This is an optimization exercise on Yosys and OpenROAD, whose aim is small area, not a production implementation.
In this exercise RTL edits were held to simulation tests only and were not proved equivalent to the original.
Not every run is shown, and edits may drop behaviour that the tests do not exercise.

==> flow/run.sh <==
#!/bin/bash
# synth_recipe.tcl (not shown) runs the flow's synth.tcl, then flattens the netlist and writes it again
# the make line also repeats each setting of config.mk as NAME=value (left out here)
make -C /OpenROAD-flow-scripts/flow DESIGN_CONFIG=/design/flow/config.mk WORK_HOME=/design/flow/orfs CLKGATE_MAP_FILE= SYNTH_SCRIPT=/design/flow/synth_recipe.tcl finish
==> flow/config.mk <==
export PLATFORM = sky130hd
export DESIGN_NAME = dct2d_top
export DESIGN_NICKNAME = dct2d_top
export VERILOG_FILES = /design/flow/design.v
export SDC_FILE = /design/flow/constraint.sdc
export NUM_CORES = 4
export LEC_CHECK = 0
export CAP_MARGIN = 20
export CORE_MARGIN = 2
export CORE_UTILIZATION = 40
export SLEW_MARGIN = 20
==> flow/constraint.sdc <==
create_clock -name core_clock -period 12.0 [get_ports {clk}]
set_input_delay 2.4000 -clock core_clock [delete_from_list [all_inputs] [get_ports {clk}]]
set_output_delay 2.4000 -clock core_clock [all_outputs]
set_load 0.01 [all_outputs]
==> flow/design.v <==
module DCT_1D(in,out);
  input [63:0] in;
  output [63:0] out;
  wire [7:0] pixel [7:0];  
  wire signed [9:0] x07, x16, x25, x34, x0_7, x1_6, x2_5, x3_4;  
  assign pixel[7] = in[7:0];
  assign pixel[6] = in[15:8];
  assign pixel[5] = in[23:16];
  assign pixel[4] = in[31:24];
  assign pixel[3] = in[39:32];
  assign pixel[2] = in[47:40];
  assign pixel[1] = in[55:48];
  assign pixel[0] = in[63:56];
  assign x07 =  pixel[0] + pixel[7];
  assign x16 =  pixel[1] +  pixel[6];
  assign x25 =  pixel[2]  +  pixel[5];
  assign x34 =  pixel[3]  +  pixel[4];
  assign x0_7 =  pixel[0]  -  pixel[7];
  assign x1_6 =  pixel[1]  -  pixel[6];
  assign x2_5 =  pixel[2]  -  pixel[5];
  assign x3_4 =  pixel[3]  -  pixel[4];  
  wire signed [10:0] b1, b2, b3, b4;
  assign b1 = x07 + x34;
  assign b2 = x16 + x25;
  assign b3 = x07 - x34;
  assign b4 = x16 - x25;
    wire signed [11:0] c1, c2;
    assign c1 = b1 + b2;
    assign c2 = b1 - b2;
    wire signed [17:0] shift6_c1, shift6_c2;
    wire signed [16:0] shift5_c1, shift5_c2;
    wire signed [13:0] shift2_c1, shift2_c2;
      assign shift6_c1 = {c1, 6'b0};
      assign shift5_c1 = {c1, 5'b0};
      assign shift2_c1 = {c1, 2'b0};
      assign shift6_c2 = {c2, 6'b0};
      assign shift5_c2 = {c2, 5'b0};
      assign shift2_c2 = {c2, 2'b0};
    wire signed [18:0] z0, z4;
      assign z0 = shift6_c1 + shift5_c1 - shift2_c1 - c1;
      assign z4 = shift6_c2 + shift5_c2 - shift2_c2 - c2;
    wire signed [17:0] shift7_b3;
    wire signed [15:0] shift5_b3, shift5_b4;
    wire signed [14:0] shift4_b3, shift4_b4;
    wire signed [13:0] shift3_b3;
    wire signed [11:0] shift1_b3;
      assign shift7_b3 = {b3, 7'b0};
      assign shift5_b3 = {b3, 5'b0};
      assign shift4_b3 = {b3, 4'b0};
      assign shift3_b3 = {b3, 3'b0};
      assign shift1_b3 = {b3, 1'b0};
      assign shift5_b4 = {b4, 5'b0};
      assign shift4_b4 = {b4, 4'b0};
    wire signed [20:0] z2;
      assign z2 = shift7_b3 - shift4_b3 - shift1_b3  + shift5_b4 + shift4_b4 + b4;
      wire signed [16:0] shift7_x0_7, shift7_x1_6, shift7_x2_5;
        assign shift7_x0_7 = {x0_7, 7'b0};
        assign shift7_x1_6 = {x1_6, 7'b0};
        assign shift7_x2_5 = {x2_5, 7'b0};
      wire signed [15:0] shift6_x0_7, shift6_x1_6, shift6_x2_5, shift6_x3_4;
        assign shift6_x0_7 = {x0_7, 6'b0};
        assign shift6_x1_6 = {x1_6, 6'b0};
        assign shift6_x2_5 = {x2_5, 6'b0};
        assign shift6_x3_4 = {x3_4, 6'b0};
      wire signed [14:0] shift5_x0_7, shift5_x1_6, shift5_x3_4;
        assign shift5_x0_7 = {x0_7, 5'b0};
        assign shift5_x1_6 = {x1_6, 5'b0};
        assign shift5_x3_4 = {x3_4, 5'b0};
      wire signed [13:0] shift4_x1_6, shift4_x2_5, shift4_x3_4;
        assign shift4_x1_6 = {x1_6, 4'b0};
        assign shift4_x2_5 = {x2_5, 4'b0};
        assign shift4_x3_4 = {x3_4, 4'b0};
      wire signed [12:0] shift3_x0_7, shift3_x1_6, shift3_x2_5, shift3_x3_4;
        assign shift3_x0_7 = {x0_7, 3'b0};
        assign shift3_x1_6 = {x1_6, 3'b0};
        assign shift3_x2_5 = {x2_5, 3'b0};
        assign shift3_x3_4 = {x3_4, 3'b0};
      wire signed [10:0] shift1_x0_7, shift1_x1_6, shift1_x2_5, shift1_x3_4;
        assign shift1_x0_7 = {x0_7, 1'b0};
        assign shift1_x1_6 = {x1_6, 1'b0};
        assign shift1_x2_5 = {x2_5, 1'b0};
        assign shift1_x3_4 = {x3_4, 1'b0};
      wire signed [19:0] sharing1, sharing2;
        assign sharing1 = shift6_x0_7 + shift3_x0_7;
        assign sharing2 = shift6_x3_4 + shift3_x3_4;
      wire signed [19:0] c1x0_7, c1x1_6, c1x2_5;
        assign c1x0_7 = shift7_x0_7 - shift1_x0_7 ;
        assign c1x1_6 = shift7_x1_6 - shift1_x1_6 ;
        assign c1x2_5 = shift7_x2_5 - shift1_x2_5 ;
      wire signed [19:0] c3x0_7, c3x1_6, c3x3_4;
         assign c3x0_7 = sharing1 + shift5_x0_7 + shift1_x0_7;
         assign c3x1_6 = shift6_x1_6 + shift5_x1_6 + shift3_x1_6 + shift1_x1_6;
         assign c3x3_4 = sharing2 + shift5_x3_4; 
      wire signed [19:0] c5x0_7, c5x2_5, c5x3_4;
         assign c5x0_7 = sharing1;
         assign c5x2_5 = shift6_x2_5 + shift3_x2_5 - x2_5;
         assign c5x3_4 = sharing2 - x3_4;
      wire signed [19:0] c7x1_6, c7x2_5, c7x3_4;
         assign c7x1_6 = shift4_x1_6 + shift3_x1_6 + x1_6;
         assign c7x2_5 = shift4_x2_5 + shift3_x2_5;
         assign c7x3_4 = shift4_x3_4 + shift3_x3_4 + x3_4;
  wire signed [20:0] z1, z3, z5;
     assign z1 = c1x0_7 + c3x1_6 + c5x2_5 + c7x3_4;
     assign z3 = c3x0_7 - c7x1_6 - c1x2_5 - c5x3_4;
     assign z5 = c5x0_7 - c1x1_6 + c7x2_5 + c3x3_4;  
  assign out={z0[18:11],z1[18:11],z2[18:11],z3[18:11],z4[18:11],z5[18:11],16'b0}; 
endmodule
module DCT_2D(in,out, count1);
  input [63:0] in;
  input [2:0] count1;
  output reg [95:0] out;
  wire signed [7:0] pixel [7:0];  
  wire signed [10:0] x07, x16, x25, x34, x0_7, x1_6, x2_5, x3_4;  
  assign pixel[7] = in[7:0];
  assign pixel[6] = in[15:8];
  assign pixel[5] = in[23:16];
  assign pixel[4] = in[31:24];
  assign pixel[3] = in[39:32];
  assign pixel[2] = in[47:40];
  assign pixel[1] = in[55:48];
  assign pixel[0] = in[63:56];
  assign x07 =  pixel[0] + pixel[7];
  assign x16 =  pixel[1] +  pixel[6];
  assign x25 =  pixel[2]  +  pixel[5];
  assign x34 =  pixel[3]  +  pixel[4];
  assign x0_7 =  pixel[0]  -  pixel[7];
  assign x1_6 =  pixel[1]  -  pixel[6];
  assign x2_5 =  pixel[2]  -  pixel[5];
  assign x3_4 =  pixel[3]  -  pixel[4];
    wire signed [11:0] b1, b2, b3, b4;
    assign b1 = x07 + x34;
    assign b2 = x16 + x25;
    assign b3 = x07 - x34;
    assign b4 = x16 - x25;
    wire signed [12:0] c1, c2;
    assign c1 = b1 + b2;
    assign c2 = b1 - b2;
    wire signed [18:0] shift6_c1, shift6_c2;
    wire signed [17:0] shift5_c1, shift5_c2;
    wire signed [14:0] shift2_c1, shift2_c2;
      assign shift6_c1 = {c1, 6'b0};
      assign shift5_c1 = {c1, 5'b0};
      assign shift2_c1 = {c1, 2'b0};
      assign shift6_c2 = {c2, 6'b0};
      assign shift5_c2 = {c2, 5'b0};
      assign shift2_c2 = {c2, 2'b0};
    wire signed [19:0] z0, z4;
      assign z0 = shift6_c1 + shift5_c1 - shift2_c1 - c1;
      assign z4 = shift6_c2 + shift5_c2 - shift2_c2 - c2;
    wire signed [18:0] shift7_b3;
    wire signed [16:0] shift5_b3, shift5_b4;
    wire signed [15:0] shift4_b3, shift4_b4;
    wire signed [14:0] shift3_b3;
    wire signed [12:0] shift1_b3;
      assign shift7_b3 = {b3, 7'b0};
      assign shift5_b3 = {b3, 5'b0};
      assign shift4_b3 = {b3, 4'b0};
      assign shift3_b3 = {b3, 3'b0};
      assign shift1_b3 = {b3, 1'b0};
      assign shift5_b4 = {b4, 5'b0};
      assign shift4_b4 = {b4, 4'b0};
    wire signed [19:0] z2;
      assign z2 = shift7_b3 - shift4_b3 - shift1_b3  + shift5_b4 + shift4_b4 + b4;
    wire signed [17:0] shift7_x0_7, shift7_x1_6, shift7_x2_5;
      assign shift7_x0_7 = {x0_7, 7'b0};
      assign shift7_x1_6 = {x1_6, 7'b0};
      assign shift7_x2_5 = {x2_5, 7'b0};
    wire signed [16:0] shift6_x0_7, shift6_x1_6, shift6_x2_5, shift6_x3_4;
      assign shift6_x0_7 = {x0_7, 6'b0};
      assign shift6_x1_6 = {x1_6, 6'b0};
      assign shift6_x2_5 = {x2_5, 6'b0};
      assign shift6_x3_4 = {x3_4, 6'b0};
    wire signed [15:0] shift5_x0_7, shift5_x1_6, shift5_x3_4;
      assign shift5_x0_7 = {x0_7, 5'b0};
      assign shift5_x1_6 = {x1_6, 5'b0};
      assign shift5_x3_4 = {x3_4, 5'b0};
    wire signed [14:0] shift4_x1_6, shift4_x2_5, shift4_x3_4;
      assign shift4_x1_6 = {x1_6, 4'b0};
      assign shift4_x2_5 = {x2_5, 4'b0};
      assign shift4_x3_4 = {x3_4, 4'b0};
    wire signed [13:0] shift3_x0_7, shift3_x1_6, shift3_x2_5, shift3_x3_4;
      assign shift3_x0_7 = {x0_7, 3'b0};
      assign shift3_x1_6 = {x1_6, 3'b0};
      assign shift3_x2_5 = {x2_5, 3'b0};
      assign shift3_x3_4 = {x3_4, 3'b0};
    wire signed [11:0] shift1_x0_7, shift1_x1_6, shift1_x2_5, shift1_x3_4;
      assign shift1_x0_7 = {x0_7, 1'b0};
      assign shift1_x1_6 = {x1_6, 1'b0};
      assign shift1_x2_5 = {x2_5, 1'b0};
      assign shift1_x3_4 = {x3_4, 1'b0};
      wire signed [19:0] sharing1, sharing2;
        assign sharing1 = shift6_x0_7 + shift3_x0_7;
        assign sharing2 = shift6_x3_4 + shift3_x3_4;
      wire signed [19:0] c1x0_7, c1x1_6, c1x2_5;
        assign c1x0_7 = shift7_x0_7 - shift1_x0_7 ;
        assign c1x1_6 = shift7_x1_6 - shift1_x1_6 ;
        assign c1x2_5 = shift7_x2_5 - shift1_x2_5 ;
      wire signed [19:0] c3x0_7, c3x1_6, c3x3_4;
         assign c3x0_7 = sharing1 + shift5_x0_7 + shift1_x0_7;
         assign c3x1_6 = shift6_x1_6 + shift5_x1_6 + shift3_x1_6 + shift1_x1_6;
         assign c3x3_4 = sharing2 + shift5_x3_4; 
      wire signed [19:0] c5x0_7, c5x2_5, c5x3_4;
         assign c5x0_7 = sharing1;
         assign c5x2_5 = shift6_x2_5 + shift3_x2_5 - x2_5;
         assign c5x3_4 = sharing2 - x3_4;
      wire signed [19:0] c7x1_6, c7x2_5, c7x3_4;
         assign c7x1_6 = shift4_x1_6 + shift3_x1_6 + x1_6;
         assign c7x2_5 = shift4_x2_5 + shift3_x2_5;
         assign c7x3_4 = shift4_x3_4 + shift3_x3_4 + x3_4;
      wire signed [19:0] z1, z3, z5;
        assign z1 = c1x0_7 + c3x1_6 + c5x2_5 + c7x3_4;
        assign z3 = c3x0_7 - c7x1_6 - c1x2_5 - c5x3_4;
        assign z5 = c5x0_7 - c1x1_6 + c7x2_5 + c3x3_4;  
       always @ (*) begin
         case (count1)
          3'b011: begin  
                      if (z1[15] != z1[14])
                        out = z1[15]?
                                    {z0[16:5],12'b1000_0000_0000,z2[14:3],z3[14:3],z4[14:3],z5[14:3],24'b0} :
                                     {z0[16:5],12'b0111_1111_1111,z2[14:3],z3[14:3],z4[14:3],z5[14:3],24'b0} ;
                      else
                        out = {z0[16:5],z1[14:3],z2[14:3],z3[14:3],z4[14:3],z5[14:3],24'b0};
                  end
          3'b100: begin  
                      if (z0[15] != z0[14])
                        out =z0[15]?
                        {12'b1000_0000_0000,z1[14:3],z2[14:3],z3[14:3],z4[14:3],z5[14:3],24'b0} :
                        {12'b0111_1111_1111,z1[14:3],z2[14:3],z3[14:3],z4[14:3],z5[14:3],24'b0};
                      else
                        out = {z0[14:3],z1[14:3],z2[14:3],z3[14:3],z4[14:3],z5[14:3],24'b0};
                  end
          default: out = {z0[14:3],z1[14:3],z2[14:3],z3[14:3],z4[14:3],z5[14:3],24'b0};
          endcase
       end
endmodule
module TPmem_1
#( parameter BW = 8 )  
(  input [8*BW-1:0]  i_data,
   input	   i_enable,
   input 	   i_clk,
   input	   i_Reset,
   output reg [8*BW-1:0] o_data,
   output reg	   o_en
);
reg [4-1:0]  counter ;
reg [6*BW-1:0] array [8-1:0];  
reg [8*BW-1:0] data_out;
wire [8*BW-1:0] col [6-1:0];  
wire [3-1:0] index = counter[3-1:0];
wire [8*BW-1:0] w_data;
wire	      w_en;
always@(posedge i_clk) begin
    if(~i_Reset) begin
    counter <= 4'b0;
    o_data <= {BW{8'b0}};
    o_en <= 1'b0;
    end
    else    begin
	o_data <= w_data ;
	o_en <= w_en ;
        if(i_enable)
        counter <= counter + 4'b1;
        else begin
            if(counter[3]==1'b1)
	    counter <= counter + 4'b1;
    	    else
    	    counter <= counter ;
    	    end
    end
end
always@(posedge i_clk) begin
    if(~i_Reset) begin
	array[7] <= {BW{6'b0}};
	array[6] <= {BW{6'b0}};
	array[5] <= {BW{6'b0}};
	array[4] <= {BW{6'b0}};
	array[3] <= {BW{6'b0}};
	array[2] <= {BW{6'b0}};
	array[1] <= {BW{6'b0}};
	array[0] <= {BW{6'b0}};
    end
    else    begin
	if(i_enable) begin
	array[index] <= i_data[8*BW-1:2*BW] ;
	end
    end
end
assign col[0] = {{array[0][6*BW-1:5*BW]},{array[1][6*BW-1:5*BW]},{array[2][6*BW-1:5*BW]},{array[3][6*BW-1:5*BW]},{array[4][6*BW-1:5*BW]},{array[5][6*BW-1:5*BW]},{array[6][6*BW-1:5*BW]},{array[7][6*BW-1:5*BW]}} ;
assign col[1] = {{array[0][5*BW-1:4*BW]},{array[1][5*BW-1:4*BW]},{array[2][5*BW-1:4*BW]},{array[3][5*BW-1:4*BW]},{array[4][5*BW-1:4*BW]},{array[5][5*BW-1:4*BW]},{array[6][5*BW-1:4*BW]},{array[7][5*BW-1:4*BW]}} ;
assign col[2] = {{array[0][4*BW-1:3*BW]},{array[1][4*BW-1:3*BW]},{array[2][4*BW-1:3*BW]},{array[3][4*BW-1:3*BW]},{array[4][4*BW-1:3*BW]},{array[5][4*BW-1:3*BW]},{array[6][4*BW-1:3*BW]},{array[7][4*BW-1:3*BW]}} ;
assign col[3] = {{array[0][3*BW-1:2*BW]},{array[1][3*BW-1:2*BW]},{array[2][3*BW-1:2*BW]},{array[3][3*BW-1:2*BW]},{array[4][3*BW-1:2*BW]},{array[5][3*BW-1:2*BW]},{array[6][3*BW-1:2*BW]},{array[7][3*BW-1:2*BW]}} ;
assign col[4] = {{array[0][2*BW-1:1*BW]},{array[1][2*BW-1:1*BW]},{array[2][2*BW-1:1*BW]},{array[3][2*BW-1:1*BW]},{array[4][2*BW-1:1*BW]},{array[5][2*BW-1:1*BW]},{array[6][2*BW-1:1*BW]},{array[7][2*BW-1:1*BW]}} ;
assign col[5] = {{array[0][1*BW-1:0*BW]},{array[1][1*BW-1:0*BW]},{array[2][1*BW-1:0*BW]},{array[3][1*BW-1:0*BW]},{array[4][1*BW-1:0*BW]},{array[5][1*BW-1:0*BW]},{array[6][1*BW-1:0*BW]},{array[7][1*BW-1:0*BW]}} ;
wire [2:0] zerotoseven;
assign zerotoseven = counter[2:0];
wire write_signal;
assign write_signal = counter[3];
always@(*) begin
    if((zerotoseven<=4'd5)&&(write_signal==1'b1)) begin    
    data_out = col[index];  
    end
    else    begin
    data_out = 63'b0;  
    end
end
assign w_en = counter[3] ;
assign w_data = data_out ;
endmodule
module TPmem_2
#( parameter BW = 12 )
(  input [8*BW-1:0]  i_data,
   input	   i_enable,
   input 	   i_clk,
   input	   i_Reset,
   output reg [8*BW-1:0] o_data,
   output reg	   o_en
);
reg [4-1:0]  counter ;
reg [8*BW-1:0] array [6-1:0];  
reg [8*BW-1:0] data_out;
wire [6*BW-1:0] col [7-1:0];   
wire [3-1:0] index = counter[3-1:0] ;
wire [8*BW-1:0] w_data;
wire	      w_en;
always@(posedge i_clk) begin
    if(~i_Reset) begin
    counter <= 4'b0;
    o_data <= {BW{8'b0}};
    o_en <= 1'b0;
    end
    else    begin
	o_data <= w_data ;
	o_en <= w_en ;
        if(i_enable)
        counter <= counter + 4'b1;
        else begin
          if(counter[3]==1'b1)
	          counter <= counter + 4'b1;
    	    else
    	      counter <= counter ;
    	  end
    end
end
always@(posedge i_clk) begin
    if(~i_Reset) begin
	array[5] <= {BW{8'b0}};
	array[4] <= {BW{8'b0}};
	array[3] <= {BW{8'b0}};
	array[2] <= {BW{8'b0}};
	array[1] <= {BW{8'b0}};
	array[0] <= {BW{8'b0}};
    end
    else    begin
	if((i_enable) && (counter<=4'd5)) begin   
	array[index] <= i_data ;
	end
    end
end
assign col[0] = {{array[0][8*BW-1:7*BW]},{array[1][8*BW-1:7*BW]},{array[2][8*BW-1:7*BW]},{array[3][8*BW-1:7*BW]},{array[4][8*BW-1:7*BW]},{array[5][8*BW-1:7*BW]}}; 
assign col[1] = {{array[0][7*BW-1:6*BW]},{array[1][7*BW-1:6*BW]},{array[2][7*BW-1:6*BW]},{array[3][7*BW-1:6*BW]},{array[4][7*BW-1:6*BW]},{array[5][7*BW-1:6*BW]}}; 
assign col[2] = {{array[0][6*BW-1:5*BW]},{array[1][6*BW-1:5*BW]},{array[2][6*BW-1:5*BW]},{array[3][6*BW-1:5*BW]},{array[4][6*BW-1:5*BW]},{array[5][6*BW-1:5*BW]}}; 
assign col[3] = {{array[0][5*BW-1:4*BW]},{array[1][5*BW-1:4*BW]},{array[2][5*BW-1:4*BW]},{array[3][5*BW-1:4*BW]},{array[4][5*BW-1:4*BW]},{array[5][5*BW-1:4*BW]}}; 
assign col[4] = {{array[0][4*BW-1:3*BW]},{array[1][4*BW-1:3*BW]},{array[2][4*BW-1:3*BW]},{array[3][4*BW-1:3*BW]},{array[4][4*BW-1:3*BW]},{array[5][4*BW-1:3*BW]}}; 
assign col[5] = {{array[0][3*BW-1:2*BW]},{array[1][3*BW-1:2*BW]},{array[2][3*BW-1:2*BW]},{array[3][3*BW-1:2*BW]},{array[4][3*BW-1:2*BW]},{array[5][3*BW-1:2*BW]}}; 
wire [2:0] zerotoseven;
assign zerotoseven = counter[2:0];
wire write_signal;
assign write_signal = counter[3];
always@(*) begin
    if((zerotoseven<=4'd5)&&(write_signal==1'b1)) begin    
    data_out = {col[index], 24'b0} ;  
    end
    else    begin
    data_out = 96'b0;  
    end
end
assign w_en = counter[3] ;
assign w_data = data_out ;
endmodule
module counter1(count,clk,reset);
  input clk,reset;
  output reg [15:0]count;
  always @(posedge clk)
  begin
    if(~reset)
      count <= 16'b0; 
    else
      count <= count + 1'b1;
  end
endmodule
module counter2(count,clk,reset);
  input clk,reset;
  output reg [4:0]count;
  always @(posedge clk)
  begin
    if(~reset)
      begin count <= 5'b11111; end
    else if (count == 5'd30)
      begin count <= count; end  
    else
      begin count <= count + 1'b1; end
  end
endmodule
module dct2d_top (clk, rst_n, pix_row, coef_row);
  input clk, rst_n;
  input  [63:0] pix_row;
  output [95:0] coef_row;
  wire reset = rst_n;
  wire [4:0]global_clk; 
  wire [15:0]address1;  
  wire [63:0]DCT1_in;  
  wire [63:0]DCT1_out_, TP1_out, TP2_out, TP1_out_pre, TP2_out_pre;  
  reg  [63:0]DCT1_out;
  wire [63:0]DCT2_in;  
  wire [95:0]DCT2_out_, TP3_out, TP4_out, TP3_out_pre, TP4_out_pre;
  reg  [95:0]DCT2_out;
  wire [95:0]OUT;
  wire en1,en3_, en3;
  wire tp1_o_en, tp2_o_en, tp3_o_en, tp4_o_en;
  assign DCT1_in = pix_row;
  assign coef_row = OUT;
  DCT_1D    DCT1(DCT1_in, DCT1_out_);
  DCT_2D    DCT2(DCT2_in, DCT2_out_,address1[2:0]);
  always @ (posedge clk) begin  
    if (!reset)
      begin
        DCT1_out <= 64'b0;
        DCT2_out <= 96'b0;
      end
    else begin
        DCT1_out <= DCT1_out_;
        DCT2_out <= DCT2_out_;
    end
  end
  wire not_en1, not_en3;
  assign not_en1 = (global_clk>5'd3) &&(global_clk<5'd31) && ~en1;
  assign not_en3 = (global_clk>5'd18) &&(global_clk<5'd31)&&~en3;
  assign en3 = (global_clk>4'd10) && en3_;
  TPmem_1 TP1(DCT1_out, en1,clk,reset,TP1_out_pre, tp1_o_en);
  TPmem_1 TP2(DCT1_out,not_en1,clk,reset,TP2_out_pre, tp2_o_en);
  TPmem_2 TP3(DCT2_out, en3,clk,reset,TP3_out_pre, tp3_o_en);
  TPmem_2 TP4(DCT2_out,not_en3,clk,reset,TP4_out_pre, tp4_o_en);
  assign TP1_out = tp1_o_en? TP1_out_pre : 64'b0;
  assign TP2_out = tp2_o_en? TP2_out_pre : 64'b0;
  assign TP3_out = tp3_o_en? TP3_out_pre : 96'b0;
  assign TP4_out = tp4_o_en? TP4_out_pre : 96'b0;
  counter1  cnt1(address1,clk,reset);  
  counter2  global_cnt(global_clk,clk,reset);
  TPcontrol tp1(global_clk,address1[3:0],en1,en3_,clk,reset);
  assign DCT2_in = tp2_o_en ? TP2_out : TP1_out;
  assign OUT =  tp4_o_en ? TP4_out : TP3_out;
endmodule
module TPcontrol(global_clk,count,en1,en3,clk,reset);
input [4:0] global_clk;
input [3:0]count;
input clk,reset;
output reg en1,en3;
  always @(posedge clk)
  begin
    if (!reset)
      begin
        en1 <=1'b0;
      end
    else if(count == 4'b0001)
      en1 <= 1'b1;
    else
      begin
        if(count[2:0] == 3'b001)
          en1 <= ~en1;
      end
  end
  always @(posedge clk)
  begin
    if (!reset)
      begin
        en3 <=1'b0;
      end
    else if((count[2:0] == 3'b011)&&(global_clk>5'b01001))
        en3<=(~en3);
  end
endmodule
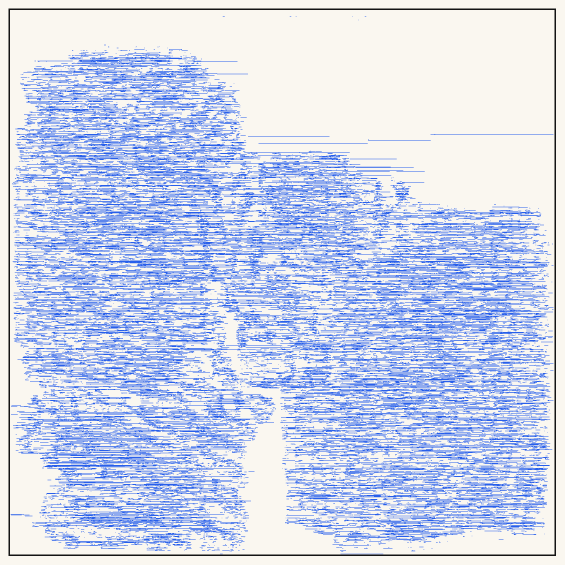
Run 1: met1 routing
(1 px per um)
nets with wire on the layer: 10,891
longest straight run: 119 um
wire length on this layer: 146 mm
main direction: horizontal

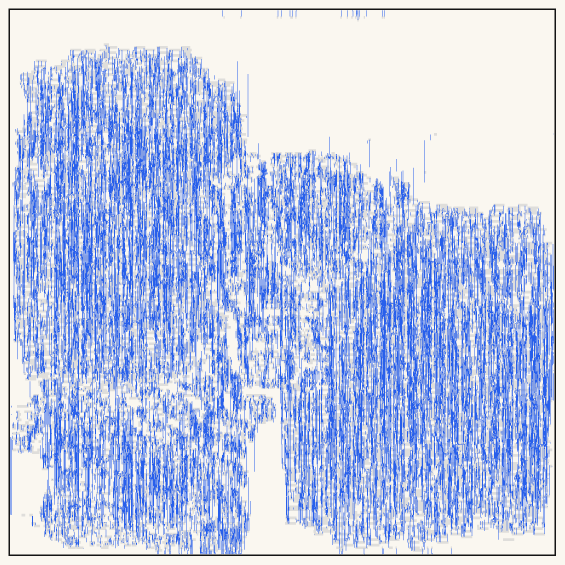
Run 1: met2 routing
(1 px per um)
main direction: vertical
longest straight run: 243 um
nets with wire on the layer: 9,121
share of all routed wire: 48%
wire length on this layer: 171 mm
met2 usage in global routing: 40.1%
final WL: 357 mm
via count: 78,400

==> impl_metrics.env, run 1 <==
export IMPL_numClockSinks=2055
export IMPL_slowest_stage="o311ai_0"
export IMPL_drive_above_1_share_pct=6.29
export IMPL_place_area_sq_um=122000
export IMPL_core_area_sq_um=291000
export IMPL_finClkSkew_ns=0.121
export IMPL_setup_tns_ns=0
export IMPL_min_to="TP4.o_data[79]"
export IMPL_stdcell_count=14100
export IMPL_synth_seq_cells=2055
export IMPL_ant_nets=0
export IMPL_cts_tree="done"
export IMPL_min_period_over_period_pct=85.4
export IMPL_place_congestion=0.884
export IMPL_r2r_worst_path_cells=34
export IMPL_via_per_inst=5.55
export IMPL_worstReg2RegEnd="DCT2_out[82]"
export IMPL_clkTransAtPathRegs_ns=0.06
export IMPL_fin_crit_ns=10.25
export IMPL_cts_setup_buffers=0
export IMPL_antenna_found_initial=24
export IMPL_htreeDepth=4
export IMPL_cts_root_buf="clkbuf_16"
export IMPL_die_h_um=545
export IMPL_grt_usage_pct=23.8
export IMPL_ctsHoldBuffers=0
export IMPL_r2r_start="TP2.o_en"
export IMPL_io_pins=162
export IMPL_wl_per_cell_um=25.2
export IMPL_drtIter0Drc=8098
export IMPL_initial_utilization_pct=40.2
export IMPL_min_path_cells=2
export IMPL_async_reset_ff_share_pct=0
export IMPL_yosysWarnings=152
export IMPL_dieArea_sq_um=297000
export IMPL_post_route_drc_count=0
export IMPL_critical_path_class="in -> reg"
export IMPL_post_place_cells=13700
export IMPL_slowest_delay_ns=0.73
export IMPL_min_path_type="reg -> reg"
export IMPL_grt_overflow=0
export IMPL_num_nets_final=11300
export IMPL_fmax_mhz=97.6
export IMPL_cts_buffers=219
export IMPL_cp_common_cell="fa_1"
export IMPL_slew_headroom_pct=20.8
export IMPL_maxCapViolations=0
export IMPL_yosysUniqueCellTypes=94
export IMPL_yosysTopAreaCell="edfxtp_1"
export IMPL_port_buffers=137
export IMPL_seq_area_frac_synth_pct=49.2
export IMPL_synth_area_leaders="edfxtp_1 42%, fa_1 9.7%, dfxtp_1 7.2%"
export IMPL_yosysTopAreaCellShare_pct=41.9
export IMPL_synth_ff_type="edfxtp_1"
export IMPL_design_area_sq_um=130000
export IMPL_status="no timing/DRC/antenna violations"
export IMPL_hpwl_mm=232
export IMPL_grt_pass1_vias=79400
export IMPL_synth_edf_count=1632
export IMPL_clockBufferDepth=4
export IMPL_fp_row_count=198
export IMPL_drv_slew=0
export IMPL_area_growth_synth_to_final_pct=11.1
export IMPL_crit_start="pix_row[16]"
export IMPL_rsz0062_at_grt="no"
export IMPL_utilization_pct=44.6
export IMPL_synth_cells=10200
export IMPL_min_delay_start="TP4.array[1][91]"
export IMPL_cp_data_arrival_time_ns=10.96
export IMPL_cts_repair_resize_count=0
export IMPL_tightest_slew_ns=1.19
export IMPL_worst_path_max_fanout=6
export IMPL_startpoint_type="primary input"
export IMPL_crit_required_ns=12.72
export IMPL_clk_latency_ns=0.93
export IMPL_firstDrtPassIters=7
export IMPL_synth_area_sq_um=117000
export IMPL_end_kind="register"
export IMPL_grt_max_degree=104
export IMPL_grt_first_pass_wirelength_mm=525
export IMPL_final_hold_viol_count=0
export IMPL_syn_avg_cell_area_sq_um=11.5
export IMPL_layout_commonest_cell="edfxtp_1"
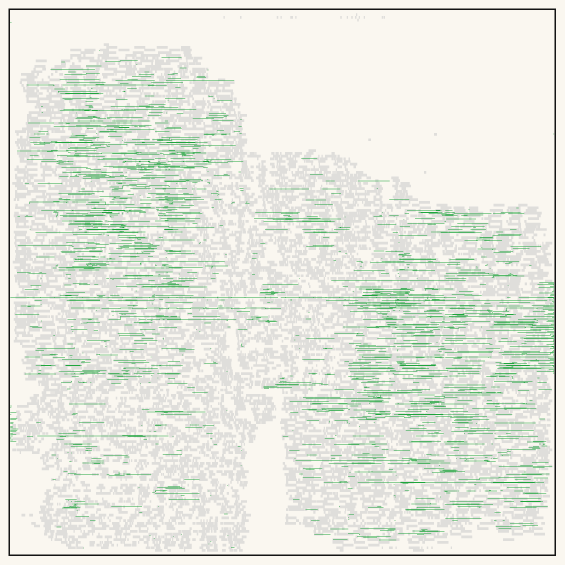
Run 1: the metal 3 layer
(1 px per um)
longest straight run: 186 um
main direction: horizontal
share of all routed wire: 7.2%
nets with wire on the layer: 710
met3 Use GR: 2.96%

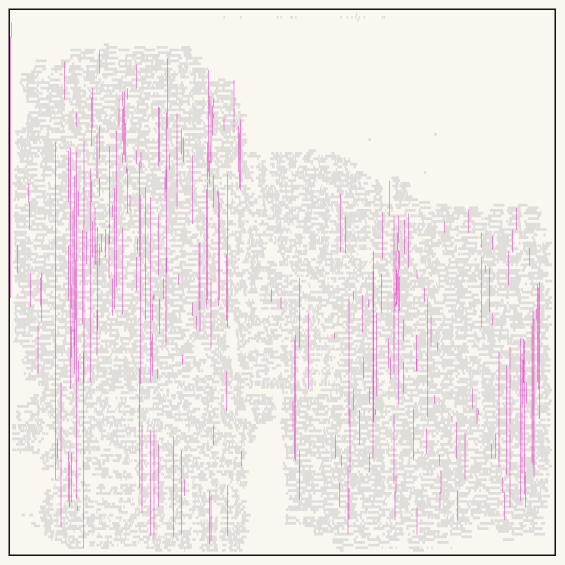
Run 1: signal wires on met4
(1 px per um)
wire length on this layer: 13,800 um
main direction: vertical
longest straight run: 348 um

run 1: registers in the layout, indices dropped and copies added (netlist names), 5 cells and up:
signal / cells
DCT1_out: 48
DCT2_out: 72
TP1.array: 384
TP1.o_data: 64
TP2.array: 384
TP2.o_data: 64
TP3.array: 432
TP3.o_data: 72
TP4.array: 432
TP4.o_data: 72
global_cnt.count: 5
run 1: kinds of logic (layout without fill, tap and decap cells):
family,count (synthesis),count (layout),share of synthesized area [%]
AO/OA/AOI/OAI,2107,2107,12.4
XOR/XNOR,435,435,3.31
adder cells (fa/ha/maj),1238,1238,16.9
buffers and inverters,1738,1746,5.68
flip-flops,2055,2055,49.2
multiplexers,16,16,0.141
other,1,28,0.00321
AND/OR/NAND/NOR,2605,2605,12.5
run 1: per-layer routing:
metal	share of wire [%]	wire [um]	track usage, %	up-vias
met5	0.0031	11	0	-
met4	3.9	13800	8.44	2
met3	7.2	25800	2.96	536
met2	48	171000	40.1	3037
met1	41	146000	31.5	39600
li1	-	-	-	35300
run 1: Yosys cell counts (35+ instances only):
library cell  count
a222oi_1        208
a22oi_1         287
a22o_1          133
inv_1          1041
xor2_1          117
nor3_1           65
dfxtp_1         423
nand2b_1         36
o21bai_1        125
a21o_1           99
clkbuf_1        631
xnor2_1         314
nor2b_1          35
a221oi_1         67
a211oi_1         76
and2_1         1280
nand3_1          41
edfxtp_1       1632
nand2_1         121
ha_1            671
a21oi_1         598
o21ai_0         320
fa_1            565
nor2_1          550
and3_1          398
run 1: worst max-delay path by stage:
stage | endpoint | slack [ns] | cells after the start
6_report | DCT1_out[39] | 1.75 | 32
5_1_grt | DCT2_out[78] | 1.13 | 34
4_1_cts | DCT2_out[78] | 1.84 | 34
3_5_place_dp | DCT1_out[39] | 1.03 | 32
3_3_place_gp | DCT1_out[39] | 0.97 | 33
2_1_floorplan | DCT2_out[78] | 2.77 | 42
run 1: worst max-delay path: cells and delay by family:
kind	cells	cell delay [ns]
AOI/OAI and AO/OA	7	1.88
xor gates and xnor gates	3	0.81
muxes	1	0.30
and+or+nand+nor	9	1.56
buffers and inverters	4	0.81
adders and majority gates	8	3.18
run 1: stage by stage:
| stage | hold WS [ns] | setup slack, ns |
|---|---|---|
| CTS | 0.427 | 1.84 |
| global placement | 0.451 | 0.968 |
| floorplan | 0.445 | 2.77 |
| detailed placement | 0.462 | 1.03 |
| global route | 0.487 | 1.13 |
| finish | 0.422 | 1.75 |
run 1: cell type report:
class / count / area [sq um]
fillers: 26600 / 161000
flip-flops and latches: 2055 / 57500
multi-input cells: 6426 / 53500
clock buffers: 304 / 6280
well taps: 3900 / 4880
inverters: 1043 / 3920
repair buffers: 299 / 2630
clock inverters: 100 / 1150
diodes: 3 / 7.51
## Run 2: files that changed since run 1, shown whole
==> flow/design.v <==
module DCT_1D(in,out);
  input [63:0] in;
  output [63:0] out;
  wire [7:0] pixel [7:0];  
  wire signed [9:0] x07, x16, x25, x34, x0_7, x1_6, x2_5, x3_4;  
  assign pixel[7] = in[7:0];
  assign pixel[6] = in[15:8];
  assign pixel[5] = in[23:16];
  assign pixel[4] = in[31:24];
  assign pixel[3] = in[39:32];
  assign pixel[2] = in[47:40];
  assign pixel[1] = in[55:48];
  assign pixel[0] = in[63:56];
  assign x07 =  pixel[0] + pixel[7];
  assign x16 =  pixel[1] +  pixel[6];
  assign x25 =  pixel[2]  +  pixel[5];
  assign x34 =  pixel[3]  +  pixel[4];
  assign x0_7 =  pixel[0]  -  pixel[7];
  assign x1_6 =  pixel[1]  -  pixel[6];
  assign x2_5 =  pixel[2]  -  pixel[5];
  assign x3_4 =  pixel[3]  -  pixel[4];  
  wire signed [10:0] b1, b2, b3, b4;
  assign b1 = x07 + x34;
  assign b2 = x16 + x25;
  assign b3 = x07 - x34;
  assign b4 = x16 - x25;
    wire signed [11:0] c1, c2;
    assign c1 = b1 + b2;
    assign c2 = b1 - b2;
    wire signed [17:0] shift6_c1, shift6_c2;
    wire signed [16:0] shift5_c1, shift5_c2;
    wire signed [13:0] shift2_c1, shift2_c2;
      assign shift6_c1 = {c1, 6'b0};
      assign shift5_c1 = {c1, 5'b0};
      assign shift2_c1 = {c1, 2'b0};
      assign shift6_c2 = {c2, 6'b0};
      assign shift5_c2 = {c2, 5'b0};
      assign shift2_c2 = {c2, 2'b0};
    wire signed [18:0] z0, z4;
      assign z0 = shift6_c1 + shift5_c1 - shift2_c1 - c1;
      assign z4 = shift6_c2 + shift5_c2 - shift2_c2 - c2;
    wire signed [17:0] shift7_b3;
    wire signed [15:0] shift5_b3, shift5_b4;
    wire signed [14:0] shift4_b3, shift4_b4;
    wire signed [13:0] shift3_b3;
    wire signed [11:0] shift1_b3;
      assign shift7_b3 = {b3, 7'b0};
      assign shift5_b3 = {b3, 5'b0};
      assign shift4_b3 = {b3, 4'b0};
      assign shift3_b3 = {b3, 3'b0};
      assign shift1_b3 = {b3, 1'b0};
      assign shift5_b4 = {b4, 5'b0};
      assign shift4_b4 = {b4, 4'b0};
    wire signed [20:0] z2;
      assign z2 = shift7_b3 - shift4_b3 - shift1_b3  + shift5_b4 + shift4_b4 + b4;
      wire signed [16:0] shift7_x0_7, shift7_x1_6, shift7_x2_5;
        assign shift7_x0_7 = {x0_7, 7'b0};
        assign shift7_x1_6 = {x1_6, 7'b0};
        assign shift7_x2_5 = {x2_5, 7'b0};
      wire signed [15:0] shift6_x0_7, shift6_x1_6, shift6_x2_5, shift6_x3_4;
        assign shift6_x0_7 = {x0_7, 6'b0};
        assign shift6_x1_6 = {x1_6, 6'b0};
        assign shift6_x2_5 = {x2_5, 6'b0};
        assign shift6_x3_4 = {x3_4, 6'b0};
      wire signed [14:0] shift5_x0_7, shift5_x1_6, shift5_x3_4;
        assign shift5_x0_7 = {x0_7, 5'b0};
        assign shift5_x1_6 = {x1_6, 5'b0};
        assign shift5_x3_4 = {x3_4, 5'b0};
      wire signed [13:0] shift4_x1_6, shift4_x2_5, shift4_x3_4;
        assign shift4_x1_6 = {x1_6, 4'b0};
        assign shift4_x2_5 = {x2_5, 4'b0};
        assign shift4_x3_4 = {x3_4, 4'b0};
      wire signed [12:0] shift3_x0_7, shift3_x1_6, shift3_x2_5, shift3_x3_4;
        assign shift3_x0_7 = {x0_7, 3'b0};
        assign shift3_x1_6 = {x1_6, 3'b0};
        assign shift3_x2_5 = {x2_5, 3'b0};
        assign shift3_x3_4 = {x3_4, 3'b0};
      wire signed [10:0] shift1_x0_7, shift1_x1_6, shift1_x2_5, shift1_x3_4;
        assign shift1_x0_7 = {x0_7, 1'b0};
        assign shift1_x1_6 = {x1_6, 1'b0};
        assign shift1_x2_5 = {x2_5, 1'b0};
        assign shift1_x3_4 = {x3_4, 1'b0};
      wire signed [19:0] sharing1, sharing2;
        assign sharing1 = shift6_x0_7 + shift3_x0_7;
        assign sharing2 = shift6_x3_4 + shift3_x3_4;
      wire signed [19:0] c1x0_7, c1x1_6, c1x2_5;
        assign c1x0_7 = shift7_x0_7 - shift1_x0_7 ;
        assign c1x1_6 = shift7_x1_6 - shift1_x1_6 ;
        assign c1x2_5 = shift7_x2_5 - shift1_x2_5 ;
      wire signed [19:0] c3x0_7, c3x1_6, c3x3_4;
         assign c3x0_7 = sharing1 + shift5_x0_7 + shift1_x0_7;
         assign c3x1_6 = shift6_x1_6 + shift5_x1_6 + shift3_x1_6 + shift1_x1_6;
         assign c3x3_4 = sharing2 + shift5_x3_4; 
      wire signed [19:0] c5x0_7, c5x2_5, c5x3_4;
         assign c5x0_7 = sharing1;
         assign c5x2_5 = shift6_x2_5 + shift3_x2_5 - x2_5;
         assign c5x3_4 = sharing2 - x3_4;
      wire signed [19:0] c7x1_6, c7x2_5, c7x3_4;
         assign c7x1_6 = shift4_x1_6 + shift3_x1_6 + x1_6;
         assign c7x2_5 = shift4_x2_5 + shift3_x2_5;
         assign c7x3_4 = shift4_x3_4 + shift3_x3_4 + x3_4;
  wire signed [20:0] z1, z3, z5;
     assign z1 = c1x0_7 + c3x1_6 + c5x2_5 + c7x3_4;
     assign z3 = c3x0_7 - c7x1_6 - c1x2_5 - c5x3_4;
     assign z5 = c5x0_7 - c1x1_6 + c7x2_5 + c3x3_4;  
  assign out={z0[18:11],z1[18:11],z2[18:11],z3[18:11],z4[18:11],z5[18:11],16'b0}; 
endmodule
module DCT_2D(in,out, col0, col1);
  input [63:0] in;
  input col0, col1;  
  output reg [95:0] out;
  wire signed [7:0] pixel [7:0];  
  wire signed [10:0] x07, x16, x25, x34, x0_7, x1_6, x2_5, x3_4;  
  assign pixel[7] = in[7:0];
  assign pixel[6] = in[15:8];
  assign pixel[5] = in[23:16];
  assign pixel[4] = in[31:24];
  assign pixel[3] = in[39:32];
  assign pixel[2] = in[47:40];
  assign pixel[1] = in[55:48];
  assign pixel[0] = in[63:56];
  assign x07 =  pixel[0] + pixel[7];
  assign x16 =  pixel[1] +  pixel[6];
  assign x25 =  pixel[2]  +  pixel[5];
  assign x34 =  pixel[3]  +  pixel[4];
  assign x0_7 =  pixel[0]  -  pixel[7];
  assign x1_6 =  pixel[1]  -  pixel[6];
  assign x2_5 =  pixel[2]  -  pixel[5];
  assign x3_4 =  pixel[3]  -  pixel[4];
    wire signed [11:0] b1, b2, b3, b4;
    assign b1 = x07 + x34;
    assign b2 = x16 + x25;
    assign b3 = x07 - x34;
    assign b4 = x16 - x25;
    wire signed [12:0] c1, c2;
    assign c1 = b1 + b2;
    assign c2 = b1 - b2;
    wire signed [18:0] shift6_c1, shift6_c2;
    wire signed [17:0] shift5_c1, shift5_c2;
    wire signed [14:0] shift2_c1, shift2_c2;
      assign shift6_c1 = {c1, 6'b0};
      assign shift5_c1 = {c1, 5'b0};
      assign shift2_c1 = {c1, 2'b0};
      assign shift6_c2 = {c2, 6'b0};
      assign shift5_c2 = {c2, 5'b0};
      assign shift2_c2 = {c2, 2'b0};
    wire signed [19:0] z0, z4;
      assign z0 = shift6_c1 + shift5_c1 - shift2_c1 - c1;
      assign z4 = shift6_c2 + shift5_c2 - shift2_c2 - c2;
    wire signed [18:0] shift7_b3;
    wire signed [16:0] shift5_b3, shift5_b4;
    wire signed [15:0] shift4_b3, shift4_b4;
    wire signed [14:0] shift3_b3;
    wire signed [12:0] shift1_b3;
      assign shift7_b3 = {b3, 7'b0};
      assign shift5_b3 = {b3, 5'b0};
      assign shift4_b3 = {b3, 4'b0};
      assign shift3_b3 = {b3, 3'b0};
      assign shift1_b3 = {b3, 1'b0};
      assign shift5_b4 = {b4, 5'b0};
      assign shift4_b4 = {b4, 4'b0};
    wire signed [19:0] z2;
      assign z2 = shift7_b3 - shift4_b3 - shift1_b3  + shift5_b4 + shift4_b4 + b4;
    wire signed [17:0] shift7_x0_7, shift7_x1_6, shift7_x2_5;
      assign shift7_x0_7 = {x0_7, 7'b0};
      assign shift7_x1_6 = {x1_6, 7'b0};
      assign shift7_x2_5 = {x2_5, 7'b0};
    wire signed [16:0] shift6_x0_7, shift6_x1_6, shift6_x2_5, shift6_x3_4;
      assign shift6_x0_7 = {x0_7, 6'b0};
      assign shift6_x1_6 = {x1_6, 6'b0};
      assign shift6_x2_5 = {x2_5, 6'b0};
      assign shift6_x3_4 = {x3_4, 6'b0};
    wire signed [15:0] shift5_x0_7, shift5_x1_6, shift5_x3_4;
      assign shift5_x0_7 = {x0_7, 5'b0};
      assign shift5_x1_6 = {x1_6, 5'b0};
      assign shift5_x3_4 = {x3_4, 5'b0};
    wire signed [14:0] shift4_x1_6, shift4_x2_5, shift4_x3_4;
      assign shift4_x1_6 = {x1_6, 4'b0};
      assign shift4_x2_5 = {x2_5, 4'b0};
      assign shift4_x3_4 = {x3_4, 4'b0};
    wire signed [13:0] shift3_x0_7, shift3_x1_6, shift3_x2_5, shift3_x3_4;
      assign shift3_x0_7 = {x0_7, 3'b0};
      assign shift3_x1_6 = {x1_6, 3'b0};
      assign shift3_x2_5 = {x2_5, 3'b0};
      assign shift3_x3_4 = {x3_4, 3'b0};
    wire signed [11:0] shift1_x0_7, shift1_x1_6, shift1_x2_5, shift1_x3_4;
      assign shift1_x0_7 = {x0_7, 1'b0};
      assign shift1_x1_6 = {x1_6, 1'b0};
      assign shift1_x2_5 = {x2_5, 1'b0};
      assign shift1_x3_4 = {x3_4, 1'b0};
      wire signed [19:0] sharing1, sharing2;
        assign sharing1 = shift6_x0_7 + shift3_x0_7;
        assign sharing2 = shift6_x3_4 + shift3_x3_4;
      wire signed [19:0] c1x0_7, c1x1_6, c1x2_5;
        assign c1x0_7 = shift7_x0_7 - shift1_x0_7 ;
        assign c1x1_6 = shift7_x1_6 - shift1_x1_6 ;
        assign c1x2_5 = shift7_x2_5 - shift1_x2_5 ;
      wire signed [19:0] c3x0_7, c3x1_6, c3x3_4;
         assign c3x0_7 = sharing1 + shift5_x0_7 + shift1_x0_7;
         assign c3x1_6 = shift6_x1_6 + shift5_x1_6 + shift3_x1_6 + shift1_x1_6;
         assign c3x3_4 = sharing2 + shift5_x3_4; 
      wire signed [19:0] c5x0_7, c5x2_5, c5x3_4;
         assign c5x0_7 = sharing1;
         assign c5x2_5 = shift6_x2_5 + shift3_x2_5 - x2_5;
         assign c5x3_4 = sharing2 - x3_4;
      wire signed [19:0] c7x1_6, c7x2_5, c7x3_4;
         assign c7x1_6 = shift4_x1_6 + shift3_x1_6 + x1_6;
         assign c7x2_5 = shift4_x2_5 + shift3_x2_5;
         assign c7x3_4 = shift4_x3_4 + shift3_x3_4 + x3_4;
      wire signed [19:0] z1, z3, z5;
        assign z1 = c1x0_7 + c3x1_6 + c5x2_5 + c7x3_4;
        assign z3 = c3x0_7 - c7x1_6 - c1x2_5 - c5x3_4;
        assign z5 = c5x0_7 - c1x1_6 + c7x2_5 + c3x3_4;  
       always @ (*) begin
         if (col0) begin  
                      if (z1[15] != z1[14])
                        out = z1[15]?
                                    {z0[16:5],12'b1000_0000_0000,z2[14:3],z3[14:3],z4[14:3],z5[14:3],24'b0} :
                                     {z0[16:5],12'b0111_1111_1111,z2[14:3],z3[14:3],z4[14:3],z5[14:3],24'b0} ;
                      else
                        out = {z0[16:5],z1[14:3],z2[14:3],z3[14:3],z4[14:3],z5[14:3],24'b0};
         end
         else if (col1) begin  
                      if (z0[15] != z0[14])
                        out =z0[15]?
                        {12'b1000_0000_0000,z1[14:3],z2[14:3],z3[14:3],z4[14:3],z5[14:3],24'b0} :
                        {12'b0111_1111_1111,z1[14:3],z2[14:3],z3[14:3],z4[14:3],z5[14:3],24'b0};
                      else
                        out = {z0[14:3],z1[14:3],z2[14:3],z3[14:3],z4[14:3],z5[14:3],24'b0};
         end
         else
           out = {z0[14:3],z1[14:3],z2[14:3],z3[14:3],z4[14:3],z5[14:3],24'b0};
       end
endmodule
module TPmem_1 (
  input             i_clk,
  input             i_vmode,    
  input             i_vout,     
  input  [47:0]     i_data,     
  output [63:0]     o_data      
);
  reg [511:0] a;    
  genvar i, j;
  generate
    for (i = 0; i < 8; i = i + 1) begin : row
      for (j = 0; j < 8; j = j + 1) begin : col
        if (!(i < 2 && j < 2)) begin : cl
          wire [7:0] vin, hin;
          if (i == 0)
            assign vin = i_data[47-8*(7-j) -: 8];
          else if (i == 2 && j < 2)
            assign vin = hin;
          else
            assign vin = a[(8*(i-1)+j)*8 +: 8];
          if (j == 0)
            assign hin = i_data[47-8*(7-i) -: 8];
          else if (j == 2 && i < 2)
            assign hin = vin;
          else
            assign hin = a[(8*i+j-1)*8 +: 8];
          always @(posedge i_clk)
            a[(8*i+j)*8 +: 8] <= i_vmode ? vin : hin;
        end
      end
    end
  endgenerate
  genvar r;
  generate
    for (r = 0; r < 8; r = r + 1) begin : out
      assign o_data[63-8*r -: 8] = i_vout ? a[(8*7+7-r)*8 +: 8] : a[(8*(7-r)+7)*8 +: 8];
    end
  endgenerate
endmodule
module TPmem_2 (
  input             i_clk,
  input             i_en,
  input             i_hmode,    
  input             i_hout,     
  input  [71:0]     i_data,     
  output [71:0]     o_data      
);
  reg [431:0] a;    
  genvar i, j;
  generate
    for (i = 0; i < 6; i = i + 1) begin : row
      for (j = 0; j < 6; j = j + 1) begin : col
        wire [11:0] vin, hin;
        if (i == 0)
          assign vin = i_data[71-12*(5-j) -: 12];
        else
          assign vin = a[(6*(i-1)+j)*12 +: 12];
        if (j == 0)
          assign hin = i_data[71-12*(5-i) -: 12];
        else
          assign hin = a[(6*i+j-1)*12 +: 12];
        always @(posedge i_clk)
          if (i_en)
            a[(6*i+j)*12 +: 12] <= i_hmode ? hin : vin;
      end
    end
  endgenerate
  genvar h;
  generate
    for (h = 0; h < 6; h = h + 1) begin : out
      assign o_data[71-12*h -: 12] = i_hout ? a[(6*(5-h)+5)*12 +: 12] : a[(6*5+5-h)*12 +: 12];
    end
  endgenerate
endmodule
module counter1(count,clk,reset);
  input clk,reset;
  output reg [3:0]count;
  always @(posedge clk)
  begin
    if(~reset)
      count <= 4'd11;
    else
      count <= count + 1'b1;
  end
endmodule
module dct2d_top (clk, rst_n, pix_row, coef_row);
  input clk, rst_n;
  input  [63:0] pix_row;
  output [95:0] coef_row;
  wire [3:0]  ph;           
  wire [63:0] DCT1_out;
  wire [63:0] DCT2_in;
  wire [95:0] DCT2_out;
  wire [71:0] TP2_out;
  counter1 cnt(ph, clk, rst_n);
  wire q      = ph[3];
  wire active = (ph[2:1] != 2'b11);     
  DCT_1D DCT1(pix_row, DCT1_out);
  reg [47:0] d1, d2, d3, d4;
  always @(posedge clk) begin
    d1 <= DCT1_out[63:16];
    d2 <= d1;
    d3 <= d2;
    d4 <= d3;
  end
  TPmem_1 TP1(.i_clk(clk), .i_vmode(~q), .i_vout(~q), .i_data(d4), .o_data(DCT2_in));
  DCT_2D DCT2(DCT2_in, DCT2_out, ph[2:0] == 3'd0, ph[2:0] == 3'd1);
  TPmem_2 TP2(.i_clk(clk), .i_en(active), .i_hmode(q), .i_hout(q),
              .i_data(DCT2_out[95:24]), .o_data(TP2_out));
  assign coef_row = {active ? TP2_out : 72'b0, 24'b0};
endmodule
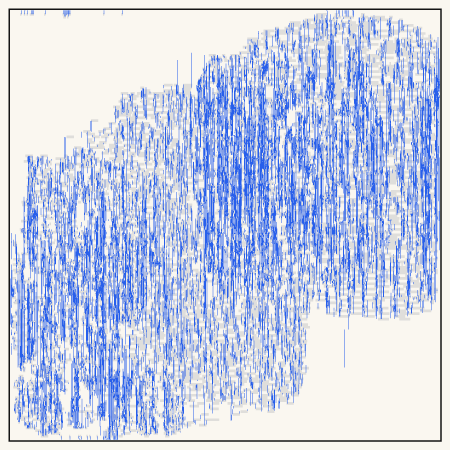
Run 2: met2 routing
(1 px per um)
longest straight run: 124 um
share of all routed wire: 52%
wire length on this layer: 87.3 mm

==> run 2 against run 1 <==
Compared with the run above: global-route usage shrank 5.5 points; highest routed layer unchanged; still clean; die area fell by 38%.
==> impl_metrics.env, run 2 <==
export IMPL_num_nets_final=7787
export IMPL_synth_seq_cells=1092
export IMPL_dieArea_sq_um=185000
export IMPL_min_path_type="reg -> reg"
export IMPL_tightest_slew_ns=1.08
export IMPL_fin_crit_ns=10.40
export IMPL_clk_latency_ns=0.76
export IMPL_htreeDepth=3
export IMPL_synth_area_sq_um=72600
export IMPL_core_area_sq_um=181000
export IMPL_slew_headroom_pct=27.8
export IMPL_numClockSinks=1092
export IMPL_ant_nets=0
export IMPL_cts_root_buf="clkbuf_16"
export IMPL_min_to="d4[28]"
export IMPL_critical_path_class="reg -> reg"
export IMPL_cts_tree="done"
export IMPL_grt_first_pass_wirelength_mm=264
export IMPL_die_h_um=430
export IMPL_final_cell_mix="1,028 x inv_1, 782 x mux2_2, 659 x dfxtp_1"
export IMPL_status="no timing/DRC/antenna violations"
export IMPL_layout_commonest_cell="inv_1"
export IMPL_multiInputGateArea_sq_um=41900
export IMPL_worst_path_max_fanout=62
export IMPL_r2r_slack_ns=1.60
export IMPL_yosysMostFrequentCell="inv_1"
export IMPL_yosysWarnings=6
export IMPL_final_hold_viol_count=0
export IMPL_finClkSkew_ns=0.0756
export IMPL_place_congestion=0.924
export IMPL_ctsHoldBuffers=0
export IMPL_grt_usage_pct=18.3
export IMPL_seq_area_sq_um=26200
export IMPL_io_pins=162
export IMPL_die_w_um=430
export IMPL_cts_buffers=107
export IMPL_synth_cells=6373
export IMPL_crit_required_ns=12.54
export IMPL_async_reset_ff_share_pct=0
export IMPL_rsz0062_at_grt="no"
export IMPL_drtIter0Drc=2144
export IMPL_cts_setup_buffers=0
export IMPL_hold_ws_ns=0.323
export IMPL_maxCapViolations=0
export IMPL_finalSetupViolCount=0
export IMPL_min_period_over_period_pct=86.7
export IMPL_post_place_cells=8779
export IMPL_synth_area_leaders="dfxtp_1 18%, edfxtp_1 18%, fa_1 16%"
export IMPL_post_route_drc_count=0
export IMPL_yosysTopAreaCell="dfxtp_1"
export IMPL_synth_edf_count=432
export IMPL_setup_tns_ns=0
export IMPL_fp_row_count=156
export IMPL_via_per_inst=4.92
export IMPL_syn_avg_cell_area_sq_um=11.4
export IMPL_synth_commonest_cells="1,030 x inv_1, 782 x mux2_2, 660 x dfxtp_1, 634 x ha_1, 569 x fa_1"
export IMPL_cts_repair_resize_count=0
export IMPL_cp_data_arrival_time_ns=10.94
export IMPL_end_kind="register"
export IMPL_antenna_found_initial=4
export IMPL_yosysTopAreaCellShare_pct=18.2
export IMPL_stdcell_count=8970
export IMPL_fillCellCount=16800
export IMPL_drive_above_1_share_pct=15.9
export IMPL_drv_slew=0
export IMPL_fmax_mhz=96.1
export IMPL_grt_overflow=0
export IMPL_largest_reg_flops=464
export IMPL_yosysUniqueCellTypes=86
export IMPL_clockBufferDepth=3
export IMPL_min_delay_start="d3[28]"
export IMPL_initial_utilization_pct=40.2
export IMPL_seq_area_frac_synth_pct=36.0
export IMPL_area_growth_synth_to_final_pct=10.6
export IMPL_startpoint_type="register"
export IMPL_clkTransAtPathRegs_ns=0.06
export IMPL_r2r_worst_path_cells=27
export IMPL_port_buffers=137
export IMPL_worstReg2RegEnd="TP2.a[155]"
export IMPL_synth_ff_type="dfxtp_1"
export IMPL_grt_max_degree=160
export IMPL_r2r_start="cnt.count[3]"
export IMPL_min_path_cells=0
export IMPL_reg_top3="TP1.a x464, TP2.a x432"
export IMPL_hpwl_mm=136
export IMPL_regMostFlops="TP1.a"
export IMPL_grt_pass1_vias=47200
export IMPL_firstDrtPassIters=5
export IMPL_wl_per_cell_um=18.7
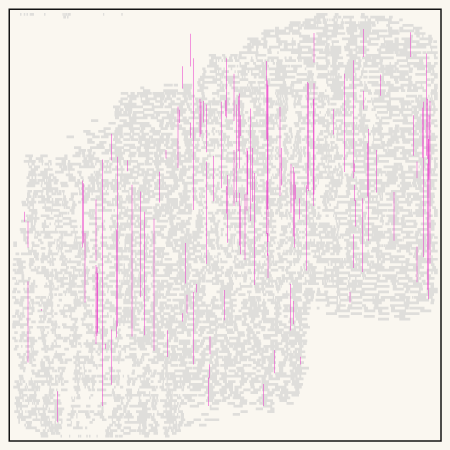
Run 2: signal wires on met4
(1 px per um)
longest straight run: 246 um
wire length on this layer: 6,990 um
share of all routed wire: 4.2%
final WL: 168 mm
via count: 44,100

-- run 2: changes by cell type in the layout (fill, tap and decap cells not counted), moves of 116 or more --
cell,change
edfxtp_1,-1200
a22o_1,-130
a222oi_1,-208
o21ai_0,-155
and3_1,-380
and2_1,-1248
clkbuf_16,-116
a21oi_1,-316
dfxtp_1,+245
mux2_2,+778
nor2_1,-290
a22oi_1,-284
-- run 2: metal layers --
layer  wire length, um  track usage (%)  up-vias
met5                13                0        -
met4              6990             7.39        2
met3              5050             2.16      256
met2             87300             34.0      693
met1             68700             21.2    21600
li1                  -                -    21600
-- run 2: worst max-delay path, stage by stage (launching register included) --
cell       delay (ns)
dfxtp_4          0.67
buf_4            0.69
buf_4            0.55
mux2i_1          0.63
ha_1             0.37
a21oi_1          0.13
o21bai_1         0.11
a21o_1           0.20
a21o_1           0.24
xor2_1           0.45
ha_1             0.37
a21oi_1          0.23
o21bai_1         0.09
a21oi_1          0.23
xnor2_1          0.25
fa_1             0.50
fa_1             0.50
fa_1             0.53
fa_1             0.63
fa_1             0.44
ha_1             0.40
and3_1           0.20
o311a_1          0.12
a2111oi_2        0.70
o21bai_1         0.12
a21oi_1          0.23
xnor3_1          0.36
o21ai_0          0.16
-- run 2: kinds of logic after synthesis --
kind of cell    after synthesis  synth area share [%]
flops                      1092                  36.0
mux                         885                  13.5
buf+inv                    1226                  6.47
fa+ha+maj                  1203                  26.6
simple gates                670                  4.33
compound gates              860                  7.64
other cells                   1               0.00516
xor+xnor                    436                  5.35
-- run 2: final cells by class --
cell class / instances / area share (%)
Clock inverter: 43 / 0.633
Inverter: 1031 / 4.83
Sequential cell: 1092 / 32.6
Clock buffer: 144 / 3.70
Tap cell: 2370 / 3.69
Multi-Input combinational cell: 4078 / 52.1
Antenna cell: 4 / 0.0125
Timing Repair Buffer: 208 / 2.40
-- run 2: how the worst max path moves through the flow --
stage / startpoint / end / slack (ns)
2_1_floorplan: pix_row[48] / d1[7] / 0.69
4_1_cts: cnt.count[3] / TP2.a[155] / 1.56
3_5_place_dp: pix_row[8] / d1[7] / 1.33
6_report: cnt.count[3] / TP2.a[155] / 1.60
3_3_place_gp: pix_row[8] / d1[7] / 1.43
5_1_grt: cnt.count[3] / TP2.a[60] / 0.85
-- run 2: per-stage QoR --
step / utilization (%) / setup slack [ns] / cell area (sq um)
after floorplan: - / 0.687 / 72700
after global placement: 42.6 / 1.43 / 76800
after CTS: 44.5 / 1.56 / 80300
final: 44.5 / 1.60 / 80300
after global routing: 44.5 / 0.849 / 80300
after detailed placement: 42.6 / 1.33 / 76800
==> run 2 -> run 3 <==
--- a/flow/design.v
+++ b/flow/design.v
@@ -235,83 +235,61 @@
 module TPmem_1 (
   input             i_clk,
-  input             i_vmode,    
-  input             i_vout,     
-  input  [47:0]     i_data,     
-  output [63:0]     o_data      
+  input      [7:0]  i_sel,      
+  input      [47:0] i_data,     
+  output reg [63:0] o_data      
 );
-  reg [511:0] a;    
-  genvar i, j;
-  generate
-    for (i = 0; i < 8; i = i + 1) begin : row
-      for (j = 0; j < 8; j = j + 1) begin : col
-        if (!(i < 2 && j < 2)) begin : cl
-          wire [7:0] vin, hin;
-          if (i == 0)
-            assign vin = i_data[47-8*(7-j) -: 8];
-          else if (i == 2 && j < 2)
-            assign vin = hin;
-          else
-            assign vin = a[(8*(i-1)+j)*8 +: 8];
-          if (j == 0)
-            assign hin = i_data[47-8*(7-i) -: 8];
-          else if (j == 2 && i < 2)
-            assign hin = vin;
-          else
-            assign hin = a[(8*i+j-1)*8 +: 8];
-          always @(posedge i_clk)
-            a[(8*i+j)*8 +: 8] <= i_vmode ? vin : hin;
-        end
-      end
-    end
-  endgenerate
-  genvar r;
+  genvar h;
   generate
-    for (r = 0; r < 8; r = r + 1) begin : out
-      assign o_data[63-8*r -: 8] = i_vout ? a[(8*7+7-r)*8 +: 8] : a[(8*(7-r)+7)*8 +: 8];
+    for (h = 0; h < 6; h = h + 1) begin : lane
+      reg [8*(14+h)-1:0] q;
+      always @(posedge i_clk)
+        q <= {q[8*(13+h)-1:0], i_data[47-8*h -: 8]};
     end
   endgenerate
+  integer r;
+  always @(*) begin
+    for (r = 0; r < 8; r = r + 1)
+      o_data[63-8*r -: 8] =
+          ({8{i_sel[0]}} & lane[0].q[8*(14+0-r)-1 -: 8])
+        | ({8{i_sel[1]}} & lane[1].q[8*(14+1-r)-1 -: 8])
+        | ({8{i_sel[2]}} & lane[2].q[8*(14+2-r)-1 -: 8])
+        | ({8{i_sel[3]}} & lane[3].q[8*(14+3-r)-1 -: 8])
+        | ({8{i_sel[4]}} & lane[4].q[8*(14+4-r)-1 -: 8])
+        | ({8{i_sel[5]}} & lane[5].q[8*(14+5-r)-1 -: 8]);
+  end
 endmodule
 module TPmem_2 (
   input             i_clk,
-  input             i_en,
-  input             i_hmode,    
-  input             i_hout,     
-  input  [71:0]     i_data,     
-  output [71:0]     o_data      
+  input      [7:0]  i_sel,      
+  input      [71:0] i_data,     
+  output reg [71:0] o_data      
 );
-  reg [431:0] a;    
-  genvar i, j;
+  genvar k;
   generate
-    for (i = 0; i < 6; i = i + 1) begin : row
-      for (j = 0; j < 6; j = j + 1) begin : col
-        wire [11:0] vin, hin;
-        if (i == 0)
-          assign vin = i_data[71-12*(5-j) -: 12];
-        else
-          assign vin = a[(6*(i-1)+j)*12 +: 12];
-        if (j == 0)
-          assign hin = i_data[71-12*(5-i) -: 12];
-        else
-          assign hin = a[(6*i+j-1)*12 +: 12];
-        always @(posedge i_clk)
-          if (i_en)
-            a[(6*i+j)*12 +: 12] <= i_hmode ? hin : vin;
-      end
-    end
-  endgenerate
-  genvar h;
-  generate
-    for (h = 0; h < 6; h = h + 1) begin : out
-      assign o_data[71-12*h -: 12] = i_hout ? a[(6*(5-h)+5)*12 +: 12] : a[(6*5+5-h)*12 +: 12];
+    for (k = 0; k < 6; k = k + 1) begin : lane
+      reg [12*(6+k)-1:0] q;
+      always @(posedge i_clk)
+        q <= {q[12*(5+k)-1:0], i_data[71-12*k -: 12]};
     end
   endgenerate
+  integer h;
+  always @(*) begin
+    for (h = 0; h < 6; h = h + 1)
+      o_data[71-12*h -: 12] =
+          ({12{i_sel[0]}} & lane[0].q[12*(6+0-h)-1 -: 12])
+        | ({12{i_sel[1]}} & lane[1].q[12*(6+1-h)-1 -: 12])
+        | ({12{i_sel[2]}} & lane[2].q[12*(6+2-h)-1 -: 12])
+        | ({12{i_sel[3]}} & lane[3].q[12*(6+3-h)-1 -: 12])
+        | ({12{i_sel[4]}} & lane[4].q[12*(6+4-h)-1 -: 12])
+        | ({12{i_sel[5]}} & lane[5].q[12*(6+5-h)-1 -: 12]);
+  end
 endmodule
 module counter1(count,clk,reset);
   input clk,reset;
-  output reg [3:0]count;
+  output reg [2:0]count;
   always @(posedge clk)
   begin
     if(~reset)
-      count <= 4'd11;
+      count <= 3'd1;
     else
       count <= count + 1'b1;
@@ -322,5 +300,5 @@
   input  [63:0] pix_row;
   output [95:0] coef_row;
-  wire [3:0]  ph;           
+  wire [2:0]  ph;           
   wire [63:0] DCT1_out;
   wire [63:0] DCT2_in;
@@ -328,18 +306,10 @@
   wire [71:0] TP2_out;
   counter1 cnt(ph, clk, rst_n);
-  wire q      = ph[3];
-  wire active = (ph[2:1] != 2'b11);     
+  wire [7:0] col_sel = 8'b1 << ph;                  
+  wire [7:0] row_sel = 8'b1 << (ph + 3'd2);         
   DCT_1D DCT1(pix_row, DCT1_out);
-  reg [47:0] d1, d2, d3, d4;
-  always @(posedge clk) begin
-    d1 <= DCT1_out[63:16];
-    d2 <= d1;
-    d3 <= d2;
-    d4 <= d3;
-  end
-  TPmem_1 TP1(.i_clk(clk), .i_vmode(~q), .i_vout(~q), .i_data(d4), .o_data(DCT2_in));
-  DCT_2D DCT2(DCT2_in, DCT2_out, ph[2:0] == 3'd0, ph[2:0] == 3'd1);
-  TPmem_2 TP2(.i_clk(clk), .i_en(active), .i_hmode(q), .i_hout(q),
-              .i_data(DCT2_out[95:24]), .o_data(TP2_out));
-  assign coef_row = {active ? TP2_out : 72'b0, 24'b0};
+  TPmem_1 TP1(.i_clk(clk), .i_sel(col_sel), .i_data(DCT1_out[63:16]), .o_data(DCT2_in));
+  DCT_2D DCT2(DCT2_in, DCT2_out, col_sel[0], col_sel[1]);
+  TPmem_2 TP2(.i_clk(clk), .i_sel(row_sel), .i_data(DCT2_out[95:24]), .o_data(TP2_out));
+  assign coef_row = {TP2_out, 24'b0};
 endmodule
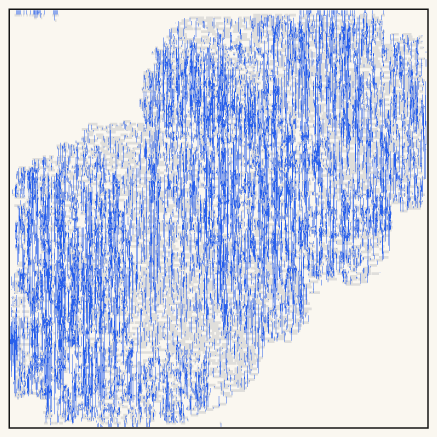
Run 3: met2 routing
(1 px per um)
longest straight run: 166 um
main direction: vertical
share of all routed wire: 51%
nets with wire on the layer: 6,476
final WL: 155 mm
via count: 41,700

==> run 3 against run 2 <==
Compared with the run above: utilization is 0.94 points higher.
==> impl_metrics.env, run 3 <==
export IMPL_layout_commonest_cell="dfxtp_1"
export IMPL_io_pins=162
export IMPL_grt_overflow=0
export IMPL_drv_slew=0
export IMPL_min_path_type="reg -> reg"
export IMPL_cts_buffers=134
export IMPL_yosysUniqueCellTypes=74
export IMPL_place_congestion=0.906
export IMPL_clockBufferDepth=3
export IMPL_synth_cells=6200
export IMPL_synth_seq_cells=1407
export IMPL_fmax_mhz=91.3
export IMPL_post_place_cells=8484
export IMPL_regMostFlops="TP1.lane.q"
export IMPL_num_nets_final=7672
export IMPL_hpwl_mm=124
export IMPL_initial_utilization_pct=40.3
export IMPL_fp_row_count=151
export IMPL_end_kind="register"
export IMPL_slowest_stage="dfxtp_4"
export IMPL_setup_tns_ns=0
export IMPL_tightest_slew_ns=1.05
export IMPL_yosysWarnings=5
export IMPL_area_growth_synth_to_final_pct=12.7
export IMPL_slew_headroom_pct=29.4
export IMPL_worst_path_max_fanout=43
export IMPL_post_route_drc_count=0
export IMPL_min_to="TP2.lane[3].q[29]"
export IMPL_slowest_delay_ns=0.75
export IMPL_final_hold_viol_count=0
export IMPL_design_area_sq_um=77000
export IMPL_hold_ws_ns=0.294
export IMPL_fillCellCount=15600
export IMPL_wl_per_cell_um=17.8
export IMPL_r2r_start="cnt.count[2]"
export IMPL_yosysTopAreaCell="dfxtp_1"
export IMPL_seq_area_frac_synth_pct=41.2
export IMPL_worstReg2RegEnd="TP2.lane[1].q[1]"
export IMPL_grt_max_degree=73
export IMPL_numClockSinks=1407
export IMPL_min_path_cells=0
export IMPL_die_w_um=417
export IMPL_finalSetupViolCount=0
export IMPL_min_period_over_period_pct=91.3
export IMPL_cts_root_buf="clkbuf_16"
export IMPL_r2r_slack_ns=1.04
export IMPL_ctsHoldBuffers=0
export IMPL_min_delay_start="TP2.lane[3].q[17]"
export IMPL_syn_avg_cell_area_sq_um=11.0
export IMPL_final_cell_mix="1,406 x dfxtp_1, 1,065 x inv_1, 634 x ha_1"
export IMPL_drtIter0Drc=2261
export IMPL_r2r_worst_path_cells=35
export IMPL_synth_area_sq_um=68300
export IMPL_synth_edf_count=0
export IMPL_htreeDepth=4
export IMPL_clkTransAtPathRegs_ns=0.06
export IMPL_dieArea_sq_um=174000
export IMPL_cts_tree="done"
export IMPL_maxCapViolations=0
export IMPL_die_h_um=417
export IMPL_antenna_found_initial=3
export IMPL_grt_pass1_vias=43700
export IMPL_reg_top3="TP1.lane.q x792, TP2.lane.q x612, cnt.count x3"
export IMPL_largest_reg_flops=792
export IMPL_place_area_sq_um=72400
export IMPL_async_reset_ff_share_pct=0
export IMPL_clk_latency_ns=0.77
export IMPL_ant_nets=0
export IMPL_grt_usage_pct=18.1
export IMPL_drive_above_1_share_pct=7.94
export IMPL_cts_setup_buffers=0
export IMPL_stdcell_count=8722
export IMPL_core_area_sq_um=169000
export IMPL_synth_commonest_cells="1,407 x dfxtp_1, 1,065 x inv_1, 639 x ha_1, 565 x fa_1, 335 x xnor2_1"
export IMPL_synth_area_leaders="dfxtp_1 41%, fa_1 17%, ha_1 12%"
export IMPL_yosysTopAreaCellShare_pct=41.2
export IMPL_via_per_inst=4.78
export IMPL_firstDrtPassIters=10
export IMPL_finClkSkew_ns=0.0418
export IMPL_critical_path_class="reg -> reg"
export IMPL_crit_required_ns=12.67
export IMPL_grt_first_pass_wirelength_mm=245
export IMPL_yosysMostFrequentCell="dfxtp_1"
export IMPL_startpoint_type="register"
export IMPL_status="no timing/DRC/antenna violations"
export IMPL_cp_data_arrival_time_ns=11.63
export IMPL_synth_ff_type="dfxtp_1"
export IMPL_cts_repair_resize_count=0
export IMPL_port_buffers=137
export IMPL_rsz0062_at_grt="no"
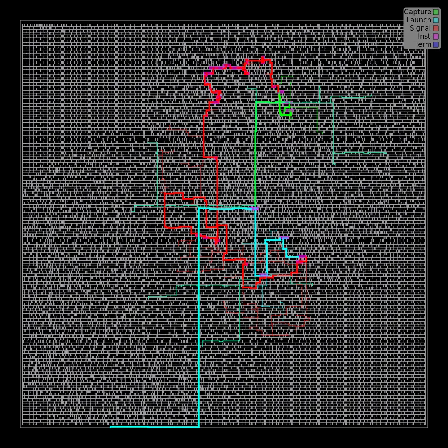
Run 3: path with the least slack
Tmin final: 10.96 ns
fin util: 45.4%

## run 3: per-layer routing
layer	global-route usage [%]	vias to the layer above	routed length (um)
li1	-	20400	-
met3	2.30	165	5020
met4	4.84	0	3520
met5	0	-	0
met1	22.5	20400	67800
met2	32.8	663	79000
## run 3: worst max-delay path by stage
| stage | startpoint | end | slack [ns] | cells past startpoint |
|---|---|---|---|---|
| after floorplan | cnt.count[2] | TP2.lane[1].q[1] | 2.08 | 36 |
| after global placement | pix_row[56] | TP1.lane[1].q[4] | 1.23 | 34 |
| after detailed placement | pix_row[17] | TP1.lane[3].q[7] | 1.07 | 29 |
| after CTS | cnt.count[2] | TP2.lane[1].q[0] | 1.07 | 35 |
| after global routing | cnt.count[2] | TP2.lane[1].q[0] | 0.36 | 33 |
| final | cnt.count[2] | TP2.lane[1].q[1] | 1.04 | 35 |
## run 3: critical path: cells and delay by family (launching register included)
family | cells | cell delay [ns]
AOI/OAI and AO/OA | 9 | 2.34
xor gates and xnor gates | 2 | 0.69
adders and majority gates | 10 | 4.71
buffers and inverters | 7 | 1.09
DFF | 1 | 0.75
muxes | 1 | 0.60
and+or+nand+nor | 6 | 0.62
## run 3: area by class of cell
type                    count  area (sq um)  area share (%)
multi-input cells        3592         35600            46.3
flip-flops and latches   1407         28200            36.6
inverters                1066          4000            5.20
clock buffers             180          3780            4.91
well taps                2218          2780            3.61
repair buffers            201          1850            2.41
clock inverters            55           783            1.02
diodes                      3          7.51         0.00975
## run 3: per-stage QoR
step,setup slack [ns]
CTS,1.07
global placement,1.23
detailed placement,1.07
finish,1.04
floorplan,2.08
global route,0.361
## run 3: logic make-up (layout without fill, tap and decap cells)
kind of cell	after synthesis	after routing	share of synthesized area [%]
multiplexers	188	188	3.09
XOR/XNOR	436	436	5.64
flip-flops	1407	1407	41.2
buffers and inverters	1225	1502	6.90
other	1	28	0.00549
adder cells (fa/ha/maj)	1204	1204	28.3
AND/OR/NAND/NOR	789	789	5.28
AO/OA/AOI/OAI	950	950	9.61
==> run 4: too many edits to list; what changed since run 3 <==
flow/design.v: 315 -> 2843 lines; modules unchanged: 4
  DCT_1D: edited, 107 -> 1378 lines
  DCT_2D: edited, 127 -> 1384 lines
--- a/flow/config.mk
+++ b/flow/config.mk
@@ -8,4 +8,5 @@
 export CAP_MARGIN = 20
 export CORE_MARGIN = 2
-export CORE_UTILIZATION = 40
+export CORE_UTILIZATION = 60
+export CTS_BUF_LIST = sky130_fd_sc_hd__clkbuf_4
 export SLEW_MARGIN = 20
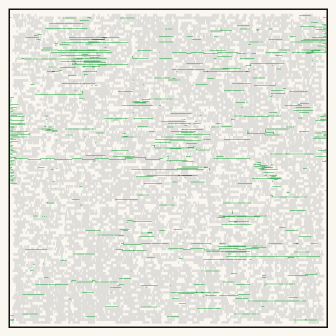
Run 4: the metal 3 layer
(1 px per um)
longest straight run: 93.4 um
wire length on this layer: 5,790 um
main direction: horizontal
nets with wire on the layer: 341

==> run 4 against run 3 <==
Compared with the run above: via count decreased by 22%; die area shrank 42%; fmax shrank 6.7%; sequential cell count is 67 lower; first-iteration DRC count is 30% lower; critical endpoint is now TP1.lane[0].q[6]; highest routed layer is now met5.
==> impl_metrics.env, run 4 <==
export IMPL_grt_max_degree=73
export IMPL_synth_seq_cells=1340
export IMPL_status="no timing/DRC/antenna violations"
export IMPL_r2r_worst_path_cells=40
export IMPL_via_per_inst=4.86
export IMPL_die_h_um=316
export IMPL_post_place_ws_ns=-0.986
export IMPL_yosysTopAreaCell="dfxtp_1"
export IMPL_dieArea_sq_um=100000
export IMPL_path_buf_inv=6
export IMPL_slew_headroom_pct=32.9
export IMPL_r2r_slack_ns=0.37
export IMPL_hpwl_mm=101
export IMPL_clockBufferDepth=4
export IMPL_syn_avg_cell_area_sq_um=12.7
export IMPL_yosysTopAreaCellShare_pct=45.8
export IMPL_synth_area_leaders="dfxtp_1 46%, fa_1 29%, inv_1 6.9%"
export IMPL_place_congestion=0.943
export IMPL_fmax_mhz=85.1
export IMPL_grt_usage_pct=26.4
export IMPL_setup_worst_path_end="TP1.lane[0].q[6]"
export IMPL_worstReg2RegEnd="TP2.lane[0].q[4]"
export IMPL_wl_met2_mm=65.2
export IMPL_layout_commonest_cell="dfxtp_1"
export IMPL_grt_overflow=0
export IMPL_core_area_sq_um=96700
export IMPL_grt_pass1_vias=35900
export IMPL_synth_commonest_cells="1,340 x dfxtp_1, 1,082 x inv_1, 846 x fa_1, 301 x ha_1, 266 x a22oi_1"
export IMPL_cts_tree="done"
export IMPL_synth_ff_type="dfxtp_1"
export IMPL_async_reset_ff_share_pct=0
export IMPL_slowest_stage="fa_2"
export IMPL_yosysWarnings=4
export IMPL_min_path_type="reg -> reg"
export IMPL_wl_per_cell_um=18.7
export IMPL_startpoint_type="primary input"
export IMPL_wl_met3_mm=5.79
export IMPL_reg_top3="TP1.lane.q x725, TP2.lane.q x612, cnt.count x3"
export IMPL_io_pins=162
export IMPL_drt_total_wl_mm=125
export IMPL_cp_depth=32
export IMPL_synth_edf_count=0
export IMPL_yosysUniqueCellTypes=56
export IMPL_finClkSkew_ns=0.131
export IMPL_crit_start="pix_row[0]"
export IMPL_crit_family="adder cells"
export IMPL_final_hold_viol_count=0
export IMPL_r2r_start="cnt.count[0]"
export IMPL_cp_data_arrival_time_ns=12.78
export IMPL_finalSetupViolCount=0
export IMPL_maxCapViolations=0
export IMPL_min_delay_start="TP2.lane[1].q[1]"
export IMPL_die_w_um=316
export IMPL_fp_row_count=114
export IMPL_num_nets_final=6439
export IMPL_drv_slew=0
export IMPL_min_path_cells=0
export IMPL_wl_met1_mm=51.0
export IMPL_end_kind="register"
export IMPL_ant_nets=0
export IMPL_port_buffers=137
export IMPL_cts_buffers=330
export IMPL_routed_top_layer="met5"
export IMPL_routed_via_count=32500
export IMPL_crit_required_ns=13.04
export IMPL_final_cell_mix="1,338 x dfxtp_1, 1,079 x inv_1, 815 x fa_1"
export IMPL_grt_first_pass_wirelength_mm=197
export IMPL_largest_reg_flops=725
export IMPL_htreeDepth=5
export IMPL_min_period_over_period_pct=97.9
export IMPL_fillCellCount=7418
export IMPL_regMostFlops="TP1.lane.q"
export IMPL_slowest_delay_ns=0.55
export IMPL_synth_area_sq_um=58600
export IMPL_drive_above_1_share_pct=16.8
export IMPL_post_route_drc_count=0
export IMPL_cts_root_buf="clkbuf_4"
export IMPL_cp_common_cell="fa_1"
export IMPL_seq_area_frac_synth_pct=45.8
export IMPL_clk_latency_ns=1.14
export IMPL_fin_ws_ns=0.253
export IMPL_yosysMostFrequentCell="dfxtp_1"
export IMPL_numClockSinks=1340
export IMPL_worst_path_max_fanout=2
export IMPL_critical_path_class="in -> reg"
export IMPL_tightest_slew_ns=1.00
export IMPL_drtIter0Drc=1572
export IMPL_area_growth_synth_to_final_pct=14.4
export IMPL_synth_cells=4598
export IMPL_clkTransAtPathRegs_ns=0.07
export IMPL_antenna_found_initial=6
export IMPL_ctsHoldBuffers=0
export IMPL_firstDrtPassIters=7
export IMPL_initial_utilization_pct=60.6
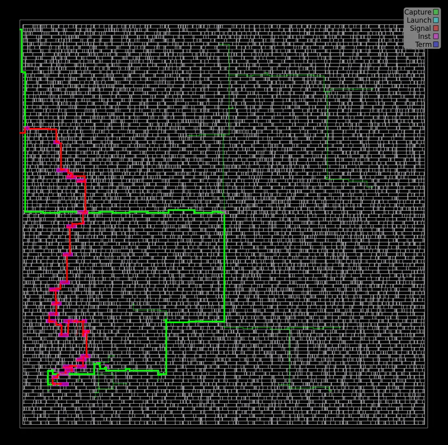
Run 4: path with the least slack
Tmin final: 11.75 ns
fin util: 69.3%

-- run 4: cells by family after synthesis --
group,after synthesis,share of synthesized area [%]
DFF,1340,45.8
other,1,0.00640
buffers and inverters,1200,7.89
and+or+nand+nor,309,2.43
xor gates and xnor gates,76,1.16
AOI/OAI and AO/OA,402,5.05
adders and majority gates,1159,35.5
muxes,111,2.13
-- run 4: worst min-delay path by stage --
stage	endpoint	slack (ns)
after floorplan	TP1.lane[0].q[10]	0.31
after detailed placement	TP1.lane[1].q[11]	0.31
after global routing	TP1.lane[1].q[53]	0.24
final	TP2.lane[1].q[13]	0.26
after CTS	TP1.lane[1].q[74]	0.25
after global placement	TP1.lane[5].q[20]	0.31
-- run 4: cell type report --
class	instances	area, sq um	share of cell area, %
repair buffers	391	3340	4.98
clock inverters	53	274	0.409
multi-input cells	2081	27400	40.9
inverters	1082	4060	6.06
diodes	4	10.0	0.0149
flip-flops and latches	1340	26800	40.0
well taps	1276	1600	2.38
clock buffers	468	3510	5.24
-- run 4: routing by layer --
layer	vias to the layer above	global-route usage, %
met5	-	0
met4	2	9.24
met3	199	5.34
met2	823	46.9
met1	16200	32.1
li1	15400	-
-- run 4: timing repair --
action	CTS	global route
pin swaps	0	1
endpoints found under the setup margin	1	21
resized for setup	1	17
buffers inserted	0	9
cloned	0	0
hold endpoints to repair	0	0
-- run 4: per-stage QoR --
step                      instances  TNS, ns  area (sq um)  hold slack [ns]
after global routing           6693  -0.0476         67000            0.241
after floorplan                4621   -0.162         58800            0.310
after global placement         6161    -7.04         63100            0.310
final                          6695        0         67000            0.258
after detailed placement       6161   -10.01         63100            0.312
after CTS                      6682        0         66900            0.249
==> run 4 -> run 5 <==
--- a/flow/config.mk
+++ b/flow/config.mk
@@ -8,5 +8,4 @@
 export CAP_MARGIN = 20
 export CORE_MARGIN = 2
-export CORE_UTILIZATION = 60
-export CTS_BUF_LIST = sky130_fd_sc_hd__clkbuf_4
+export CORE_UTILIZATION = 40
 export SLEW_MARGIN = 20
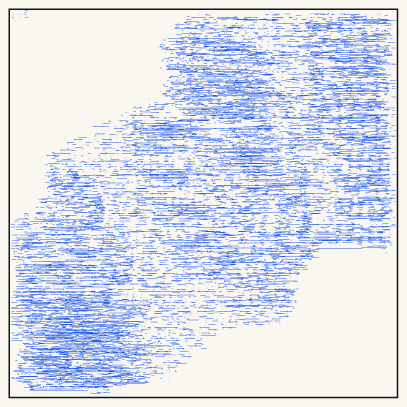
Run 5: met1 routing
(1 px per um)
wire length on this layer: 51.7 mm
longest straight run: 83.7 um
final WL: 120 mm
via count: 31,200

==> run 5 against run 4 <==
Compared with the run above: cell count is 5.1% higher; critical path depth rose by 3; fmax rose by 0.18%; final area grew 2.2%; sequential share of layout area down 0.86 points; worst hold slack got worse by 0.0030 ns; synthesized cell count unchanged; setup slack improved by 0.021 ns; critical endpoint is now TP1.lane[4].q[6].
==> impl_metrics.env, run 5 <==
export IMPL_yosysTopAreaCellShare_pct=45.8
export IMPL_clkTransAtPathRegs_ns=0.06
export IMPL_final_hold_viol_count=0
export IMPL_clockBufferDepth=3
export IMPL_numClockSinks=1340
export IMPL_clk_latency_ns=0.75
export IMPL_place_congestion=0.935
export IMPL_post_route_drc_count=0
export IMPL_worst_path_max_fanout=4
export IMPL_startpoint_type="primary input"
export IMPL_finClkSkew_ns=0.0794
export IMPL_dieArea_sq_um=150000
export IMPL_antenna_found_initial=1
export IMPL_hpwl_mm=95.8
export IMPL_drive_above_1_share_pct=13.4
export IMPL_slew_headroom_pct=32.7
export IMPL_post_place_ws_ns=-0.886
export IMPL_drv_slew=0
export IMPL_cts_buffers=120
export IMPL_fin_crit_ns=11.73
export IMPL_finalSetupViolCount=0
export IMPL_synth_ff_type="dfxtp_1"
export IMPL_async_reset_ff_share_pct=0
export IMPL_io_pins=162
export IMPL_tightest_slew_ns=1.01
export IMPL_yosysTopAreaCell="dfxtp_1"
export IMPL_ctsHoldBuffers=0
export IMPL_cp_data_arrival_time_ns=12.35
export IMPL_cts_tree="done"
export IMPL_slowest_delay_ns=0.57
export IMPL_syn_avg_cell_area_sq_um=12.7
export IMPL_synth_area_leaders="dfxtp_1 46%, fa_1 29%, inv_1 6.9%"
export IMPL_crit_family="adder cells"
export IMPL_drtIter0Drc=1524
export IMPL_end_kind="register"
export IMPL_ant_nets=0
export IMPL_fin_ws_ns=0.274
export IMPL_status="no timing/DRC/antenna violations"
export IMPL_yosysWarnings=4
export IMPL_final_cell_mix="1,339 x dfxtp_1, 1,064 x inv_1, 784 x fa_1"
export IMPL_grt_pass1_vias=34300
export IMPL_cp_common_cell="fa_2"
export IMPL_initial_utilization_pct=40.3
export IMPL_yosysUniqueCellTypes=56
export IMPL_largest_reg_flops=725
export IMPL_synth_commonest_cells="1,340 x dfxtp_1, 1,082 x inv_1, 846 x fa_1, 301 x ha_1, 266 x a22oi_1"
export IMPL_synth_cells=4598
export IMPL_critical_path_class="in -> reg"
export IMPL_grt_first_pass_wirelength_mm=192
export IMPL_layout_commonest_cell="dfxtp_1"
export IMPL_grt_usage_pct=16.5
export IMPL_grt_overflow=0
export IMPL_synth_edf_count=0
export IMPL_area_growth_synth_to_final_pct=16.9
export IMPL_num_nets_final=6225
export IMPL_maxCapViolations=0
export IMPL_min_path_type="reg -> reg"
export IMPL_firstDrtPassIters=6
export IMPL_via_per_inst=4.44
export IMPL_synth_area_sq_um=58600
export IMPL_seq_area_frac_synth_pct=45.8
export IMPL_fp_row_count=140
export IMPL_core_area_sq_um=146000
export IMPL_port_buffers=137
export IMPL_yosysMostFrequentCell="dfxtp_1"
export IMPL_hold_ws_ns=0.255
export IMPL_grt_max_degree=73
export IMPL_crit_required_ns=12.63
export IMPL_path_buf_inv=9
export IMPL_wl_per_cell_um=17.1
export IMPL_cts_root_buf="clkbuf_16"
export IMPL_synth_seq_cells=1340
export IMPL_die_h_um=387
export IMPL_htreeDepth=3
export IMPL_min_period_over_period_pct=97.7
export IMPL_r2r_slack_ns=0.52
export IMPL_fmax_mhz=85.3
export IMPL_regMostFlops="TP1.lane.q"
export IMPL_reg_top3="TP1.lane.q x725, TP2.lane.q x612, cnt.count x3"
export IMPL_die_w_um=387
export IMPL_slowest_stage="fa_2"
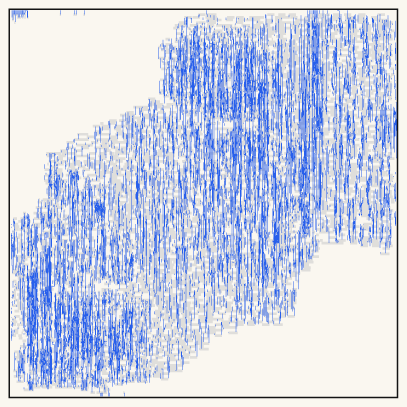
Run 5: met2 routing
(1 px per um)
wire length on this layer: 60.3 mm
nets with wire on the layer: 5,230
share of all routed wire: 50%
met2 usage in global routing: 29.3%

==> run 5: cell counts after synthesis <==
No cell type changed its count.
==> run 5: cell type report <==
class / instances / area (sq um)
timing repair buffer: 387 / 3300
antenna: 1 / 2.50
inverter: 1082 / 4060
sequential: 1340 / 26800
multi-input combinational: 2081 / 27500
tap: 1917 / 2400
clock buffer: 163 / 3380
fill: 13000 / 77100
clock inverter: 63 / 1000
==> run 5: cells by family (layout without fill, tap and decap cells) <==
group | after synthesis | in the layout | share of synthesized area, %
AO/OA/AOI/OAI | 402 | 402 | 5.05
XOR/XNOR | 76 | 76 | 1.16
adder cells (fa/ha/maj) | 1159 | 1159 | 35.5
buffers and inverters | 1200 | 1695 | 7.89
flip-flops | 1340 | 1340 | 45.8
multiplexers | 111 | 111 | 2.13
other | 1 | 25 | 0.00640
AND/OR/NAND/NOR | 309 | 309 | 2.43
==> run 5: timing repair <==
item                                    in CTS  in global routing
pin swaps                                    2                 58
resized for setup                            5                 82
endpoints found under the hold margin        0                  0
endpoints found under the setup margin       2                 24
setup buffers                                0                 11
==> run 5: worst paths after layout <==
path | depth (start not counted) | startpoint | end
min | 0 | TP2.lane[4].q[47] | TP2.lane[4].q[59]
min reg2reg | 0 | TP2.lane[4].q[47] | TP2.lane[4].q[59]
max reg2reg | 39 | cnt.count[0] | TP2.lane[0].q[2]
max | 35 | pix_row[56] | TP1.lane[4].q[6]
==> run 5: metal layers <==
layer	vias up	share of wire, %	global-route usage (%)	wire [um]
met2	661	50	29.3	60300
met1	15700	43	20.8	51700
met3	157	3.9	2.34	4690
li1	14700	-	-	-
met4	0	2.9	5.22	3430
met5	-	0	0	0
==> run 5: per-stage QoR <==
step / instances / util (%) / TNS, ns / instance area [sq um]
after floorplan: 4621 / - / -0.162 / 58800
after global placement: 6796 / 43.9 / -8.03 / 63800
after detailed placement: 6796 / 43.9 / -9.41 / 63800
after CTS: 7022 / 46.9 / -0.00751 / 68200
after global routing: 7033 / 47.1 / -0.0000657 / 68500
final: 7034 / 47.1 / 0 / 68500
==> run 5 -> run 6 <==
--- a/flow/design.v
+++ b/flow/design.v
@@ -2761,5 +2761,5 @@
   end
 endmodule
-module TPmem_1 (
+module TPmem_1 #(parameter D = 14) (
   input             i_clk,
   input      [7:0]  i_sel,      
@@ -2770,7 +2770,7 @@
   generate
     for (h = 0; h < 6; h = h + 1) begin : lane
-      reg [8*(14+h)-1:0] q;
+      reg [8*(D+h)-1:0] q;
       always @(posedge i_clk)
-        q <= {q[8*(13+h)-1:0], i_data[47-8*h -: 8]};
+        q <= {q[8*(D-1+h)-1:0], i_data[47-8*h -: 8]};
     end
   endgenerate
@@ -2779,10 +2779,10 @@
     for (r = 0; r < 8; r = r + 1)
       o_data[63-8*r -: 8] =
-          ({8{i_sel[0]}} & lane[0].q[8*(14+0-r)-1 -: 8])
-        | ({8{i_sel[1]}} & lane[1].q[8*(14+1-r)-1 -: 8])
-        | ({8{i_sel[2]}} & lane[2].q[8*(14+2-r)-1 -: 8])
-        | ({8{i_sel[3]}} & lane[3].q[8*(14+3-r)-1 -: 8])
-        | ({8{i_sel[4]}} & lane[4].q[8*(14+4-r)-1 -: 8])
-        | ({8{i_sel[5]}} & lane[5].q[8*(14+5-r)-1 -: 8]);
+          ({8{i_sel[0]}} & lane[0].q[8*(D+0-r)-1 -: 8])
+        | ({8{i_sel[1]}} & lane[1].q[8*(D+1-r)-1 -: 8])
+        | ({8{i_sel[2]}} & lane[2].q[8*(D+2-r)-1 -: 8])
+        | ({8{i_sel[3]}} & lane[3].q[8*(D+3-r)-1 -: 8])
+        | ({8{i_sel[4]}} & lane[4].q[8*(D+4-r)-1 -: 8])
+        | ({8{i_sel[5]}} & lane[5].q[8*(D+5-r)-1 -: 8]);
   end
 endmodule
@@ -2836,6 +2836,9 @@
   wire [7:0] col_sel = 8'b1 << ph;                  
   wire [7:0] row_sel = 8'b1 << (ph + 3'd2);         
-  DCT_1D DCT1(pix_row, DCT1_out);
-  TPmem_1 TP1(.i_clk(clk), .i_sel(col_sel), .i_data(DCT1_out[63:16]), .o_data(DCT2_in));
+  reg [63:0] pix_q;        
+  always @(posedge clk)
+    pix_q <= pix_row;
+  DCT_1D DCT1(pix_q, DCT1_out);
+  TPmem_1 #(.D(13)) TP1(.i_clk(clk), .i_sel(col_sel), .i_data(DCT1_out[63:16]), .o_data(DCT2_in));
   DCT_2D DCT2(DCT2_in, DCT2_out, col_sel[0], col_sel[1]);
   TPmem_2 TP2(.i_clk(clk), .i_sel(row_sel), .i_data(DCT2_out[95:24]), .o_data(TP2_out));
--- a/flow/config.mk
+++ b/flow/config.mk
@@ -8,4 +8,4 @@
 export CAP_MARGIN = 20
 export CORE_MARGIN = 2
-export CORE_UTILIZATION = 40
+export CORE_UTILIZATION = 60
 export SLEW_MARGIN = 20
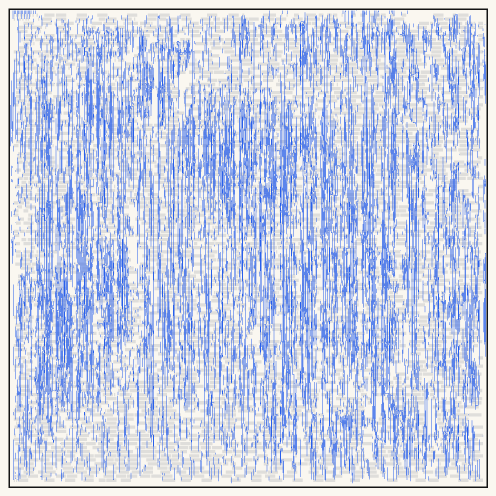
Run 6: met2 routing
(1.5 px per um)
nets with wire on the layer: 5,147
main direction: vertical
share of all routed wire: 53%
via count: 30,900
met2 usage in global routing: 46.6%
final WL: 123 mm

==> run 6 against run 5 <==
Compared with the run above: register-to-register slack about the same; area after synthesis grew 0.70%; synthesized cell count grew 0.30%; critical path type is now reg -> reg; largest cell class is now sequential cells.
==> impl_metrics.env, run 6 <==
export IMPL_status="no timing/DRC/antenna violations"
export IMPL_drtIter0Drc=1653
export IMPL_cp_data_arrival_time_ns=12.10
export IMPL_yosysTopAreaCellShare_pct=46.1
export IMPL_num_nets_final=6075
export IMPL_slowest_stage="fa_1"
export IMPL_yosysUniqueCellTypes=58
export IMPL_synth_cells=4612
export IMPL_fin_crit_ns=11.48
export IMPL_rsz0062_at_grt="no"
export IMPL_fmax_mhz=87.1
export IMPL_clkTransAtPathRegs_ns=0.06
export IMPL_yosysMostFrequentCell="dfxtp_1"
export IMPL_grt_max_degree=73
export IMPL_reg_top3="TP1.lane.q x681, TP2.lane.q x612, pix_q x64"
export IMPL_cp_common_cell="fa_1"
export IMPL_die_h_um=318
export IMPL_port_buffers=137
export IMPL_clk_latency_ns=0.73
export IMPL_hpwl_mm=98.4
export IMPL_htreeDepth=4
export IMPL_design_area_sq_um=66600
export IMPL_firstDrtPassIters=5
export IMPL_grt_overflow=0
export IMPL_area_growth_synth_to_final_pct=12.9
export IMPL_place_congestion=0.909
export IMPL_startpoint_type="register"
export IMPL_post_place_cells=6010
export IMPL_yosysTopAreaCell="dfxtp_1"
export IMPL_final_cell_mix="1,359 x dfxtp_1, 1,083 x inv_1, 845 x fa_1"
export IMPL_grt_first_pass_wirelength_mm=194
export IMPL_critical_path_class="reg -> reg"
export IMPL_fin_ws_ns=0.524
export IMPL_slowest_delay_ns=0.71
export IMPL_synth_commonest_cells="1,360 x dfxtp_1, 1,083 x inv_1, 846 x fa_1, 301 x ha_1, 284 x a22oi_1"
export IMPL_min_path_type="reg -> reg"
export IMPL_antenna_found_initial=0
export IMPL_ant_nets=0
export IMPL_crit_required_ns=12.63
export IMPL_tightest_slew_ns=0.985
export IMPL_grt_pass1_vias=34000
export IMPL_via_per_inst=4.95
export IMPL_cts_buffers=133
export IMPL_hold_ws_ns=0.314
export IMPL_place_area_sq_um=62000
export IMPL_cts_tree="done"
export IMPL_die_w_um=318
export IMPL_synth_seq_cells=1360
export IMPL_numClockSinks=1360
export IMPL_min_period_over_period_pct=95.6
export IMPL_post_route_drc_count=0
export IMPL_final_hold_viol_count=0
export IMPL_drv_slew=0
export IMPL_seq_area_frac_synth_pct=46.1
export IMPL_layout_commonest_cell="dfxtp_1"
export IMPL_yosysWarnings=5
export IMPL_synth_ff_type="dfxtp_1"
export IMPL_synth_edf_count=0
export IMPL_drive_above_1_share_pct=8.12
export IMPL_fillCellCount=7261
export IMPL_path_buf_inv=8
export IMPL_dieArea_sq_um=101000
export IMPL_grt_usage_pct=25.6
export IMPL_end_kind="register"
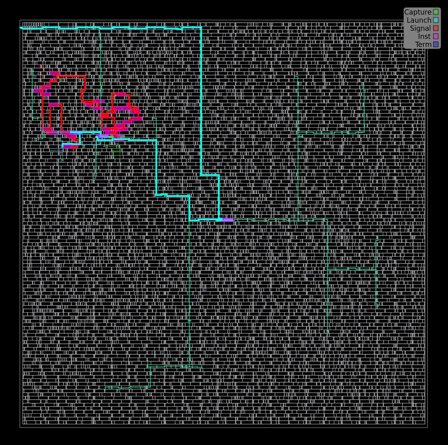
Run 6: path with the least slack
TNS Setup: 0 ns
Post-Layout Cell Count: 6,252

run 6: through the flow:
stage | util [%]
floorplan | -
global placement | 63.3
detailed placement | 63.3
CTS | 67.9
global route | 68.0
finish | 68.0
run 6: metal layers:
layer	GRT usage [%]	vias up	wire length [um]
li1	-	14500	-
met1	30.5	15600	49200
met2	46.6	636	64800
met3	3.64	206	4320
met4	10.2	0	4600
met5	0	-	0
run 6: cells by family (layout without fill, tap and decap cells):
family / count (synthesis) / after routing / synth area share, %
buffers and inverters: 1200 / 1529 / 7.95
XOR/XNOR: 73 / 73 / 1.11
AND/OR/NAND/NOR: 298 / 298 / 2.38
multiplexers: 95 / 95 / 1.81
AO/OA/AOI/OAI: 425 / 425 / 5.30
other: 1 / 25 / 0.00636
adder cells (fa/ha/maj): 1160 / 1160 / 35.3
flip-flops: 1360 / 1360 / 46.1
run 6: what timing repair did:
item | in CTS | in global routing
setup endpoints to repair | 0 | 22
resized for setup | 0 | 12
buffers inserted | 0 | 4
hold buffers | 0 | 0
endpoints found under the hold margin | 0 | 0
run 6: cell type report:
| cell class | count | area [sq um] | area share [%] |
|---|---|---|---|
| clock buffers | 193 | 3940 | 5.91 |
| diodes | 1 | 2.50 | 0.00376 |
| multi-input cells | 2075 | 27200 | 40.9 |
| clock inverters | 44 | 627 | 0.941 |
| flip-flops and latches | 1360 | 27200 | 40.9 |
| repair buffers | 209 | 1940 | 2.91 |
| inverters | 1083 | 4070 | 6.10 |
| well taps | 1287 | 1610 | 2.42 |
run 6: worst paths after layout:
check / startpoint / to / slack (ns) / cells past startpoint
worst min-delay path: TP1.lane[3].q[51] / TP1.lane[3].q[59] / 0.31 / 0
worst max register to register: pix_q[24] / TP1.lane[4].q[6] / 0.52 / 34
worst min register to register: TP1.lane[3].q[51] / TP1.lane[3].q[59] / 0.31 / 0
worst max-delay path: pix_q[24] / TP1.lane[4].q[6] / 0.52 / 34
==> run 6 -> run 7 <==
--- a/flow/config.mk
+++ b/flow/config.mk
@@ -8,4 +8,4 @@
 export CAP_MARGIN = 20
 export CORE_MARGIN = 2
-export CORE_UTILIZATION = 60
+export CORE_UTILIZATION = 40
 export SLEW_MARGIN = 20
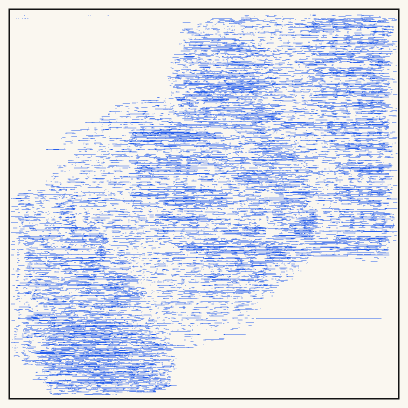
Run 7: met1 routing
(1 px per um)
main direction: horizontal
longest straight run: 125 um
nets with wire on the layer: 5,636
share of all routed wire: 42%
wire length on this layer: 50.7 mm

==> run 7 against run 6 <==
Compared with the run above: still clean; global-route usage is 9.0 points lower; final area is 1.2% higher; area after synthesis stayed put; sequential cell count stayed put; clock-buffer cell count is 6 lower; non-clock buffer count is 6 higher; worst hold slack worse by 0.0066 ns; utilization is 22 points lower; synthesized cell count stayed put; setup slack worse by 0.028 ns; critical endpoint is now TP2.lane[1].q[7].
==> impl_metrics.env, run 7 <==
export IMPL_status="no timing/DRC/antenna violations"
export IMPL_maxCapViolations=0
export IMPL_final_cell_mix="1,359 x dfxtp_1, 1,083 x inv_1, 846 x fa_1"
export IMPL_utilization_pct=46.2
export IMPL_core_area_sq_um=146000
export IMPL_slowest_delay_ns=0.75
export IMPL_grt_max_degree=73
export IMPL_fmax_mhz=86.9
export IMPL_syn_avg_cell_area_sq_um=12.8
export IMPL_worstReg2RegEnd="TP2.lane[1].q[7]"
export IMPL_fillCellCount=13100
export IMPL_cp_common_cell="fa_1"
export IMPL_seq_area_frac_synth_pct=46.1
export IMPL_tightest_slew_ns=1.03
export IMPL_crit_start="cnt.count[2]"
export IMPL_yosysMostFrequentCell="dfxtp_1"
export IMPL_area_growth_synth_to_final_pct=14.3
export IMPL_regMostFlops="TP1.lane.q"
export IMPL_grt_overflow=0
export IMPL_htreeDepth=4
export IMPL_path_buf_inv=6
export IMPL_finalSetupViolCount=0
export IMPL_design_area_sq_um=67400
export IMPL_die_w_um=388
export IMPL_place_congestion=0.894
export IMPL_via_per_inst=4.49
export IMPL_post_place_ws_ns=0.198
export IMPL_synth_seq_cells=1360
export IMPL_yosysWarnings=5
export IMPL_place_area_sq_um=62800
export IMPL_yosysUniqueCellTypes=58
export IMPL_yosysTopAreaCell="dfxtp_1"
export IMPL_yosysTopAreaCellShare_pct=46.1
export IMPL_seq_area_sq_um=27200
export IMPL_antenna_found_initial=0
export IMPL_cts_buffers=131
export IMPL_crit_family="adder cells"
export IMPL_num_nets_final=6080
export IMPL_drive_above_1_share_pct=8.17
export IMPL_synth_cells=4612
export IMPL_hold_ws_ns=0.308
export IMPL_clkTransAtPathRegs_ns=0.06
export IMPL_min_path_type="reg -> reg"
export IMPL_drtIter0Drc=1523
export IMPL_multiInputGateArea_sq_um=27200
export IMPL_firstDrtPassIters=5
export IMPL_grt_pass1_vias=33900
export IMPL_post_route_drc_count=0
export IMPL_final_hold_viol_count=0
export IMPL_slowest_stage="buf_4"
export IMPL_grt_usage_pct=16.6
export IMPL_min_period_over_period_pct=95.9
export IMPL_startpoint_type="register"
export IMPL_critical_path_class="reg -> reg"
export IMPL_async_reset_ff_share_pct=0
export IMPL_fin_ws_ns=0.496
export IMPL_drv_slew=0
export IMPL_finClkSkew_ns=0.0471
export IMPL_ant_nets=0
export IMPL_setup_worst_path_end="TP2.lane[1].q[7]"
export IMPL_synth_edf_count=0
export IMPL_synth_area_leaders="dfxtp_1 46%, fa_1 29%, inv_1 6.9%"
export IMPL_cp_depth=32
export IMPL_initial_utilization_pct=40.4
export IMPL_setup_tns_ns=0
export IMPL_cts_tree="done"
export IMPL_synth_area_sq_um=59000
export IMPL_layout_commonest_cell="dfxtp_1"
export IMPL_cts_root_buf="clkbuf_16"
export IMPL_end_kind="register"
export IMPL_slew_headroom_pct=31.5
export IMPL_fp_row_count=140
export IMPL_largest_reg_flops=681
export IMPL_synth_ff_type="dfxtp_1"
export IMPL_r2r_worst_path_cells=32
export IMPL_wl_per_cell_um=17.6
export IMPL_numClockSinks=1360
export IMPL_fin_crit_ns=11.50
export IMPL_r2r_start="cnt.count[2]"
export IMPL_clockBufferDepth=3
export IMPL_cp_data_arrival_time_ns=12.12
export IMPL_worst_path_max_fanout=68
export IMPL_clk_latency_ns=0.76
export IMPL_crit_required_ns=12.61
export IMPL_die_h_um=388
export IMPL_grt_first_pass_wirelength_mm=192
export IMPL_io_pins=162
export IMPL_port_buffers=137
export IMPL_synth_commonest_cells="1,360 x dfxtp_1, 1,083 x inv_1, 846 x fa_1, 301 x ha_1, 284 x a22oi_1"
export IMPL_reg_top3="TP1.lane.q x681, TP2.lane.q x612, pix_q x64"
export IMPL_dieArea_sq_um=151000
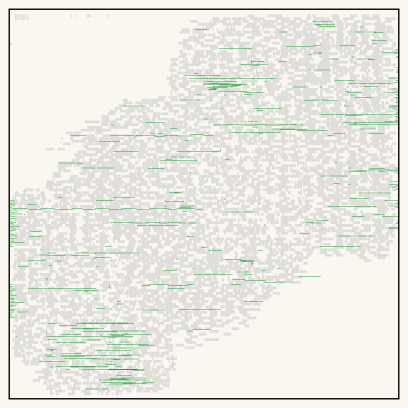
Run 7: the metal 3 layer
(1 px per um)
wire length on this layer: 5,290 um
share of all routed wire: 4.4%
final WL: 121 mm
via count: 30,900
met3 Use GR: 3.00%

-- run 7: cell counts after synthesis --
Identical to the previous run, type by type.
-- run 7: kinds of logic after synthesis --
group                    after synthesis  synth area share [%]
flip-flops                          1360                  46.1
AO/OA/AOI/OAI                        425                  5.30
adder cells (fa/ha/maj)             1160                  35.3
XOR/XNOR                              73                  1.11
AND/OR/NAND/NOR                      298                  2.38
buffers and inverters               1200                  7.95
other                                  1               0.00636
multiplexers                          95                  1.81
-- run 7: metrics by stage --
step | cells
finish | 6887
global route | 6887
CTS | 6879
detailed placement | 6643
global placement | 6643
floorplan | 4635
-- run 7: metal layers --
| metal | GRT usage [%] | vias up | routed length, um |
|---|---|---|---|
| met2 | 29.1 | 657 | 61000 |
| met5 | 0 | - | 0 |
| met1 | 20.4 | 15600 | 50700 |
| li1 | - | 14500 | - |
| met4 | 5.82 | 0 | 3960 |
| met3 | 3.00 | 173 | 5290 |
-- run 7: worst register-to-register path: cells and delay by family, from the launching register on --
family	cells	cell delay, ns
AOI/OAI and AO/OA	1	0.09
xor gates and xnor gates	3	0.68
adders and majority gates	18	7.87
buffers and inverters	6	1.08
DFF	1	0.50
muxes	1	0.44
and+or+nand+nor	3	0.72
-- run 7: area by class of cell --
cell class | instances | share of cell area [%]
multi-input combinational | 2076 | 40.4
tap | 1917 | 3.56
clock inverter | 49 | 1.11
timing repair buffer | 215 | 2.94
sequential | 1360 | 40.4
clock buffer | 187 | 5.62
inverter | 1083 | 6.03
-- run 7: worst min-delay path by stage --
stage	start	end	slack, ns	cells past startpoint
detailed placement	TP1.lane[1].q[4]	TP1.lane[1].q[12]	0.31	0
finish	TP1.lane[4].q[55]	TP1.lane[4].q[63]	0.31	0
floorplan	TP1.lane[0].q[2]	TP1.lane[0].q[10]	0.31	0
global placement	TP1.lane[3].q[26]	TP1.lane[3].q[34]	0.31	0
CTS	TP1.lane[5].q[20]	TP1.lane[5].q[28]	0.31	0
global route	TP1.lane[5].q[20]	TP1.lane[5].q[28]	0.31	0
-- run 7: repair_timing --
| item | in CTS | in global routing |
|---|---|---|
| endpoints found under the hold margin | 0 | 0 |
| setup buffers | 0 | 7 |
| hold buffers | 0 | 0 |
| setup endpoints to repair | 0 | 20 |
| gates resized for setup | 0 | 6 |
==> run 7 -> run 8 <==
--- a/flow/config.mk
+++ b/flow/config.mk
@@ -8,4 +8,6 @@
 export CAP_MARGIN = 20
 export CORE_MARGIN = 2
-export CORE_UTILIZATION = 40
+export CORE_UTILIZATION = 70
+export CTS_CLUSTER_DIAMETER = 100
+export CTS_CLUSTER_SIZE = 30
 export SLEW_MARGIN = 20
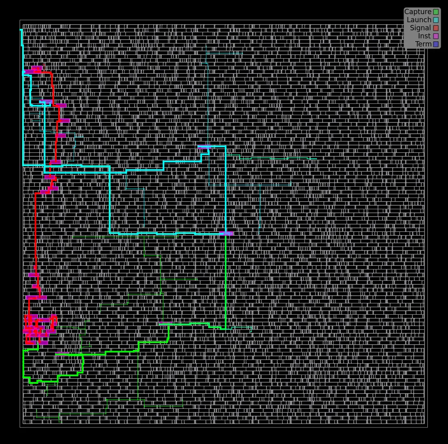
Run 8: path with the least slack
Tmin final: 11.49 ns
fin util: 75.8%
Post-Layout Cell Count: 5,864

==> run 8 against run 7 <==
Compared with the run above: via count down 0.61%; area after synthesis stayed put; utilization rose by 30 points; clock skew up 0.0043 ns; sequential cell count unchanged; non-clock buffer count fell by 18; largest cell class is now multi-input combinational cells; setup slack gained 0.017 ns; cell count down 15%; still clean on timing, DRC and antenna; first-iteration DRC count fell by 2.8%; register-to-register slack better by 0.02 ns.
==> impl_metrics.env, run 8 <==
export IMPL_drv_slew=0
export IMPL_maxCapViolations=0
export IMPL_dieArea_sq_um=86600
export IMPL_synth_seq_cells=1360
export IMPL_rsz0062_at_grt="no"
export IMPL_grt_busiest_layer="met2"
export IMPL_port_buffers=137
export IMPL_slowest_stage="fa_1"
export IMPL_grt_max_degree=73
export IMPL_design_area_sq_um=63300
export IMPL_die_h_um=294
export IMPL_io_pins=162
export IMPL_status="no timing/DRC/antenna violations"
export IMPL_seq_area_sq_um=27200
export IMPL_finClkSkew_ns=0.0513
export IMPL_place_congestion=0.960
export IMPL_post_route_drc_count=0
export IMPL_cts_tree="done"
export IMPL_r2r_worst_path_cells=34
export IMPL_tightest_slew_ns=0.987
export IMPL_core_area_sq_um=83600
export IMPL_hpwl_mm=93.8
export IMPL_cp_data_arrival_time_ns=12.09
export IMPL_yosysUniqueCellTypes=58
export IMPL_hold_ws_ns=0.301
export IMPL_ant_nets=0
export IMPL_clockBufferDepth=3
export IMPL_cp_common_cell="fa_1"
export IMPL_via_per_inst=5.24
export IMPL_synth_ff_type="dfxtp_1"
export IMPL_crit_start="pix_q[0]"
export IMPL_yosysTopAreaCell="dfxtp_1"
export IMPL_num_nets_final=5985
export IMPL_synth_top_family_by_area="adder cells"
export IMPL_r2r_start="pix_q[0]"
export IMPL_slew_headroom_pct=34.2
export IMPL_clkTransAtPathRegs_ns=0.11
export IMPL_wl_per_cell_um=20.0
export IMPL_synthAdderAreaFrac_pct=35.3
export IMPL_fmax_mhz=87.1
export IMPL_yosysWarnings=5
export IMPL_synth_area_mux_share_pct=1.81
export IMPL_grt_pass1_vias=33400
export IMPL_async_reset_ff_share_pct=0
export IMPL_setup_tns_ns=0
export IMPL_r2r_slack_ns=0.51
export IMPL_critical_path_class="reg -> reg"
export IMPL_yosysTopAreaCellShare_pct=46.1
export IMPL_slowest_delay_ns=0.71
export IMPL_crit_required_ns=12.60
export IMPL_fp_row_count=106
export IMPL_layout_commonest_cell="dfxtp_1"
export IMPL_worstReg2RegEnd="TP1.lane[4].q[6]"
export IMPL_place_area_sq_um=61700
export IMPL_firstDrtPassIters=8
export IMPL_grt_overflow=0
export IMPL_ctsHoldBuffers=0
export IMPL_synth_area_sq_um=59000
export IMPL_synthXorXnorAreaFrac_pct=1.11
export IMPL_global_route_usage_met1_pct=34.5
export IMPL_drive_above_1_share_pct=5.12
export IMPL_worst_path_max_fanout=5
export IMPL_syn_avg_cell_area_sq_um=12.8
export IMPL_area_growth_synth_to_final_pct=7.36
export IMPL_antenna_found_initial=5
export IMPL_yosys_area_share_simple_pct=2.38
export IMPL_largest_reg_flops=681
export IMPL_drtIter0Drc=1480
export IMPL_grt_first_pass_wirelength_mm=185
export IMPL_setup_worst_path_end="TP1.lane[4].q[6]"
export IMPL_die_w_um=294
export IMPL_synth_edf_count=0
export IMPL_cts_buffers=55
export IMPL_regMostFlops="TP1.lane.q"
export IMPL_cts_root_buf="clkbuf_16"
export IMPL_grt_usage_pct=28.5
export IMPL_startpoint_type="register"
export IMPL_synth_area_leaders="dfxtp_1 46%, fa_1 29%, inv_1 6.9%"
export IMPL_clk_latency_ns=0.68
export IMPL_reg_top3="TP1.lane.q x681, TP2.lane.q x612, pix_q x64"
export IMPL_multiInputGateArea_sq_um=27200
export IMPL_use_met3_pct=3.63
export IMPL_synth_commonest_cells="1,360 x dfxtp_1, 1,083 x inv_1, 846 x fa_1, 301 x ha_1, 284 x a22oi_1"
export IMPL_yosysMostFrequentCell="dfxtp_1"
export IMPL_seq_area_frac_synth_pct=46.1
export IMPL_end_kind="register"
export IMPL_htreeDepth=2
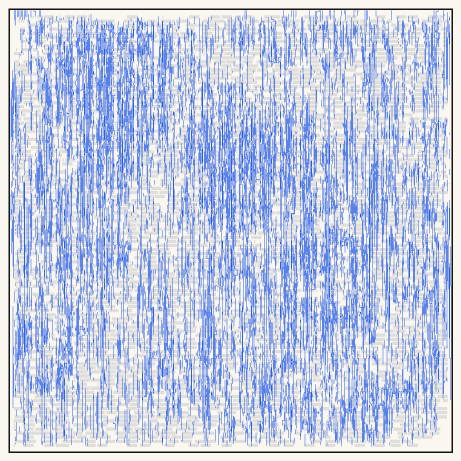
Run 8: met2 routing
(1.5 px per um)
main direction: vertical
share of all routed wire: 53%
final WL: 117 mm
met2 usage in global routing: 52.0%
via count: 30,700

[run 8: routing by layer]
metal	part of all wire [%]	wire length, um	vias up
met4	4.5	5340	6
met3	4.5	5330	202
li1	-	-	14200
met5	0.034	40	-
met1	38	44900	15600
met2	53	61900	745
[run 8: cell families after synthesis]
group | Yosys count
AOI/OAI and AO/OA | 425
xor gates and xnor gates | 73
adders and majority gates | 1160
buffers and inverters | 1200
DFF | 1360
muxes | 95
other | 1
and+or+nand+nor | 298
[run 8: what timing repair did]
item	in CTS	in global routing
endpoints found under the setup margin	0	10
setup buffers	0	1
resized for setup	0	6
[run 8: worst min-delay path by stage]
| stage | cells past startpoint | slack, ns | from | to |
|---|---|---|---|---|
| after CTS | 0 | 0.31 | TP2.lane[1].q[24] | TP2.lane[1].q[36] |
| after global routing | 0 | 0.31 | TP1.lane[3].q[10] | TP1.lane[3].q[18] |
| final | 0 | 0.30 | TP1.lane[3].q[10] | TP1.lane[3].q[18] |
| after floorplan | 0 | 0.31 | TP1.lane[0].q[2] | TP1.lane[0].q[10] |
| after global placement | 0 | 0.31 | TP2.lane[4].q[46] | TP2.lane[4].q[58] |
| after detailed placement | 0 | 0.31 | TP1.lane[0].q[11] | TP1.lane[0].q[19] |
[run 8: final cells by class]
class                   count  area share, %
diodes                      1        0.00395
clock buffers              57           2.22
clock inverters            11          0.369
inverters                1083           6.42
multi-input cells        2075           43.0
flip-flops and latches   1360           43.0
well taps                1080           2.13
repair buffers            197           2.88
[run 8: critical path: cells and delay by family (launching register included)]
family | cells | cell delay, ns
compound gates | 2 | 0.36
fa+ha+maj | 23 | 10.00
buf+inv | 8 | 0.62
flops | 1 | 0.34
simple gates | 1 | 0.08
[run 8: stage by stage]
stage / util, % / instances / setup slack (ns)
detailed placement: 73.8 / 5794 / 0.296
floorplan: - / 4635 / 0.865
CTS: 75.8 / 5862 / 0.303
global placement: 73.8 / 5794 / 0.554
finish: 75.8 / 5864 / 0.513
global route: 75.8 / 5863 / 0.0181
==> run 8 -> run 9 <==
--- a/flow/config.mk
+++ b/flow/config.mk
@@ -8,6 +8,6 @@
 export CAP_MARGIN = 20
 export CORE_MARGIN = 2
-export CORE_UTILIZATION = 70
-export CTS_CLUSTER_DIAMETER = 100
-export CTS_CLUSTER_SIZE = 30
+export CORE_UTILIZATION = 75
+export CTS_CLUSTER_DIAMETER = 80
+export CTS_CLUSTER_SIZE = 35
 export SLEW_MARGIN = 20
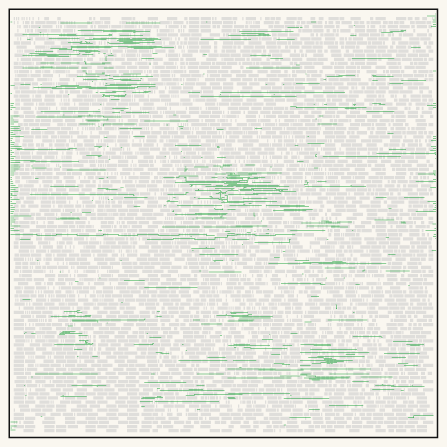
Run 9: the metal 3 layer
(1.5 px per um)
share of all routed wire: 5.3%
longest straight run: 82.8 um
wire length on this layer: 6,430 um

==> run 9 against run 8 <==
Compared with the run above: now fails the layout checks on antenna rules; register-to-register slack got worse by 0.03 ns; via count rose by 1.9%; cell count fell by 0.72%; fmax fell by 0.30%; clock-buffer cell count fell by 5; sequential cell count did not move; utilization rose by 5.7 points; critical endpoint is now TP2.lane[1].q[6]; highest routed layer unchanged.
==> impl_metrics.env, run 9 <==
export IMPL_num_nets_final=5975
export IMPL_maxCapViolations=0
export IMPL_wl_per_cell_um=20.9
export IMPL_drive_above_1_share_pct=5.19
export IMPL_synth_cells=4612
export IMPL_fmax_mhz=86.8
export IMPL_yosysWarnings=5
export IMPL_hpwl_mm=96.3
export IMPL_initial_utilization_pct=75.9
export IMPL_reg_top3="TP1.lane.q x681, TP2.lane.q x612, pix_q x64"
export IMPL_clockBufferDepth=3
export IMPL_yosysMostFrequentCell="dfxtp_1"
export IMPL_drtIter0Drc=2086
export IMPL_critical_path_class="reg -> reg"
export IMPL_startpoint_type="register"
export IMPL_final_cell_mix="1,359 x dfxtp_1, 1,083 x inv_1, 843 x fa_1"
export IMPL_finClkSkew_ns=0.0677
export IMPL_r2r_slack_ns=0.48
export IMPL_cp_data_arrival_time_ns=12.12
export IMPL_drv_slew=0
export IMPL_failed_checks="antenna rules"
export IMPL_grt_first_pass_wirelength_mm=192
export IMPL_via_per_inst=5.38
export IMPL_synth_area_leaders="dfxtp_1 46%, fa_1 29%, inv_1 6.9%"
export IMPL_async_reset_ff_share_pct=0
export IMPL_finalSetupViolCount=0
export IMPL_yosysTopAreaCellShare_pct=46.1
export IMPL_dieArea_sq_um=80900
export IMPL_antenna_found_initial=3
export IMPL_end_kind="register"
export IMPL_grt_max_degree=73
export IMPL_place_congestion=0.962
export IMPL_htreeDepth=2
export IMPL_area_growth_synth_to_final_pct=7.34
export IMPL_setup_tns_ns=0
export IMPL_slowest_stage="fa_2"
export IMPL_synth_ff_type="dfxtp_1"
export IMPL_crit_required_ns=12.60
export IMPL_cts_tree="done"
export IMPL_yosysUniqueCellTypes=58
export IMPL_cts_root_buf="clkbuf_16"
export IMPL_ant_nets=1
export IMPL_cp_common_cell="fa_1"
export IMPL_post_route_drc_count=0
export IMPL_cts_buffers=50
export IMPL_grt_usage_pct=31.4
export IMPL_synth_area_sq_um=59000
export IMPL_fp_row_count=102
export IMPL_numClockSinks=1360
export IMPL_synth_seq_cells=1360
export IMPL_grt_overflow=0
export IMPL_syn_avg_cell_area_sq_um=12.8
export IMPL_io_pins=162
export IMPL_min_period_over_period_pct=96.0
export IMPL_port_buffers=137
export IMPL_worst_path_max_fanout=33
export IMPL_clkTransAtPathRegs_ns=0.12
export IMPL_synth_commonest_cells="1,360 x dfxtp_1, 1,083 x inv_1, 846 x fa_1, 301 x ha_1, 284 x a22oi_1"
export IMPL_final_hold_viol_count=0
export IMPL_fin_crit_ns=11.52
export IMPL_yosysTopAreaCell="dfxtp_1"
export IMPL_status="complete, but fails checks"
export IMPL_largest_reg_flops=681
export IMPL_die_h_um=284
export IMPL_rsz0062_at_grt="no"
export IMPL_slew_headroom_pct=27.8
export IMPL_seq_area_frac_synth_pct=46.1
export IMPL_layout_commonest_cell="dfxtp_1"
export IMPL_clk_latency_ns=0.68
export IMPL_grt_pass1_vias=34300
export IMPL_tightest_slew_ns=1.07
export IMPL_die_w_um=284
export IMPL_synth_edf_count=0
export IMPL_min_path_type="reg -> reg"
export IMPL_core_area_sq_um=77700
export IMPL_slowest_delay_ns=0.66
export IMPL_firstDrtPassIters=8
export IMPL_regMostFlops="TP1.lane.q"
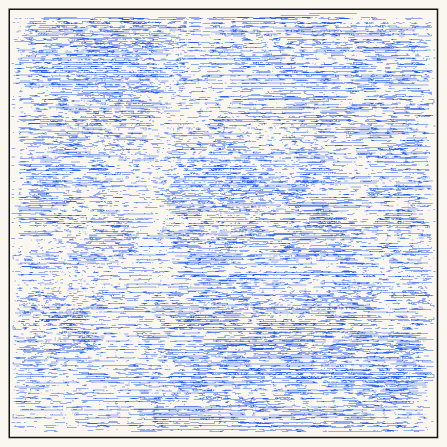
Run 9: met1 routing
(1.5 px per um)
main direction: horizontal
share of all routed wire: 39%
wire length on this layer: 47.0 mm
nets with wire on the layer: 5,556
via count: 31,300
met1 Use GR: 39.3%
final WL: 122 mm

-- run 9: cell counts after synthesis --
No cell type changed its count.
-- run 9: timing repair --
action                                  4_1_cts  5_1_grt
buffers inserted                              0        1
resized for setup                             0       18
endpoints found under the setup margin        0       22
hold buffers                                  0        0
-- run 9: critical path: cells and delay by family (launching register included) --
family | cells | cell delay [ns]
xor gates and xnor gates | 3 | 0.51
muxes | 1 | 0.37
and+or+nand+nor | 3 | 0.80
AOI/OAI and AO/OA | 2 | 0.51
adders and majority gates | 19 | 8.00
buffers and inverters | 6 | 0.68
DFF | 1 | 0.52
-- run 9: cell type report --
class | instances | area (sq um)
Sequential cell | 1360 | 27200
Antenna cell | 5 | 12.5
Fill cell | 4374 | 14400
Multi-Input combinational cell | 2077 | 27300
Timing Repair Buffer | 190 | 1830
Clock inverter | 15 | 325
Clock buffer | 52 | 1290
Tap cell | 1040 | 1300
Inverter | 1083 | 4070
-- run 9: worst paths after layout --
kind | end | depth (start not counted) | from
setup / recovery | TP2.lane[1].q[6] | 34 | cnt.count[2]
hold / removal | TP2.lane[5].q[17] | 0 | TP2.lane[5].q[5]
setup reg to reg | TP2.lane[1].q[6] | 34 | cnt.count[2]
hold reg to reg | TP2.lane[5].q[17] | 0 | TP2.lane[5].q[5]
-- run 9: per-layer routing --
layer	track usage (%)	vias up	share of wire, %
met4	15.1	2	5.7
met2	54.5	964	50
li1	-	14200	-
met1	39.3	15900	39
met3	4.10	289	5.3
met5	0	-	0.011
-- run 9: metrics by stage --
step | area (sq um) | utilization [%] | instances | hold slack, ns | setup WS [ns]
2_1_floorplan | 59100 | - | 4635 | 0.310 | 0.865
3_3_place_gp | 61600 | 79.2 | 5746 | 0.310 | 0.556
3_5_place_dp | 61600 | 79.2 | 5746 | 0.312 | 0.271
4_1_cts | 63200 | 81.3 | 5813 | 0.281 | 0.187
5_1_grt | 63300 | 81.5 | 5817 | 0.280 | 0.0451
6_report | 63300 | 81.5 | 5822 | 0.288 | 0.478
-- run 9: cells by family after synthesis --
family          Yosys count  share of synthesized area (%)
flops                  1360                           46.1
buf+inv                1200                           7.95
fa+ha+maj              1160                           35.3
compound gates          425                           5.30
simple gates            298                           2.38
mux                      95                           1.81
xor+xnor                 73                           1.11
other cells               1                        0.00636

## re-timing with driven ports
How much do the figures lean on ideal ports? The routed layouts below were timed once more, with nothing changed but the port constraints.
Step 1 sets driving cells, clkbuf_16 on the clock port and buf_2 on the other inputs (assumed; they add their load-dependent delay and slew).
Step 2, shift: input delay + t, output delay - t, t = (earliest + latest rising clock arrival at the registers) / 2. This alone moves slack from input paths to output paths.
Slacks: ideal / step 1 / step 2; pairs: ideal / step 1.
run	shift t [ns]	setup slack, ns	worst slew at a driven data input, ns
run 1	0.963	1.752 / 1.763 / 0.864	0.08
run 2	0.805	1.599 / 1.599 / 1.336	0.11
run 3	0.824	1.042 / 1.042 / 1.042	0.09
run 4	1.155	0.253 / 0.302 / -0.853	0.05
run 5	0.777	0.274 / 0.326 / -0.451	0.11
run 6	0.795	0.524 / 0.524 / 0.524	0.09
run 7	0.808	0.496 / 0.496 / 0.496	0.06
run 8	0.732	0.513 / 0.513 / 0.513	0.07
run 9	0.713	0.478 / 0.478 / 0.478	0.07
Met with ideal ports but missed after step 2: setup timing in run 4 and run 5. For run 4, which loses most, drivers alone change the setup slack by +0.049 ns; drivers and shift together by -1.106 ns.
